What follows belongs to an exercise in optimizing a design on an open flow for small area; a production flow would make more cautious choices. In this exercise RTL edits were held to simulation tests only and were not proved equivalent to the original. Not every run is shown, and edits may drop behaviour that the tests do not exercise.

**Run 1: power grid**

Scale bar: 100 um. Pins as bars on the die edge. Tap cells in gray.
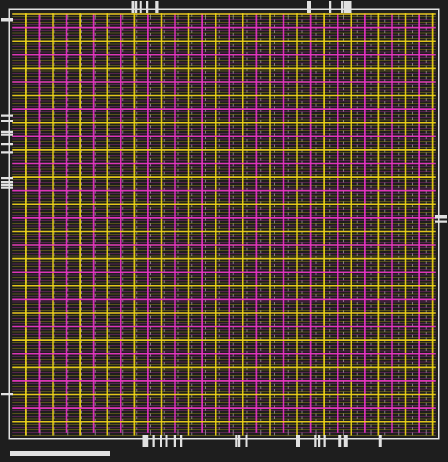
**Run 1: cell outlines without signal wires**

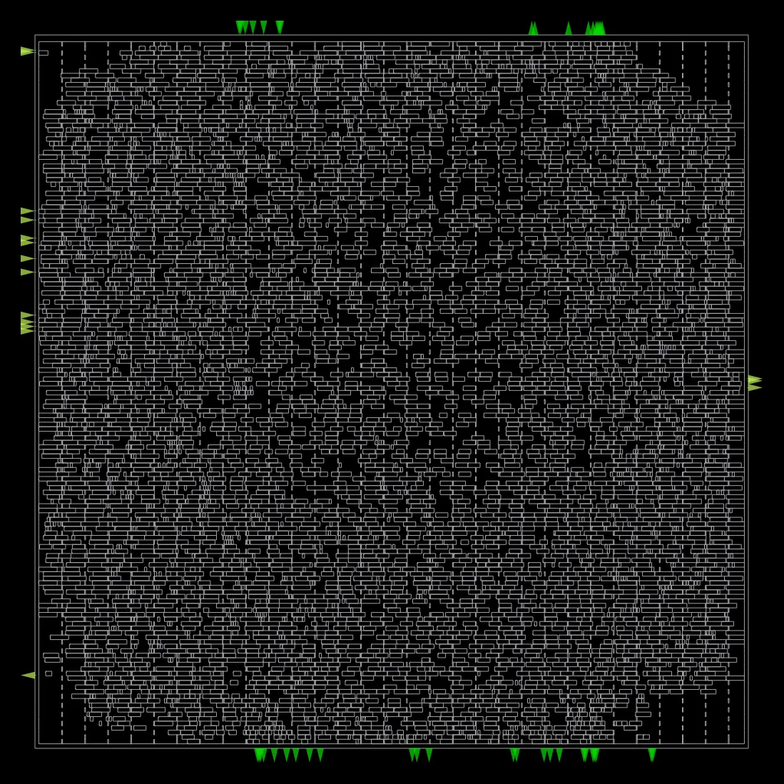
**Run 1: signal metal coverage by tile**

21 x 21 tiles, from dark blue (low) to red (high), scaled to the fullest tile. Values are wire area over tile area, all layers added.
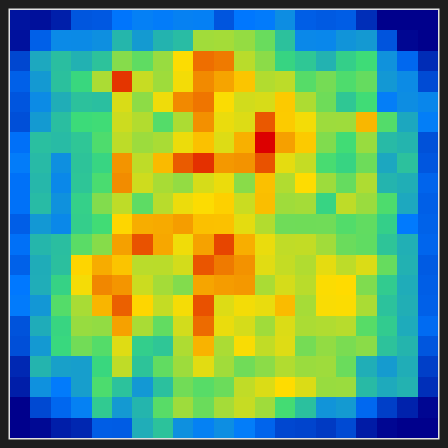
==> flow/design.v, too long to show whole: its modules and the start of the top module <==
// module fir_fa: 10 lines
// module fir_ha: 9 lines
// module fir_inst: 6308 lines
module fir_inst (
    input                clk,
    input                rst,
    input                data_in_vld,
    input  signed [15:0] data_in,
    output signed [36:0] data_out,
    output reg           data_out_vld
);
  // ...
==> flow/run.sh <==
#!/bin/bash
# synth_recipe.tcl (not shown) runs the flow's synth.tcl, then flattens the netlist and writes it again
# the make line also repeats each setting of config.mk as NAME=value (left out here)
make -C /OpenROAD-flow-scripts/flow DESIGN_CONFIG=/design/flow/config.mk WORK_HOME=/design/flow/orfs CLKGATE_MAP_FILE= SYNTH_SCRIPT=/design/flow/synth_recipe.tcl finish
==> flow/config.mk <==
export PLATFORM = sky130hd
export DESIGN_NAME = fir_inst
export DESIGN_NICKNAME = fir_inst
export VERILOG_FILES = /design/flow/design.v
export SDC_FILE = /design/flow/constraint.sdc
export NUM_CORES = 4
export LEC_CHECK = 0
export CAP_MARGIN = 20
export CORE_MARGIN = 2
export CORE_UTILIZATION = 50
export CTS_CLUSTER_DIAMETER = 60
export CTS_CLUSTER_SIZE = 25
export SLEW_MARGIN = 20
export SYNTH_HIERARCHICAL = 1
export SYNTH_MINIMUM_KEEP_SIZE = 0
==> flow/constraint.sdc <==
create_clock -name core_clock -period 9.0 [get_ports {clk}]
set_input_delay 1.8000 -clock core_clock [delete_from_list [all_inputs] [get_ports {clk}]]
set_output_delay 1.8000 -clock core_clock [all_outputs]
set_load 0.01 [all_outputs]
==> impl_results.md, run 1 <==
- Area share of the largest cell type after synthesis: a little over two fifths
- Full die area: about 180000 sq um
- Sum of overflow across all layers after global routing: 0
- Final setup TNS: 0 ns
- Number of distinct library cells after synthesis: 45
- Synthesis Warnings: 7
- Timing-limited maximum frequency: 0.120 GHz
- Met1 routed wirelength after detailed routing: 132 mm
- Final Skew: just over 0.05 ns
- Fraction of layout cells with a size suffix above 1: roughly 6.0%
- Global-route wire length before repair: 427 mm
- Max-cap violations: 0
- Pin slew with the least headroom to its limit: around 1.3 ns
- Critical path startpoint category: flip-flop
- Final GP Congestion: 1.02
- Synth-to-Final Area Change: 9.18%
- Relative max-transition margin: 12.1%
- Bufs and invs on worst path: 0
- Crit path kind: reg2reg
- Total of hold buffers inserted after clock tree synthesis: 0
- Cell occurring most often along the worst timing path: fa_1
- Fraction of the mapped netlist area in compound gates: around 1.1%
- Global routing usage on met2: between 50 and 60%
- Status: no timing/DRC/antenna violations
- Fraction of synthesized area in multiplexers: 0%
- Cell area after placement: 93400 sq um
- Number of diodes added for antenna fixing: 8
- Non-clk invs: 266
- Detailed router's first-iteration violation count: approximately 6400
- GRT Max-Usage Layer: met1
- Most used DFF post-synth: edfxtp_1
- Later-pin clock latency in the skew report: approximately 0.87 ns
- Leading cell type in the layout, fill and taps excluded: fa_1
Notes on 'power grid' above:
| color | net |
|---|---|
| yellow | VSS |
| magenta | VDD |
met1 rails: 156
met4 straps: 31
signal pins: 57
tap cells: 2355
met5 straps: 31

Notes on 'cell outlines without signal wires' above:
Core Util, Final: 55.0%
tapcell count: 2355
Seq cells: 1524

Notes on 'signal metal coverage by tile' above:
mean over tiles: 0.29
nearly empty tiles: 2.7%
densest ninth of the die: center
tiles over half the peak: 54%

**Run 1: pin placement**

Pins as bars across the die edge, other pins in gray.
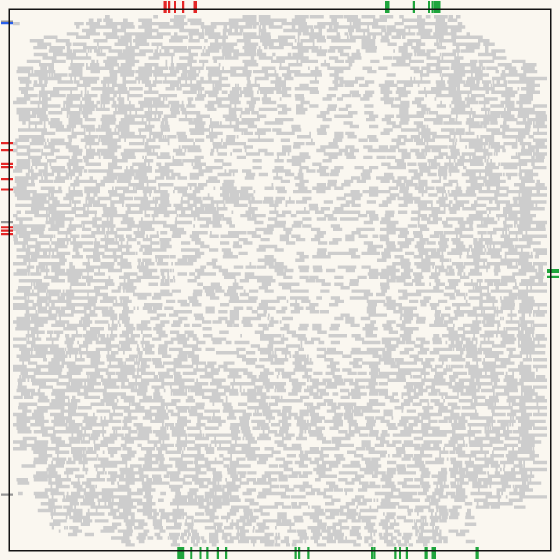

==> run 2: too many edits to list; what changed since run 1 <==
flow/design.v: 6406 -> 6330 lines; modules unchanged: 2
  fir_inst: edited, 6308 -> 6232 lines
--- a/flow/config.mk
+++ b/flow/config.mk
@@ -9,6 +9,6 @@
 export CORE_MARGIN = 2
 export CORE_UTILIZATION = 50
-export CTS_CLUSTER_DIAMETER = 60
-export CTS_CLUSTER_SIZE = 25
+export CTS_CLUSTER_DIAMETER = 70
+export CTS_CLUSTER_SIZE = 30
 export SLEW_MARGIN = 20
 export SYNTH_HIERARCHICAL = 1
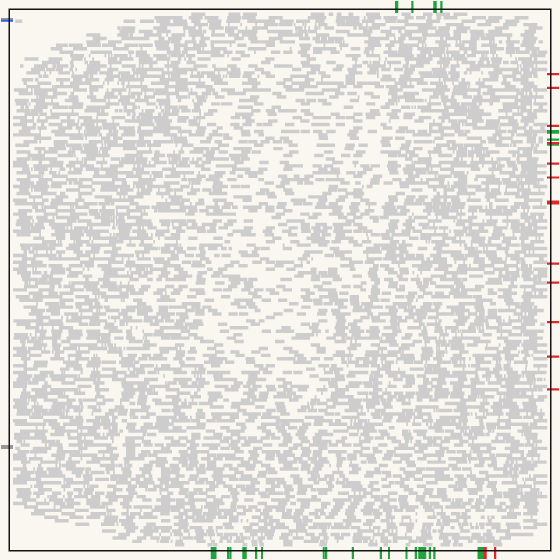
**Above:** run 2 (pin placement).
Pins as bars across the die edge, other pins in gray.
| color | port | pins | direction | edge |
|---|---|---|---|---|
| red | data_in | 16 | input | 13 right, 3 bottom |
| green | data_out | 37 | output | 27 bottom, 6 top, 4 right |
| blue | data_in_vld | 1 | input | left |

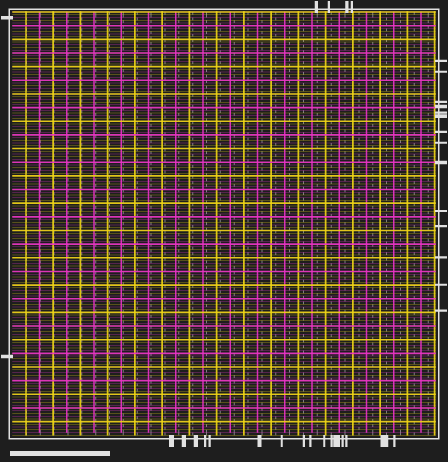
**Above:** run 2 (power grid).
Scale bar: 100 um. Pins as bars on the die edge. Tap cells in gray.
| color | net |
|---|---|
| magenta | VDD |
| yellow | VSS |
met1 rails: 156
signal pins: 57
tap cells: 2355
rows: 155
met5 straps: 31
y dimension of the die: 426 um
Die X: 426 um
placeable core region: 178000 sq um

==> impl_results.md, run 2 <==
- Post-synth EDFFs: 1120 (unchanged)
- Port buffer count: 56 (unchanged)
- Later-pin clock latency in the skew report: 0.80 ns (was 0.87 ns)
- Sum of overflow across all layers after global routing: 0 (unchanged)
- Met2 routed WL: 139 mm (was 138 mm)
- Non-clk invs: 193 (was 266)
- Critical path startpoint category: flip-flop (unchanged)
- Crit path kind: reg2reg (unchanged)
- Area share of the largest cell type after synthesis: 42.0% (was 41.8%)
- Most used DFF post-synth: edfxtp_1 (unchanged)
- Global-route wire length before repair: 425 mm (was 427 mm)
- Met3 Wirelength: 33.5 mm (was 39.0 mm)
- Number of distinct library cells after synthesis: 44 (was 45)
- Post-synthesis register bit count: 1469 (was 1524)
- Full die area: 182000 sq um (was 183000 sq um)
- Synthesis Warnings: 7 (unchanged)
- Bufs and invs on worst path: 0 (unchanged)
- Status: no timing/DRC/antenna violations (unchanged)
- Final setup TNS: 0 ns (unchanged)
- Fraction of the mapped netlist area in compound gates: 1.15% (was 1.13%)
- Cell area after placement: 92700 sq um (was 93400 sq um)
- Seq cells: 1469 (was 1524)
- Global routing usage on met2: 51.8% (was 51.0%)
- Setup ws final: 0.612 ns (was 0.696 ns)
- Top metal layer carrying routed signals: met5 (was met4)
- Final GP Congestion: 1.05 (was 1.02)
- GRT Max-Usage Layer: met1 (unchanged)
- Final Instance Count excl. Fillers: 7765 (was 7893)
- Met1 routed wirelength after detailed routing: 136 mm (was 132 mm)
- Detail-routed via count per cell: 6.00 (was 5.97)
- Cell occurring most often along the worst timing path: fa_1 (unchanged)
- Total of hold buffers inserted after clock tree synthesis: 0 (unchanged)
- Fraction of layout cells with a size suffix above 1: 5.23% (was 6.04%)
- CP delay by family, top: adder cells (unchanged)
- Final Skew: 0.0422 ns (was 0.0512 ns)
- Worst-case hold slack: 0.332 ns (was 0.328 ns)
- Timing-limited maximum frequency: 0.119 GHz (was 0.120 GHz)
- Relative max-transition margin: 14.7% (was 12.1%)
- Buffers outside the clock class: 144 (unchanged)
- Detailed router's first-iteration violation count: 6569 (was 6372)
- Max-cap violations: 0 (unchanged)
- Leading cell type in the layout, fill and taps excluded: fa_1 (unchanged)
- Tapcell count: 2355 (unchanged)
- Core Util, Final: 54.3% (was 55.0%)
- Pin slew with the least headroom to its limit: 1.28 ns (was 1.32 ns)
- Number of diodes added for antenna fixing: 4 (was 8)
- Synth-to-Final Area Change: 8.34% (was 9.18%)
- Endpoint type of the worst setup path: flip-flop (unchanged)
- Nets in the synthesized netlist: 7444 (was 7473)
- Fraction of synthesized area in multiplexers: 0.0112% (was 0%)
- Number of DRC violations after detailed routing: 0 (unchanged)
- Synth top area cells: fa_1, edfxtp_1, dfxtp_1 (unchanged)
**Run 2: signal metal coverage by tile**

21 x 21 tiles, from dark blue (low) to red (high), scaled to the fullest tile. Values are wire area over tile area, all layers added.
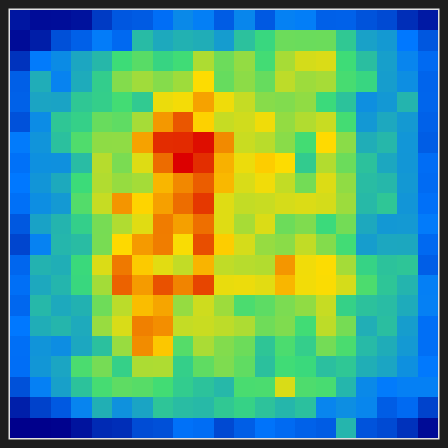

--- run 3: outline of the changes from run 2 ---
flow/design.v: 6330 -> 6293 lines; modules unchanged: 2
  fir_inst: edited, 6232 -> 6195 lines
==> flow/flow/run.sh (new file) <==
#!/bin/bash
# The standard layout (standard.sh: standard synthesis, floorplan,
# placement, CTS, routing), with one change: clock tree synthesis does not
# insert dummy loads (the leaf clusters are balanced well enough without
# them).  Everything else, including the synthesis, is the standard flow.
set -euo pipefail
export CTS_ARGS="-sink_clustering_enable -repair_clock_nets -dont_use_dummy_load -sink_clustering_size 30 -sink_clustering_max_diameter 70"
bash standard.sh > standard_flow.log 2>&1
==> flow/standard.sh (new file) <==
#!/bin/bash
# synth_recipe.tcl (not shown) runs the flow's synth.tcl, then flattens the netlist and writes it again
# the make line also repeats each setting of config.mk as NAME=value (left out here)
make -C /OpenROAD-flow-scripts/flow DESIGN_CONFIG=/design/flow/config.mk WORK_HOME=/design/flow/orfs CLKGATE_MAP_FILE= SYNTH_SCRIPT=/design/flow/synth_recipe.tcl "${@:-finish}"
removed: flow/run.sh
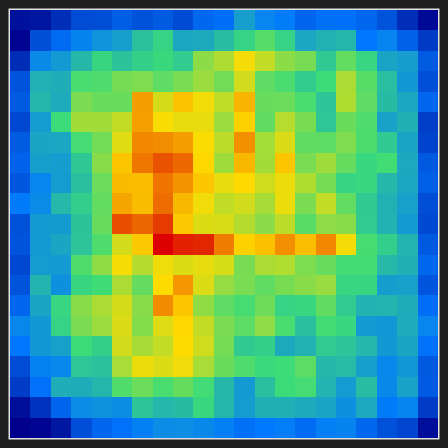
**Above:** run 3 (signal metal coverage by tile).
21 x 21 tiles, from dark blue (low) to red (high), scaled to the fullest tile. Values are wire area over tile area, all layers added.
mean over tiles: 0.31
nearly empty tiles: 0.90%
densest ninth of the die: center
fullest tile: 0.65
tiles over half the peak: 46%
post-DR wirelength/cell: 43.0 um
total routing resource utilization after global routing: 37.2%
vias after detailed routing: 46600

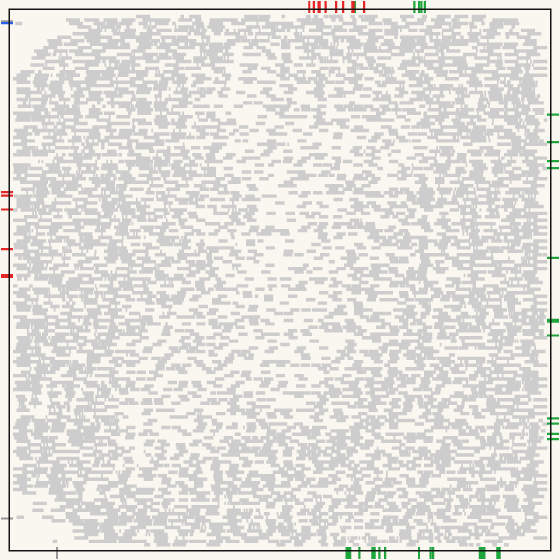
**Above:** run 3 (pin placement).
Pins as bars across the die edge, other pins in gray.
y dimension of the die: 425 um
Die X: 425 um
port buffer count: 56

==> impl_results.md, run 3 <==
- Status: no timing/DRC/antenna violations (unchanged)
- Post-synth EDFFs: 1120 (unchanged)
- Number of diodes added for antenna fixing: 3 (was 4)
- Met2 routed WL: 141 mm (was 139 mm)
- Tapcell count: 2340 (was 2355)
- Fraction of layout cells with a size suffix above 1: 3.93% (was 5.23%)
- Area share of the largest cell type after synthesis: 42.3% (was 42.0%)
- Number of distinct library cells after synthesis: 34 (was 44)
- Final Instance Count excl. Fillers: 7633 (was 7765)
- Nets in the synthesized netlist: 7405 (was 7444)
- Core Util, Final: 53.8% (was 54.3%)
- Buffers outside the clock class: 154 (was 144)
- Detail-routed via count per cell: 6.10 (was 6.00)
- Endpoint type of the worst setup path: flip-flop (unchanged)
- Met1 routed wirelength after detailed routing: 139 mm (was 136 mm)
- Final GP Congestion: 1.04 (was 1.05)
- Global routing usage on met2: 52.8% (was 51.8%)
- Fraction of synthesized area in multiplexers: 0% (was 0.0112%)
- Setup ws final: 0.624 ns (was 0.612 ns)
- Bufs and invs on worst path: 0 (unchanged)
- Pin slew with the least headroom to its limit: 1.24 ns (was 1.28 ns)
- Met3 Wirelength: 36.5 mm (was 33.5 mm)
- Detailed router's first-iteration violation count: 6905 (was 6569)
- Post-synthesis register bit count: 1458 (was 1469)
- Fraction of the mapped netlist area in compound gates: 1.08% (was 1.15%)
- Max-cap violations: 0 (unchanged)
- Synth top area cells: fa_1, edfxtp_1, dfxtp_1 (unchanged)
- Cell area after placement: 92300 sq um (was 92700 sq um)
- Placeable core region: 176000 sq um (was 178000 sq um)
**Run 3: close-up of the layout**

Scale bar: 5 um. Window x 203 to 223, y 118 to 138 um. Cells in gray, sequential cells in the stronger gray; small squares are vias.
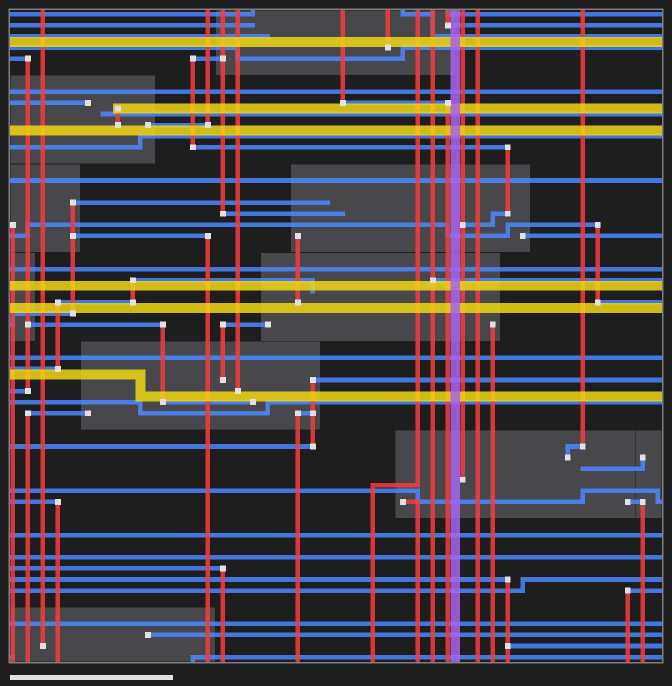

==> run 4: too many edits to list; what changed since run 3 <==
flow/design.v: 6293 -> 6268 lines; modules unchanged: 2
  fir_inst: edited, 6195 -> 6170 lines
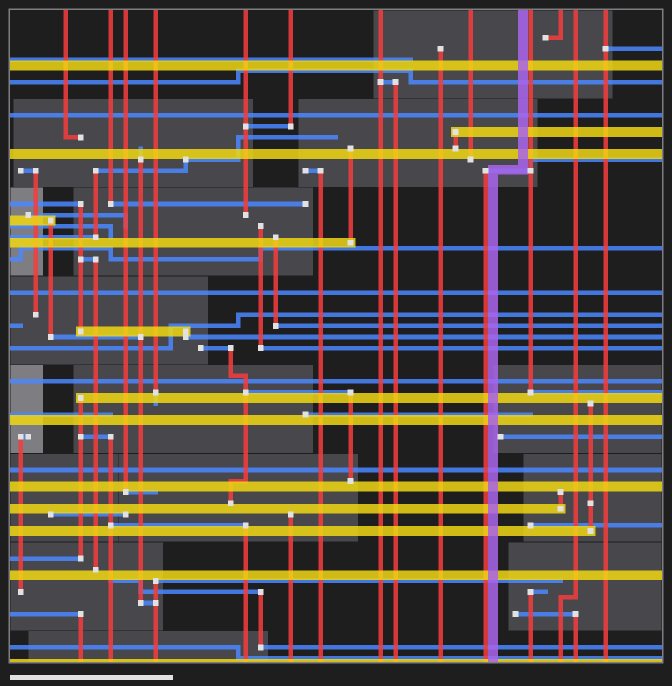
**Above:** run 4 (close-up of the layout).
Scale bar: 5 um. Window x 200 to 220, y 116 to 136 um. Cells in gray, sequential cells in the stronger gray; small squares are vias.
| color | layer |
|---|---|
| purple | met4 |
| yellow | met3 |
| blue | met1 |
| red | met2 |
sequential cells in the window: 0
cells with their middle in the window: 11
most frequent: fa_1 (11)

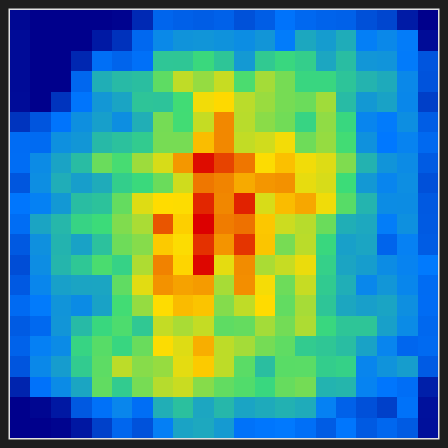
**Above:** run 4 (signal metal coverage by tile).
21 x 21 tiles, from dark blue (low) to red (high), scaled to the fullest tile. Values are wire area over tile area, all layers added.
emptiest ninth of the die: upper left
nearly empty tiles: 4.5%
tiles over half the peak: 35%
fullest tile: 0.64
total routing resource utilization after global routing: 32.8%
post-DR wirelength/cell: 37.2 um

==> impl_results.md, run 4 <==
- Status: no timing/DRC/antenna violations (unchanged)
- Global routing usage on met2: 44.0% (was 52.8%)
- Vias after detailed routing: 44200 (was 46600)
- Post-synthesis register bit count: 1372 (was 1458)
- Later-pin clock latency in the skew report: 0.82 ns (was 0.79 ns)
- GRT Max-Usage Layer: met1 (unchanged)
- Number of DRC violations after detailed routing: 0 (unchanged)
- Met3 Wirelength: 34.9 mm (was 36.5 mm)
- Y dimension of the die: 419 um (was 425 um)
- Port buffer count: 56 (unchanged)
- Tapcell count: 2310 (was 2340)
- Detail-routed via count per cell: 5.85 (was 6.10)
- Fraction of layout cells with a size suffix above 1: 2.65% (was 3.93%)
- Die X: 419 um (was 425 um)
- Seq cells: 1372 (was 1458)
- Cell occurring most often along the worst timing path: fa_1 (unchanged)
- Global-route wire length before repair: 379 mm (was 432 mm)
- Area share of the largest cell type after synthesis: 42.0% (was 42.3%)
- Fraction of synthesized area in multiplexers: 0% (unchanged)
- Final Skew: 0.124 ns (was 0.0982 ns)
- Endpoint type of the worst setup path: flip-flop (unchanged)
- Buffers outside the clock class: 85 (was 154)
- Synthesis Warnings: 7 (unchanged)
- Nets in the synthesized netlist: 7379 (was 7405)
- Leading cell type in the layout, fill and taps excluded: fa_1 (unchanged)
- Critical path startpoint category: flip-flop (unchanged)
- Synth top area cells: fa_1, edfxtp_1, dfxtp_1 (unchanged)
- Most used DFF post-synth: edfxtp_1 (unchanged)
- CP delay by family, top: adder cells (unchanged)
- Full die area: 176000 sq um (was 181000 sq um)
- Core Util, Final: 53.4% (was 53.8%)
- Bufs and invs on worst path: 2 (was 0)
- Crit path kind: reg2reg (unchanged)
- Total of hold buffers inserted after clock tree synthesis: 0 (unchanged)
- Number of diodes added for antenna fixing: 3 (unchanged)
- Timing-limited maximum frequency: 0.118 GHz (was 0.119 GHz)
- Worst-case hold slack: 0.328 ns (was 0.301 ns)
- Met1 routed wirelength after detailed routing: 122 mm (was 139 mm)
**Run 4: cell outlines without signal wires**

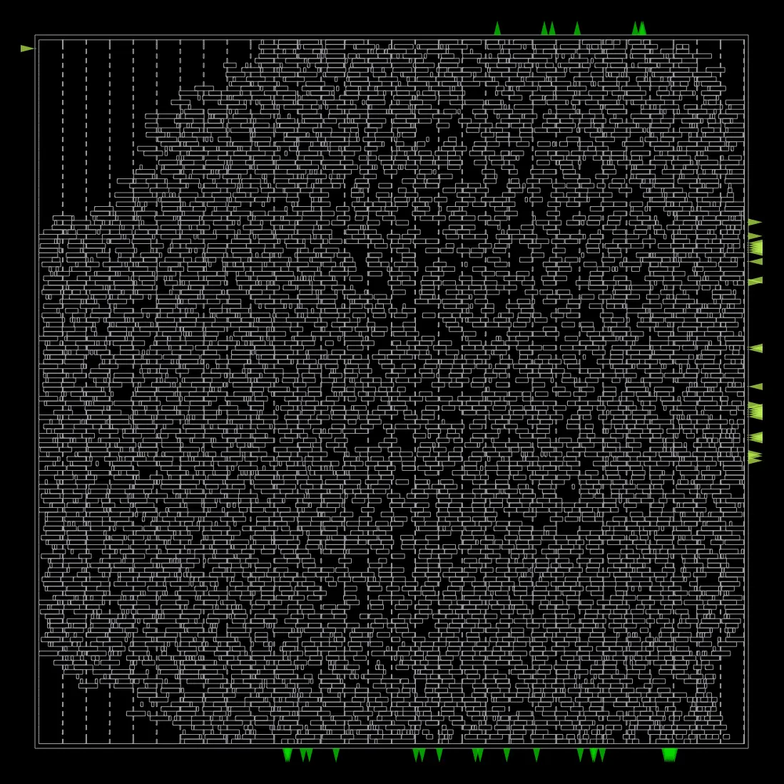

==> run 5: too many edits to list; what changed since run 4 <==
flow/design.v: 6268 -> 6153 lines; modules unchanged: 2
  fir_inst: edited, 6170 -> 6055 lines
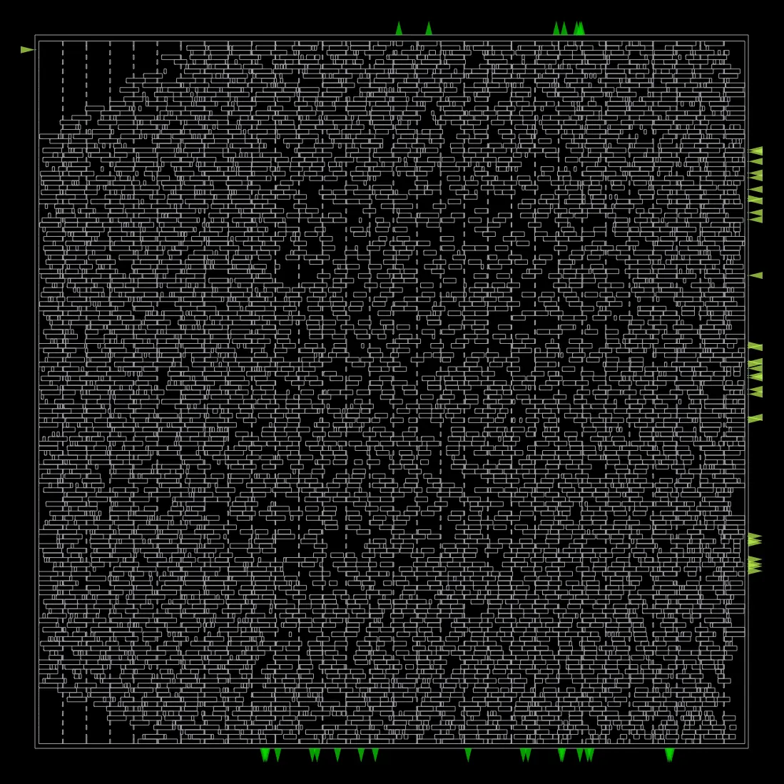
**Above:** run 5 (cell outlines without signal wires).
tapcell count: 2218
Seq cells: 1378
FILL cells: 13800
placeable core region: 169000 sq um
Core Rows: 151

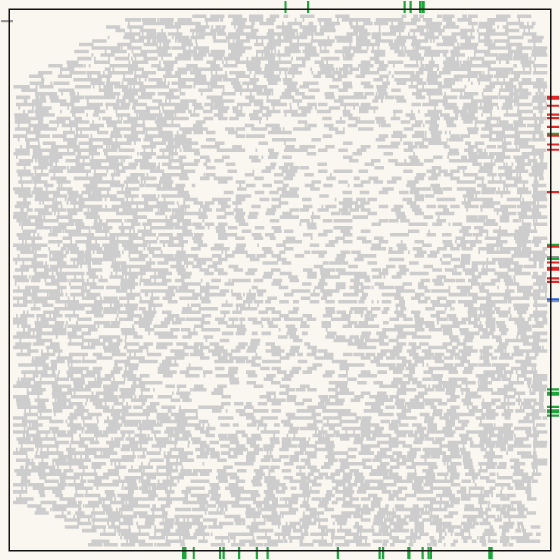
**Above:** run 5 (pin placement).
Pins as bars across the die edge, other pins in gray.
y dimension of the die: 417 um
Die X: 417 um

==> impl_results.md, run 5 <==
- Setup ws final: 0.177 ns (was 0.502 ns)
- Leading cell type in the layout, fill and taps excluded: fa_1 (unchanged)
- Worst-case hold slack: 0.289 ns (was 0.328 ns)
- Full die area: 174000 sq um (was 176000 sq um)
- Timing-limited maximum frequency: 0.113 GHz (was 0.118 GHz)
- Global-route wire length before repair: 399 mm (was 379 mm)
- CP delay by family, top: adder cells (unchanged)
- Detailed router's first-iteration violation count: 6612 (was 6220)
- Detail-routed via count per cell: 5.98 (was 5.85)
- Sum of overflow across all layers after global routing: 0 (unchanged)
- Relative max-transition margin: 12.8% (was 6.24%)
- Synthesis Warnings: 7 (unchanged)
- Core Util, Final: 53.5% (was 53.4%)
- Nets in the synthesized netlist: 7260 (was 7379)
- Post-synthesis register bit count: 1378 (was 1372)
- Total of hold buffers inserted after clock tree synthesis: 0 (unchanged)
- Number of diodes added for antenna fixing: 4 (was 3)
- Endpoint type of the worst setup path: flip-flop (unchanged)
- Top metal layer carrying routed signals: met5 (unchanged)
- Most used DFF post-synth: edfxtp_1 (unchanged)
- Number of distinct library cells after synthesis: 33 (unchanged)
- Met2 routed WL: 121 mm (was 115 mm)
- Status: no timing/DRC/antenna violations (unchanged)
- Buffers outside the clock class: 102 (was 85)
- Fraction of synthesized area in multiplexers: 0% (unchanged)
- Met1 routed wirelength after detailed routing: 133 mm (was 122 mm)
- Bufs and invs on worst path: 3 (was 2)
- Crit path kind: reg2reg (unchanged)
- Synth-to-Final Area Change: 6.39% (was 6.33%)
- Final setup TNS: 0 ns (unchanged)
- Final Skew: 0.0980 ns (was 0.124 ns)
- Max-cap violations: 0 (unchanged)
- Cell area after placement: 88300 sq um (was 89100 sq um)
- Post-DR wirelength/cell: 40.4 um (was 37.2 um)
- Post-synth EDFFs: 1120 (unchanged)
- Cell occurring most often along the worst timing path: fa_1 (unchanged)
- Met3 Wirelength: 37.4 mm (was 34.9 mm)
- Final GP Congestion: 1.04 (was 1.09)
- Synth top area cells: fa_1, edfxtp_1, dfxtp_1 (unchanged)
- Final Instance Count excl. Fillers: 7436 (was 7558)
- Pin slew with the least headroom to its limit: 1.30 ns (was 1.41 ns)
**Run 5: close-up of the layout**

Scale bar: 5 um. Window x 198 to 218, y 115 to 135 um. Cells in gray, sequential cells in the stronger gray; small squares are vias.
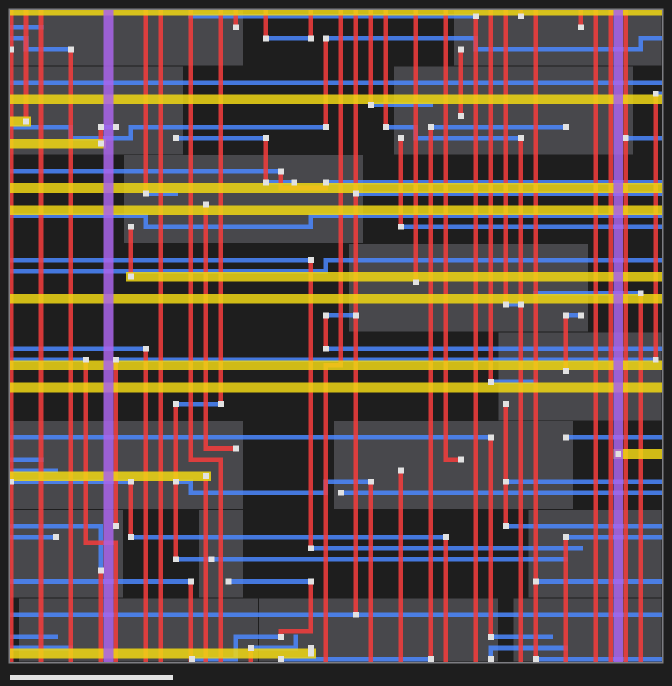

==> run 6, diff against run 5 <==
--- a/flow/design.v
+++ b/flow/design.v
@@ -4955,6 +4955,16 @@
 fir_fa un9230 (.a(n9228), .b(n9200), .c(n9203), .s(n9231), .co(n9232));
 wire n9252, n9253;
 fir_fa un9251 (.a(n920), .b(n9229), .c(n9232), .s(n9252), .co(n9253));
+wire r1_tp0_35_13 = ~x[589];
+wire r1_tp0_35_14 = ~x[590];
+wire r1_tp0_35_15 = ~x[591];
+wire r1_n927 = x[591];
+wire r1_n6173 = x[585];
+wire r1_n6174 = x[586];
+wire r1_n6175 = x[587];
+wire r1_n6176 = x[588];
+wire r1_n6177 = x[589];
+wire r1_n6178 = x[590];
 reg r1_n212;
 reg r1_n215;
 reg r1_n218;
@@ -4964,10 +4974,6 @@
 reg r1_n776;
 reg r1_n924;
 reg r1_n926;
-reg r1_tp0_35_13;
-reg r1_tp0_35_14;
-reg r1_tp0_35_15;
-reg r1_n927;
 reg r1_n1220;
 reg r1_n1223;
 reg r1_n1226;
@@ -5051,12 +5057,6 @@
 reg r1_n5981;
 reg r1_n6162;
 reg r1_n6163;
-reg r1_n6173;
-reg r1_n6174;
-reg r1_n6175;
-reg r1_n6176;
-reg r1_n6177;
-reg r1_n6178;
 reg r1_n6273;
 reg r1_n6276;
 reg r1_n6277;
@@ -5181,10 +5181,6 @@
     r1_n776 <= n776;
     r1_n924 <= n924;
     r1_n926 <= n926;
-    r1_tp0_35_13 <= tp0_35_13;
-    r1_tp0_35_14 <= tp0_35_14;
-    r1_tp0_35_15 <= tp0_35_15;
-    r1_n927 <= n927;
     r1_n1220 <= n1220;
     r1_n1223 <= n1223;
     r1_n1226 <= n1226;
@@ -5268,12 +5264,6 @@
     r1_n5981 <= n5981;
     r1_n6162 <= n6162;
     r1_n6163 <= n6163;
-    r1_n6173 <= n6173;
-    r1_n6174 <= n6174;
-    r1_n6175 <= n6175;
-    r1_n6176 <= n6176;
-    r1_n6177 <= n6177;
-    r1_n6178 <= n6178;
     r1_n6273 <= n6273;
     r1_n6276 <= n6276;
     r1_n6277 <= n6277;
--- a/flow/config.mk
+++ b/flow/config.mk
@@ -7,9 +7,10 @@
 export LEC_CHECK = 0
 export CAP_MARGIN = 20
 export CORE_MARGIN = 2
-export CORE_UTILIZATION = 50
+export CORE_UTILIZATION = 62
 export CTS_CLUSTER_DIAMETER = 70
 export CTS_CLUSTER_SIZE = 30
+export PLACE_DENSITY = 0.7
 export SLEW_MARGIN = 20
 export SYNTH_HIERARCHICAL = 1
 export SYNTH_MINIMUM_KEEP_SIZE = 0
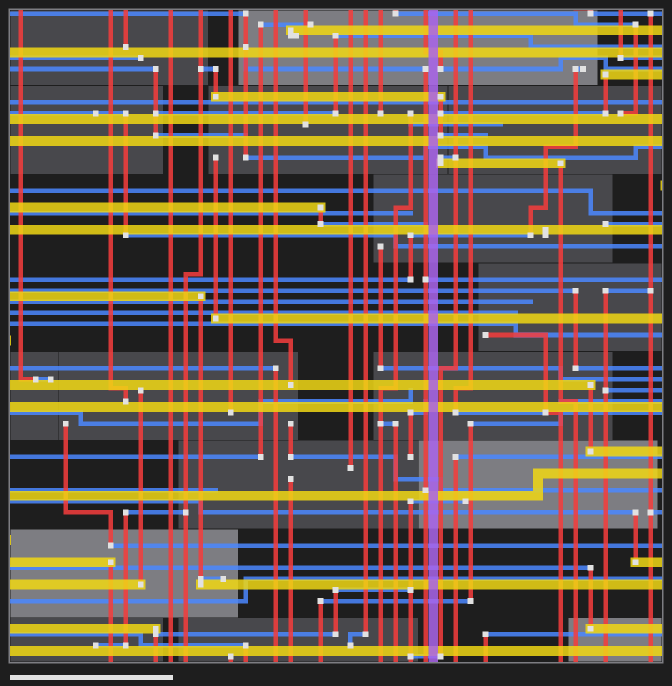
**Above:** run 6 (close-up of the layout).
Scale bar: 5 um. Window x 177 to 197, y 102 to 122 um. Cells in gray, sequential cells in the stronger gray; small squares are vias.
| color | layer |
|---|---|
| yellow | met3 |
| blue | met1 |
| red | met2 |
| purple | met4 |
sequential cells in the window: 3
cells with their middle in the window: 14
most frequent: fa_1 (11), edfxtp_1 (2), dfxtp_1 (1)

==> impl_results.md, run 6 <==
- Global routing usage on met2: 55.0% (was 46.6%)
- FILL cells: 9346 (was 13800)
- Most used DFF post-synth: edfxtp_1 (unchanged)
- Nets in the synthesized netlist: 7246 (was 7260)
- Met2 routed WL: 115 mm (was 121 mm)
- Core Rows: 135 (was 151)
- Endpoint type of the worst setup path: flip-flop (unchanged)
- Final GP Congestion: 1.09 (was 1.04)
- Area share of the largest cell type after synthesis: 42.5% (was 42.3%)
- Number of diodes added for antenna fixing: 5 (was 4)
- Final Instance Count excl. Fillers: 6972 (was 7436)
- Fraction of layout cells with a size suffix above 1: 2.76% (was 3.01%)
- Tapcell count: 1781 (was 2218)
- Post-synth EDFFs: 1120 (unchanged)
- GR met1 Demand/Resource: 62.7% (was 56.3%)
- Core Util, Final: 66.1% (was 53.5%)
- Top metal layer carrying routed signals: met5 (unchanged)
- Synth top area cells: fa_1, edfxtp_1, dfxtp_1 (unchanged)
- Detail-routed via count per cell: 6.44 (was 5.98)
- Total of hold buffers inserted after clock tree synthesis: 0 (unchanged)
- Leading cell type in the layout, fill and taps excluded: fa_1 (unchanged)
- GRT Max-Usage Layer: met1 (unchanged)
- Relative max-transition margin: 8.73% (was 12.8%)
- Timing-limited maximum frequency: 0.114 GHz (was 0.113 GHz)
- Synthesis Warnings: 7 (unchanged)
- Status: no timing/DRC/antenna violations (unchanged)
- Number of distinct library cells after synthesis: 34 (was 33)
- CP delay by family, top: adder cells (unchanged)
- Non-clk invs: 359 (was 362)
- Final setup TNS: 0 ns (unchanged)
- Fraction of the mapped netlist area in compound gates: 0.285% (was 0.299%)
- Die X: 374 um (was 417 um)
- Crit path kind: reg2reg (unchanged)
- Later-pin clock latency in the skew report: 0.77 ns (was 0.80 ns)
- Post-synthesis register bit count: 1368 (was 1378)
- Met1 routed wirelength after detailed routing: 111 mm (was 133 mm)
- Y dimension of the die: 374 um (was 417 um)
- Fraction of synthesized area in multiplexers: 0% (unchanged)
- Cell area after placement: 87500 sq um (was 88300 sq um)
- Seq cells: 1368 (was 1378)
- Placeable core region: 136000 sq um (was 169000 sq um)
- Global-route wire length before repair: 381 mm (was 399 mm)
- Bufs and invs on worst path: 2 (was 3)
- Worst-case hold slack: 0.297 ns (was 0.289 ns)
- Full die area: 140000 sq um (was 174000 sq um)
- Max-cap violations: 0 (unchanged)
- Detailed router's first-iteration violation count: 7074 (was 6612)
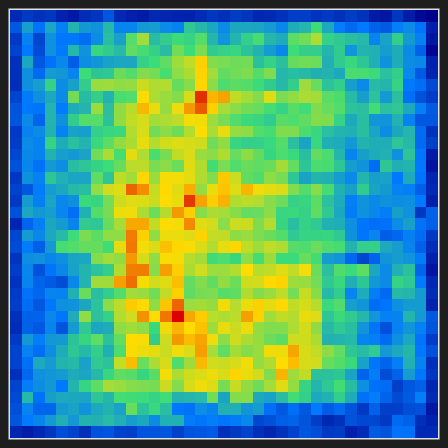
**Above:** run 6 (signal metal coverage by tile).
37 x 37 tiles, from dark blue (low) to red (high), scaled to the fullest tile. Values are wire area over tile area, all layers added.
fullest tile: 0.81
densest ninth of the die: center
mean over tiles: 0.36
nearly empty tiles: 0.20%
vias after detailed routing: 44900
drt total wl: 282 mm
total routing resource utilization after global routing: 41.5%
post-DR wirelength/cell: 40.5 um

**Run 6: cell outlines without signal wires**

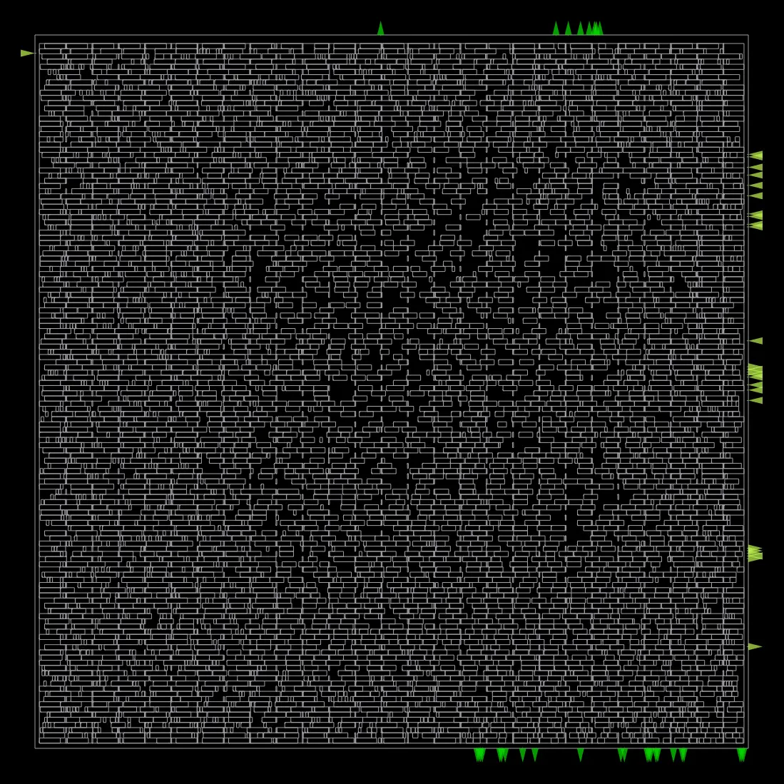

==> run 7, diff against run 6 <==
==> flow/flow/run.sh (replaced) <==
#!/bin/bash
# The standard layout (standard.sh: standard synthesis, floorplan,
# placement, CTS, routing), with two changes:
#  - clock tree synthesis does not insert dummy loads (the leaf clusters are
#    balanced well enough without them);
#  - the buffer that placement puts on every input and output port is the
#    platform's smallest plain buffer (buf_1) instead of the delay cell that
#    buffer_ports picks by default.
# Everything else, including the synthesis, is the standard flow.
set -euo pipefail
export CTS_ARGS="-sink_clustering_enable -repair_clock_nets -dont_use_dummy_load -sink_clustering_size 30 -sink_clustering_max_diameter 70"
export BUFFER_PORTS_ARGS="-buffer_cell sky130_fd_sc_hd__buf_1"
bash standard.sh > standard_flow.log 2>&1
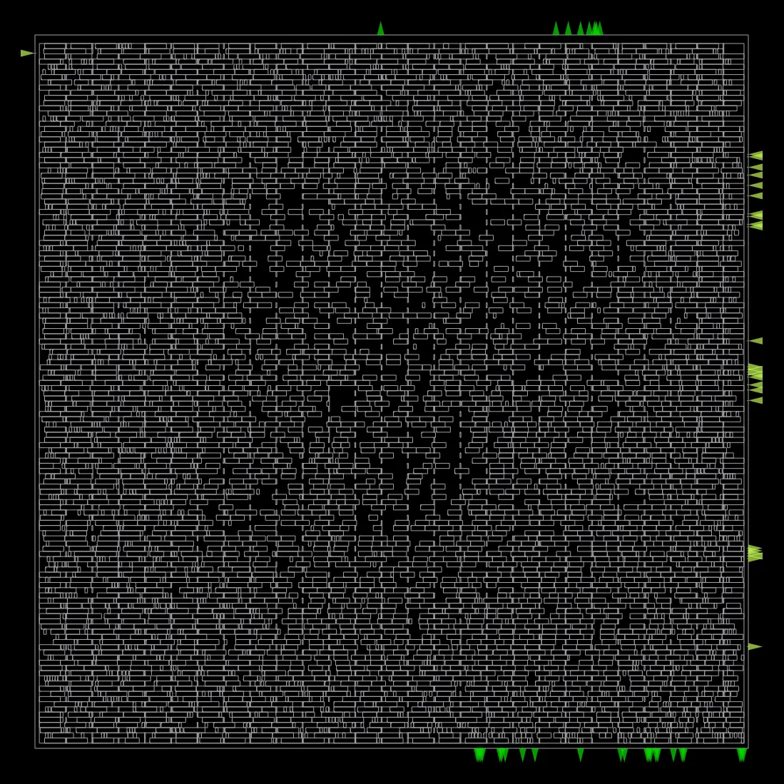
**Above:** run 7 (cell outlines without signal wires).
sequential cell area share: 43.2%
Seq cells: 1368

==> impl_results.md, run 7 <==
- GRT Max-Usage Layer: met1 (unchanged)
- Sum of overflow across all layers after global routing: 0 (unchanged)
- Max-cap violations: 0 (unchanged)
- CP delay by family, top: adder cells (unchanged)
- Synthesis Warnings: 7 (unchanged)
- Core Rows: 135 (unchanged)
- Total routing resource utilization after global routing: 42.3% (was 41.5%)
- Endpoint type of the worst setup path: flip-flop (unchanged)
- Tapcell count: 1781 (unchanged)
- Most used DFF post-synth: edfxtp_1 (unchanged)
- Full die area: 140000 sq um (unchanged)
- Placeable core region: 136000 sq um (unchanged)
- Port buffer count: 56 (unchanged)
- FILL cells: 9335 (was 9346)
- Fraction of synthesized area in multiplexers: 0% (unchanged)
- Fraction of layout cells with a size suffix above 1: 2.78% (was 2.76%)
- Cell occurring most often along the worst timing path: fa_1 (unchanged)
- Bufs and invs on worst path: 2 (unchanged)
- Relative max-transition margin: 15.9% (was 8.73%)
- Leading cell type in the layout, fill and taps excluded: fa_1 (unchanged)
- Detail-routed via count per cell: 6.51 (was 6.44)
- Crit path kind: reg2reg (unchanged)
- Met3 Wirelength: 48.0 mm (was 46.6 mm)
- Global routing usage on met2: 56.0% (was 55.0%)
- Final setup TNS: 0 ns (unchanged)
- Critical path startpoint category: flip-flop (unchanged)
- Synth top area cells: fa_1, edfxtp_1, dfxtp_1 (unchanged)
- Drt total wl: 287 mm (was 282 mm)
- Timing-limited maximum frequency: 0.112 GHz (was 0.114 GHz)
- Post-synthesis register bit count: 1368 (unchanged)
- Status: no timing/DRC/antenna violations (unchanged)
- Global-route wire length before repair: 388 mm (was 381 mm)
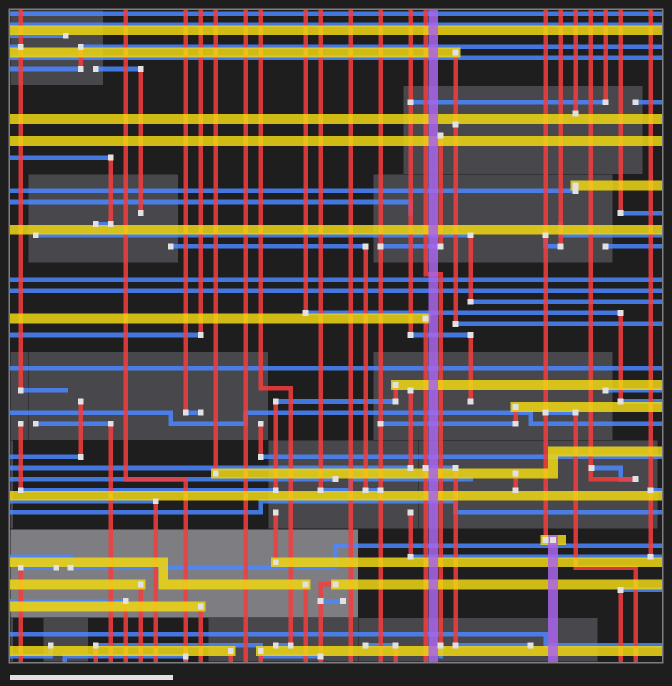
**Above:** run 7 (close-up of the layout).
Scale bar: 5 um. Window x 177 to 197, y 102 to 122 um. Cells in gray, sequential cells in the stronger gray; small squares are vias.
| color | layer |
|---|---|
| yellow | met3 |
| red | met2 |
| blue | met1 |
| purple | met4 |
sequential cells in the window: 1
cells with their middle in the window: 12
most frequent: fa_1 (6), ha_1 (4)

**Run 7: signal metal coverage by tile**

37 x 37 tiles, from dark blue (low) to red (high), scaled to the fullest tile. Values are wire area over tile area, all layers added.
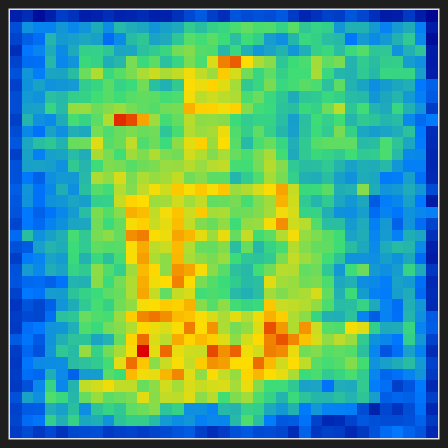

==> run 8, diff against run 7 <==
--- a/flow/config.mk
+++ b/flow/config.mk
@@ -7,10 +7,10 @@
 export LEC_CHECK = 0
 export CAP_MARGIN = 20
 export CORE_MARGIN = 2
-export CORE_UTILIZATION = 62
+export CORE_UTILIZATION = 68
 export CTS_CLUSTER_DIAMETER = 70
 export CTS_CLUSTER_SIZE = 30
-export PLACE_DENSITY = 0.7
+export PLACE_DENSITY = 0.76
 export SLEW_MARGIN = 20
 export SYNTH_HIERARCHICAL = 1
 export SYNTH_MINIMUM_KEEP_SIZE = 0
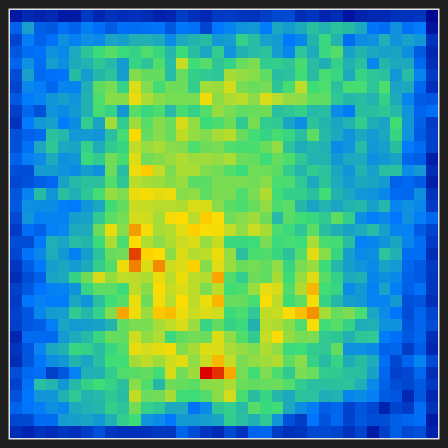
**Above:** run 8 (signal metal coverage by tile).
36 x 36 tiles, from dark blue (low) to red (high), scaled to the fullest tile. Values are wire area over tile area, all layers added.
fullest tile: 0.95
nearly empty tiles: 0.10%
tiles over half the peak: 35%
vias after detailed routing: 45300
post-DR wirelength/cell: 40.6 um
total routing resource utilization after global routing: 44.8%
drt total wl: 276 mm

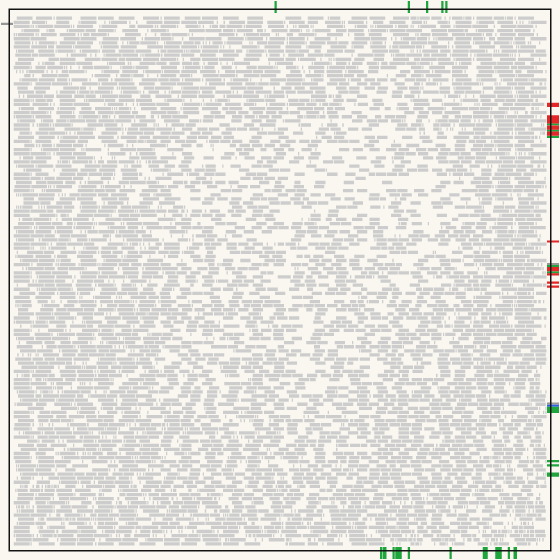
**Above:** run 8 (pin placement).
Pins as bars across the die edge, other pins in gray.
| color | port | pins | direction | edge |
|---|---|---|---|---|
| red | data_in | 16 | input | right |
| blue | data_in_vld | 1 | input | right |
| green | data_out | 37 | output | 20 bottom, 12 right, 5 top |
all pins by edge: 31 right, 20 bottom, 5 top, 1 left

==> impl_results.md, run 8 <==
- Status: no timing/DRC/antenna violations (unchanged)
- FILL cells: 7739 (was 9335)
- Non-clk invs: 359 (unchanged)
- Final Skew: 0.0934 ns (was 0.115 ns)
- Nets in the synthesized netlist: 7246 (unchanged)
- Most used DFF post-synth: edfxtp_1 (unchanged)
- Synthesis Warnings: 7 (unchanged)
- Synth-to-Final Area Change: 4.68% (was 5.07%)
- Global-route wire length before repair: 373 mm (was 388 mm)
- Buffers outside the clock class: 85 (was 97)
- Critical path startpoint category: flip-flop (unchanged)
- Detail-routed via count per cell: 6.65 (was 6.51)
- Later-pin clock latency in the skew report: 0.78 ns (was 0.76 ns)
- Final setup TNS: 0 ns (unchanged)
- Final GP Congestion: 1.12 (was 1.07)
- Area share of the largest cell type after synthesis: 42.5% (unchanged)
- Number of distinct library cells after synthesis: 34 (unchanged)
- Global routing usage on met2: 58.9% (was 56.0%)
- Met1 routed wirelength after detailed routing: 101 mm (was 112 mm)
- Final Instance Count excl. Fillers: 6813 (was 6974)
- Die X: 358 um (was 374 um)
- Met3 Wirelength: 52.1 mm (was 48.0 mm)
- Cell area after placement: 86900 sq um (was 87100 sq um)
- Top metal layer carrying routed signals: met5 (unchanged)
- Y dimension of the die: 358 um (was 374 um)
- Relative max-transition margin: 22.5% (was 15.9%)
- Tapcell count: 1637 (was 1781)
- Number of DRC violations after detailed routing: 0 (unchanged)
- Bufs and invs on worst path: 2 (unchanged)
- Core Util, Final: 71.8% (was 65.8%)
- Synth top area cells: fa_1, edfxtp_1, dfxtp_1 (unchanged)
- GRT Max-Usage Layer: met1 (unchanged)
**Run 8: cell outlines without signal wires**

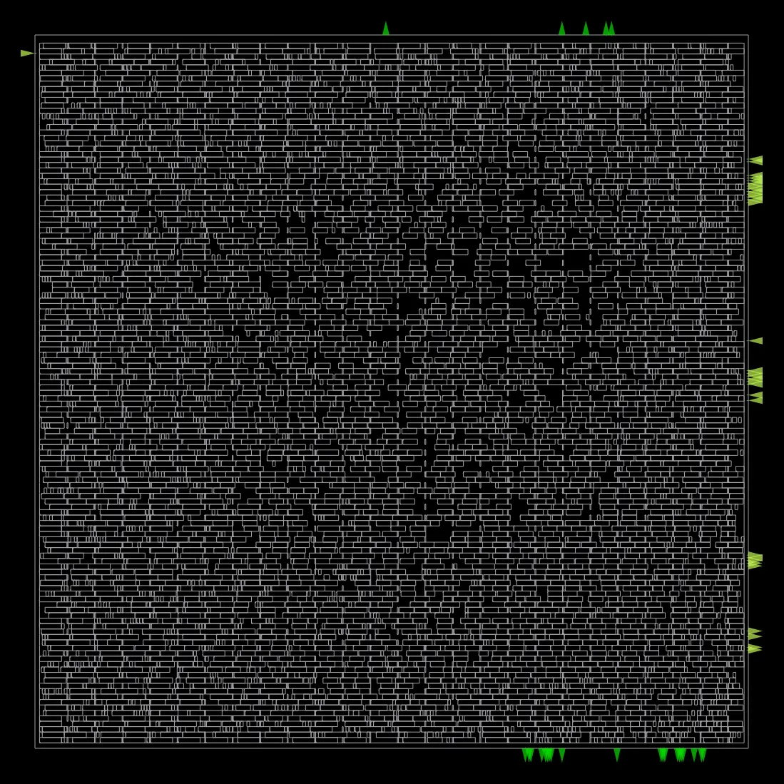

==> run 9, diff against run 8 <==
--- a/flow/config.mk
+++ b/flow/config.mk
@@ -7,10 +7,10 @@
 export LEC_CHECK = 0
 export CAP_MARGIN = 20
 export CORE_MARGIN = 2
-export CORE_UTILIZATION = 68
+export CORE_UTILIZATION = 75
 export CTS_CLUSTER_DIAMETER = 70
 export CTS_CLUSTER_SIZE = 30
-export PLACE_DENSITY = 0.76
+export PLACE_DENSITY = 0.82
 export SLEW_MARGIN = 20
 export SYNTH_HIERARCHICAL = 1
 export SYNTH_MINIMUM_KEEP_SIZE = 0
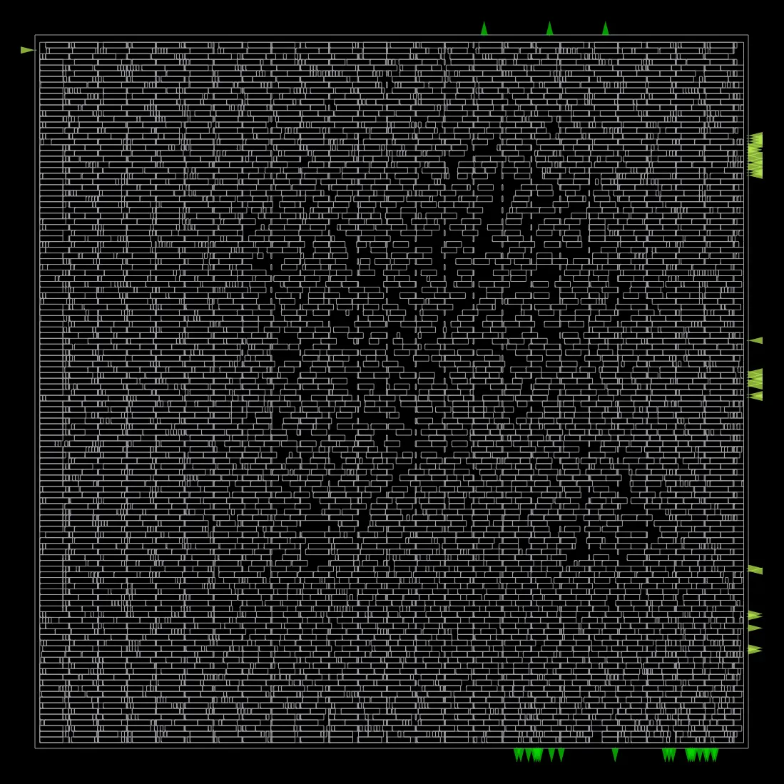
**Above:** run 9 (cell outlines without signal wires).
FILL cells: 5445
Final Instance Count excl. Fillers: 6697
tapcell count: 1500
placeable core region: 112000 sq um

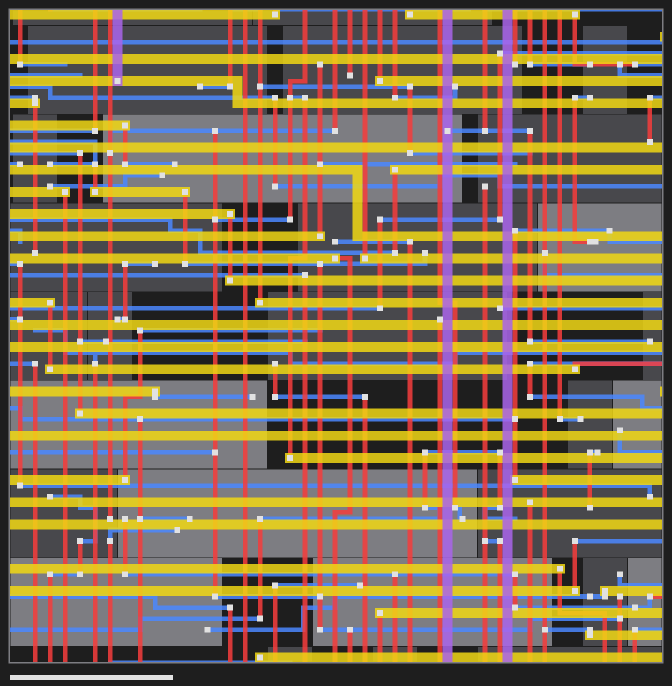
**Above:** run 9 (close-up of the layout).
Scale bar: 5 um. Window x 160 to 180, y 92 to 112 um. Cells in gray, sequential cells in the stronger gray; small squares are vias.
| color | layer |
|---|---|
| blue | met1 |
| yellow | met3 |
| red | met2 |
| purple | met4 |
most frequent: fa_1 (6), edfxtp_1 (4)
sequential cells in the window: 5
cells with their middle in the window: 17

==> impl_results.md, run 9 <==
- Synthesis Warnings: 7 (unchanged)
- Timing-limited maximum frequency: 0.115 GHz (was 0.114 GHz)
- Die X: 341 um (was 358 um)
- Detailed router's first-iteration violation count: 9067 (was 8046)
- Pin slew with the least headroom to its limit: 1.26 ns (was 1.16 ns)
- Core Rows: 123 (was 129)
- Detail-routed via count per cell: 7.20 (was 6.65)
- Number of DRC violations after detailed routing: 0 (unchanged)
- GR met1 Demand/Resource: 68.4% (was 65.3%)
- Total of hold buffers inserted after clock tree synthesis: 0 (unchanged)
- Post-synthesis register bit count: 1368 (unchanged)
- Sequential cell area share: 43.5% (was 43.4%)
- Synth-to-Final Area Change: 4.40% (was 4.68%)
- Fraction of the mapped netlist area in compound gates: 0.285% (unchanged)
- Nets in the synthesized netlist: 7246 (unchanged)
- Cell area after placement: 86800 sq um (was 86900 sq um)
- Seq cells: 1368 (unchanged)
- Status: no timing/DRC/antenna violations (unchanged)
- Port buffer count: 56 (unchanged)
- Met1 routed wirelength after detailed routing: 93.6 mm (was 101 mm)
- Global-route wire length before repair: 390 mm (was 373 mm)
- Post-synth EDFFs: 1120 (unchanged)
- Final Skew: 0.0867 ns (was 0.0934 ns)
- Y dimension of the die: 341 um (was 358 um)
- Fraction of synthesized area in multiplexers: 0% (unchanged)
- Number of diodes added for antenna fixing: 21 (was 3)
- Drt total wl: 289 mm (was 276 mm)
- Top metal layer carrying routed signals: met5 (unchanged)
- Final setup TNS: 0 ns (unchanged)
- Relative max-transition margin: 15.4% (was 22.5%)
- Post-DR wirelength/cell: 43.1 um (was 40.6 um)
- Full die area: 116000 sq um (was 128000 sq um)
**Run 9: power grid**

Scale bar: 100 um. Pins as bars on the die edge. Tap cells in gray.
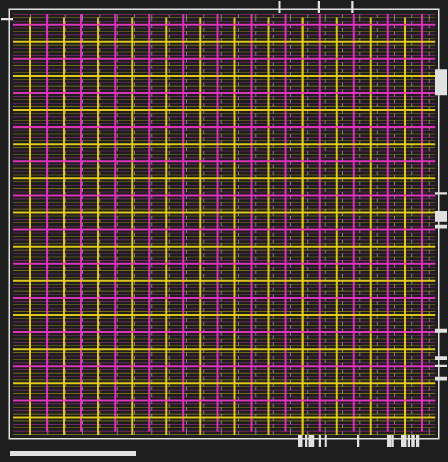

==> run 10: too many edits to list; what changed since run 9 <==
flow/design.v: 6143 -> 6158 lines; modules unchanged: 2
  fir_inst: edited, 6045 -> 6060 lines
--- a/flow/config.mk
+++ b/flow/config.mk
@@ -8,8 +8,8 @@
 export CAP_MARGIN = 20
 export CORE_MARGIN = 2
-export CORE_UTILIZATION = 75
+export CORE_UTILIZATION = 62
 export CTS_CLUSTER_DIAMETER = 70
 export CTS_CLUSTER_SIZE = 30
-export PLACE_DENSITY = 0.82
+export PLACE_DENSITY = 0.7
 export SLEW_MARGIN = 20
 export SYNTH_HIERARCHICAL = 1
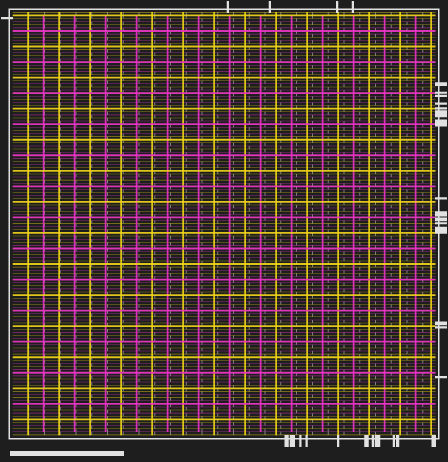
**Above:** run 10 (power grid).
Scale bar: 100 um. Pins as bars on the die edge. Tap cells in gray.
| color | net |
|---|---|
| yellow | VSS |
| magenta | VDD |
met1 rails: 137
met5 straps: 27
placeable core region: 137000 sq um
Die X: 375 um

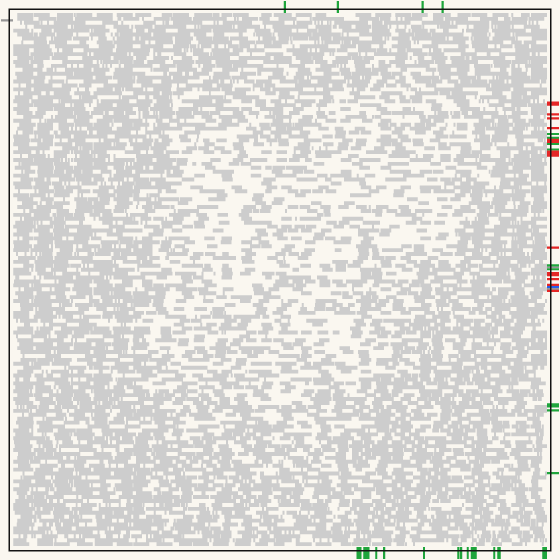
**Above:** run 10 (pin placement).
Pins as bars across the die edge, other pins in gray.
| color | port | pins | direction | edge |
|---|---|---|---|---|
| red | data_in | 16 | input | right |
| blue | data_in_vld | 1 | input | right |
| green | data_out | 37 | output | 23 bottom, 10 right, 4 top |
all pins by edge: 29 right, 23 bottom, 4 top, 1 left
y dimension of the die: 375 um

==> impl_results.md, run 10 <==
- Status: no timing/DRC/antenna violations (unchanged)
- Synth-to-Final Area Change: 5.27% (was 4.40%)
- Met1 routed wirelength after detailed routing: 114 mm (was 93.6 mm)
- GR met1 Demand/Resource: 64.1% (was 68.4%)
- CP delay by family, top: adder cells (unchanged)
- Post-DR wirelength/cell: 40.9 um (was 43.1 um)
- Timing-limited maximum frequency: 0.118 GHz (was 0.115 GHz)
- Final Instance Count excl. Fillers: 6995 (was 6697)
- Critical path startpoint category: flip-flop (unchanged)
- Final GP Congestion: 1.08 (was 1.12)
- Tapcell count: 1794 (was 1500)
- Fraction of the mapped netlist area in compound gates: 0.285% (about the same)
- Non-clk invs: 358 (was 359)
- Full die area: 140000 sq um (was 116000 sq um)
- Sum of overflow across all layers after global routing: 0 (unchanged)
- FILL cells: 9497 (was 5445)
- Number of DRC violations after detailed routing: 0 (unchanged)
- Cell occurring most often along the worst timing path: fa_1 (unchanged)
- Bufs and invs on worst path: 0 (unchanged)
- Synth top area cells: fa_1, edfxtp_1, dfxtp_1 (unchanged)
- Synthesis Warnings: 7 (unchanged)
- Buffers outside the clock class: 96 (unchanged)
- Top metal layer carrying routed signals: met4 (was met5)
- Drt total wl: 286 mm (was 289 mm)
- GRT Max-Usage Layer: met1 (was met2)
- Met2 routed WL: 118 mm (was 119 mm)
- Final setup TNS: 0 ns (unchanged)
- Post-synth EDFFs: 1120 (unchanged)
- Fraction of layout cells with a size suffix above 1: 2.81% (was 2.55%)
- Met3 Wirelength: 44.4 mm (was 59.1 mm)
- Relative max-transition margin: 22.9% (was 15.4%)
- Number of diodes added for antenna fixing: 5 (was 21)
- Total of hold buffers inserted after clock tree synthesis: 0 (unchanged)
- Core Util, Final: 65.5% (was 78.9%)
- Final Skew: 0.130 ns (was 0.0867 ns)
- Area share of the largest cell type after synthesis: 42.4% (was 42.5%)
- Global-route wire length before repair: 385 mm (was 390 mm)
- Later-pin clock latency in the skew report: 0.79 ns (was 0.75 ns)
- Detailed router's first-iteration violation count: 7840 (was 9067)
- Sequential cell area share: 43.2% (was 43.5%)
- Global routing usage on met2: 56.1% (was 69.6%)
- Endpoint type of the worst setup path: flip-flop (unchanged)
- Seq cells: 1375 (was 1368)
- Fraction of synthesized area in multiplexers: 0% (unchanged)
- Pin slew with the least headroom to its limit: 1.15 ns (was 1.26 ns)
- Vias after detailed routing: 45300 (was 48200)
**Run 10: signal metal coverage by tile**

37 x 37 tiles, from dark blue (low) to red (high), scaled to the fullest tile. Values are wire area over tile area, all layers added.
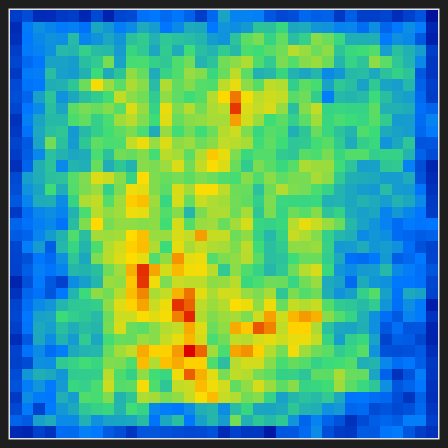

==> run 11, diff against run 10 <==
--- a/flow/config.mk
+++ b/flow/config.mk
@@ -7,10 +7,10 @@
 export LEC_CHECK = 0
 export CAP_MARGIN = 20
 export CORE_MARGIN = 2
-export CORE_UTILIZATION = 62
+export CORE_UTILIZATION = 72
 export CTS_CLUSTER_DIAMETER = 70
 export CTS_CLUSTER_SIZE = 30
-export PLACE_DENSITY = 0.7
+export PLACE_DENSITY = 0.79
 export SLEW_MARGIN = 20
 export SYNTH_HIERARCHICAL = 1
 export SYNTH_MINIMUM_KEEP_SIZE = 0
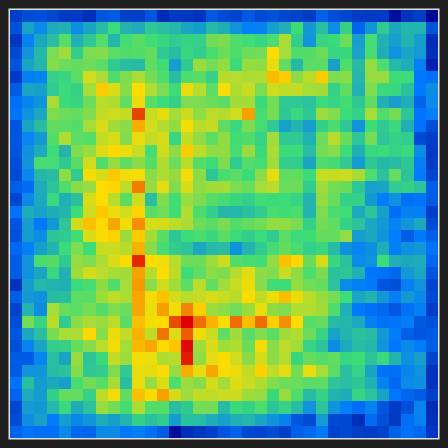
**Above:** run 11 (signal metal coverage by tile).
35 x 35 tiles, from dark blue (low) to red (high), scaled to the fullest tile. Values are wire area over tile area, all layers added.
post-DR wirelength/cell: 43.1 um
drt total wl: 290 mm
total routing resource utilization after global routing: 49.7%
vias after detailed routing: 47200

==> impl_results.md, run 11 <==
- Status: no timing/DRC/antenna violations (unchanged)
- Number of distinct library cells after synthesis: 34 (unchanged)
- Setup ws final: 0.441 ns (was 0.507 ns)
- Timing-limited maximum frequency: 0.117 GHz (was 0.118 GHz)
- Port buffer count: 56 (unchanged)
- Nets in the synthesized netlist: 7252 (unchanged)
- GRT Max-Usage Layer: met1 (unchanged)
- Total of hold buffers inserted after clock tree synthesis: 0 (unchanged)
- Met1 routed wirelength after detailed routing: 99.6 mm (was 114 mm)
- Area share of the largest cell type after synthesis: 42.4% (unchanged)
- GR met1 Demand/Resource: 69.6% (was 64.1%)
- Synth-to-Final Area Change: 4.63% (was 5.27%)
- Post-synth EDFFs: 1120 (unchanged)
- Post-synthesis register bit count: 1375 (unchanged)
- Worst-case hold slack: 0.328 ns (was 0.335 ns)
- Sum of overflow across all layers after global routing: 0 (unchanged)
- Placeable core region: 118000 sq um (was 137000 sq um)
- Sequential cell area share: 43.5% (was 43.2%)
- Full die area: 121000 sq um (was 140000 sq um)
- Relative max-transition margin: 19.1% (was 22.9%)
- Synthesis Warnings: 7 (unchanged)
- Detailed router's first-iteration violation count: 8577 (was 7840)
- Final Skew: 0.105 ns (was 0.130 ns)
- Bufs and invs on worst path: 0 (unchanged)
- Cell area after placement: 86900 sq um (was 87300 sq um)
- Global routing usage on met2: 67.3% (was 56.1%)
- Number of DRC violations after detailed routing: 0 (unchanged)
- Global-route wire length before repair: 391 mm (was 385 mm)
- Synth top area cells: fa_1, edfxtp_1, dfxtp_1 (unchanged)
- Later-pin clock latency in the skew report: 0.78 ns (was 0.79 ns)
- Met3 Wirelength: 55.3 mm (was 44.4 mm)
- Core Rows: 126 (was 136)
- Most used DFF post-synth: edfxtp_1 (unchanged)
- Final setup TNS: 0 ns (unchanged)
- Fraction of synthesized area in multiplexers: 0% (unchanged)
- Buffers outside the clock class: 92 (was 96)
- Met2 routed WL: 120 mm (was 118 mm)
- Max-cap violations: 0 (unchanged)
- Crit path kind: reg2reg (unchanged)
- Tapcell count: 1536 (was 1794)
- Fraction of the mapped netlist area in compound gates: 0.285% (unchanged)
- Top metal layer carrying routed signals: met5 (was met4)
- Core Util, Final: 75.7% (was 65.5%)
- CP delay by family, top: adder cells (unchanged)
- Length in cells of the worst reg-to-reg path: 16 (was 17)
- Leading cell type in the layout, fill and taps excluded: fa_1 (unchanged)
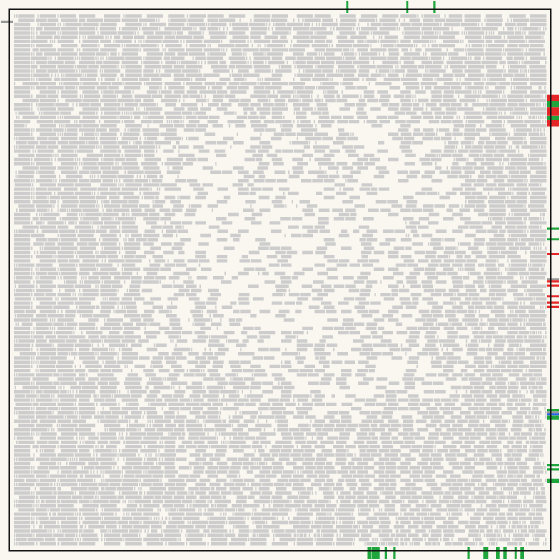
**Above:** run 11 (pin placement).
Pins as bars across the die edge, other pins in gray.
| color | port | pins | direction | edge |
|---|---|---|---|---|
| green | data_out | 37 | output | 20 bottom, 14 right, 3 top |
| red | data_in | 16 | input | right |
| blue | data_in_vld | 1 | input | right |
all pins by edge: 33 right, 20 bottom, 3 top, 1 left
y dimension of the die: 348 um
Die X: 348 um

## port drivers added, routing unchanged
In the flow no input, the clock included, has a driving cell. The finished layouts below were timed again as built, in two steps.
Step 1 assumes that a clkbuf_16 drives the clock port and a buf_2 every other input.
Step 2 times the ports against the registers' clock, not the clock port: input delays grow and output delays shrink by t, the midpoint of the rising clock arrivals with the driver on.
a / b / c = ideal / step 1 / step 2; a / b = the first two.
run	t (ns)	slack for setup (ns)	worst setup path at the end	latest minus earliest clock arrival (ns)	worst slew at a driven data input, ns
run 1	0.938	0.696 / 0.696 / 0.696	register to register	0.054 / 0.054	0.09
run 2	0.864	0.612 / 0.612 / 0.612	register to register	0.044 / 0.044	0.05
run 3	0.848	0.624 / 0.624 / 0.624	register to register	0.108 / 0.109	0.05
run 4	0.841	0.502 / 0.502 / 0.502	register to register	0.125 / 0.125	0.05
run 5	0.850	0.177 / 0.177 / 0.177	register to register	0.118 / 0.117	0.05
run 6	0.797	0.250 / 0.250 / 0.250	register to register	0.135 / 0.135	0.05
run 7	0.794	0.095 / 0.095 / 0.095	register to register	0.133 / 0.133	0.05
run 8	0.795	0.192 / 0.192 / 0.192	register to register	0.121 / 0.121	0.07
run 9	0.795	0.295 / 0.295 / 0.295	register to register	0.111 / 0.111	0.06
run 10	0.817	0.507 / 0.507 / 0.507	register to register	0.130 / 0.130	0.07
run 11	0.809	0.441 / 0.441 / 0.441	register to register	0.125 / 0.124	0.07
After both steps setup and hold are still met in every run listed.
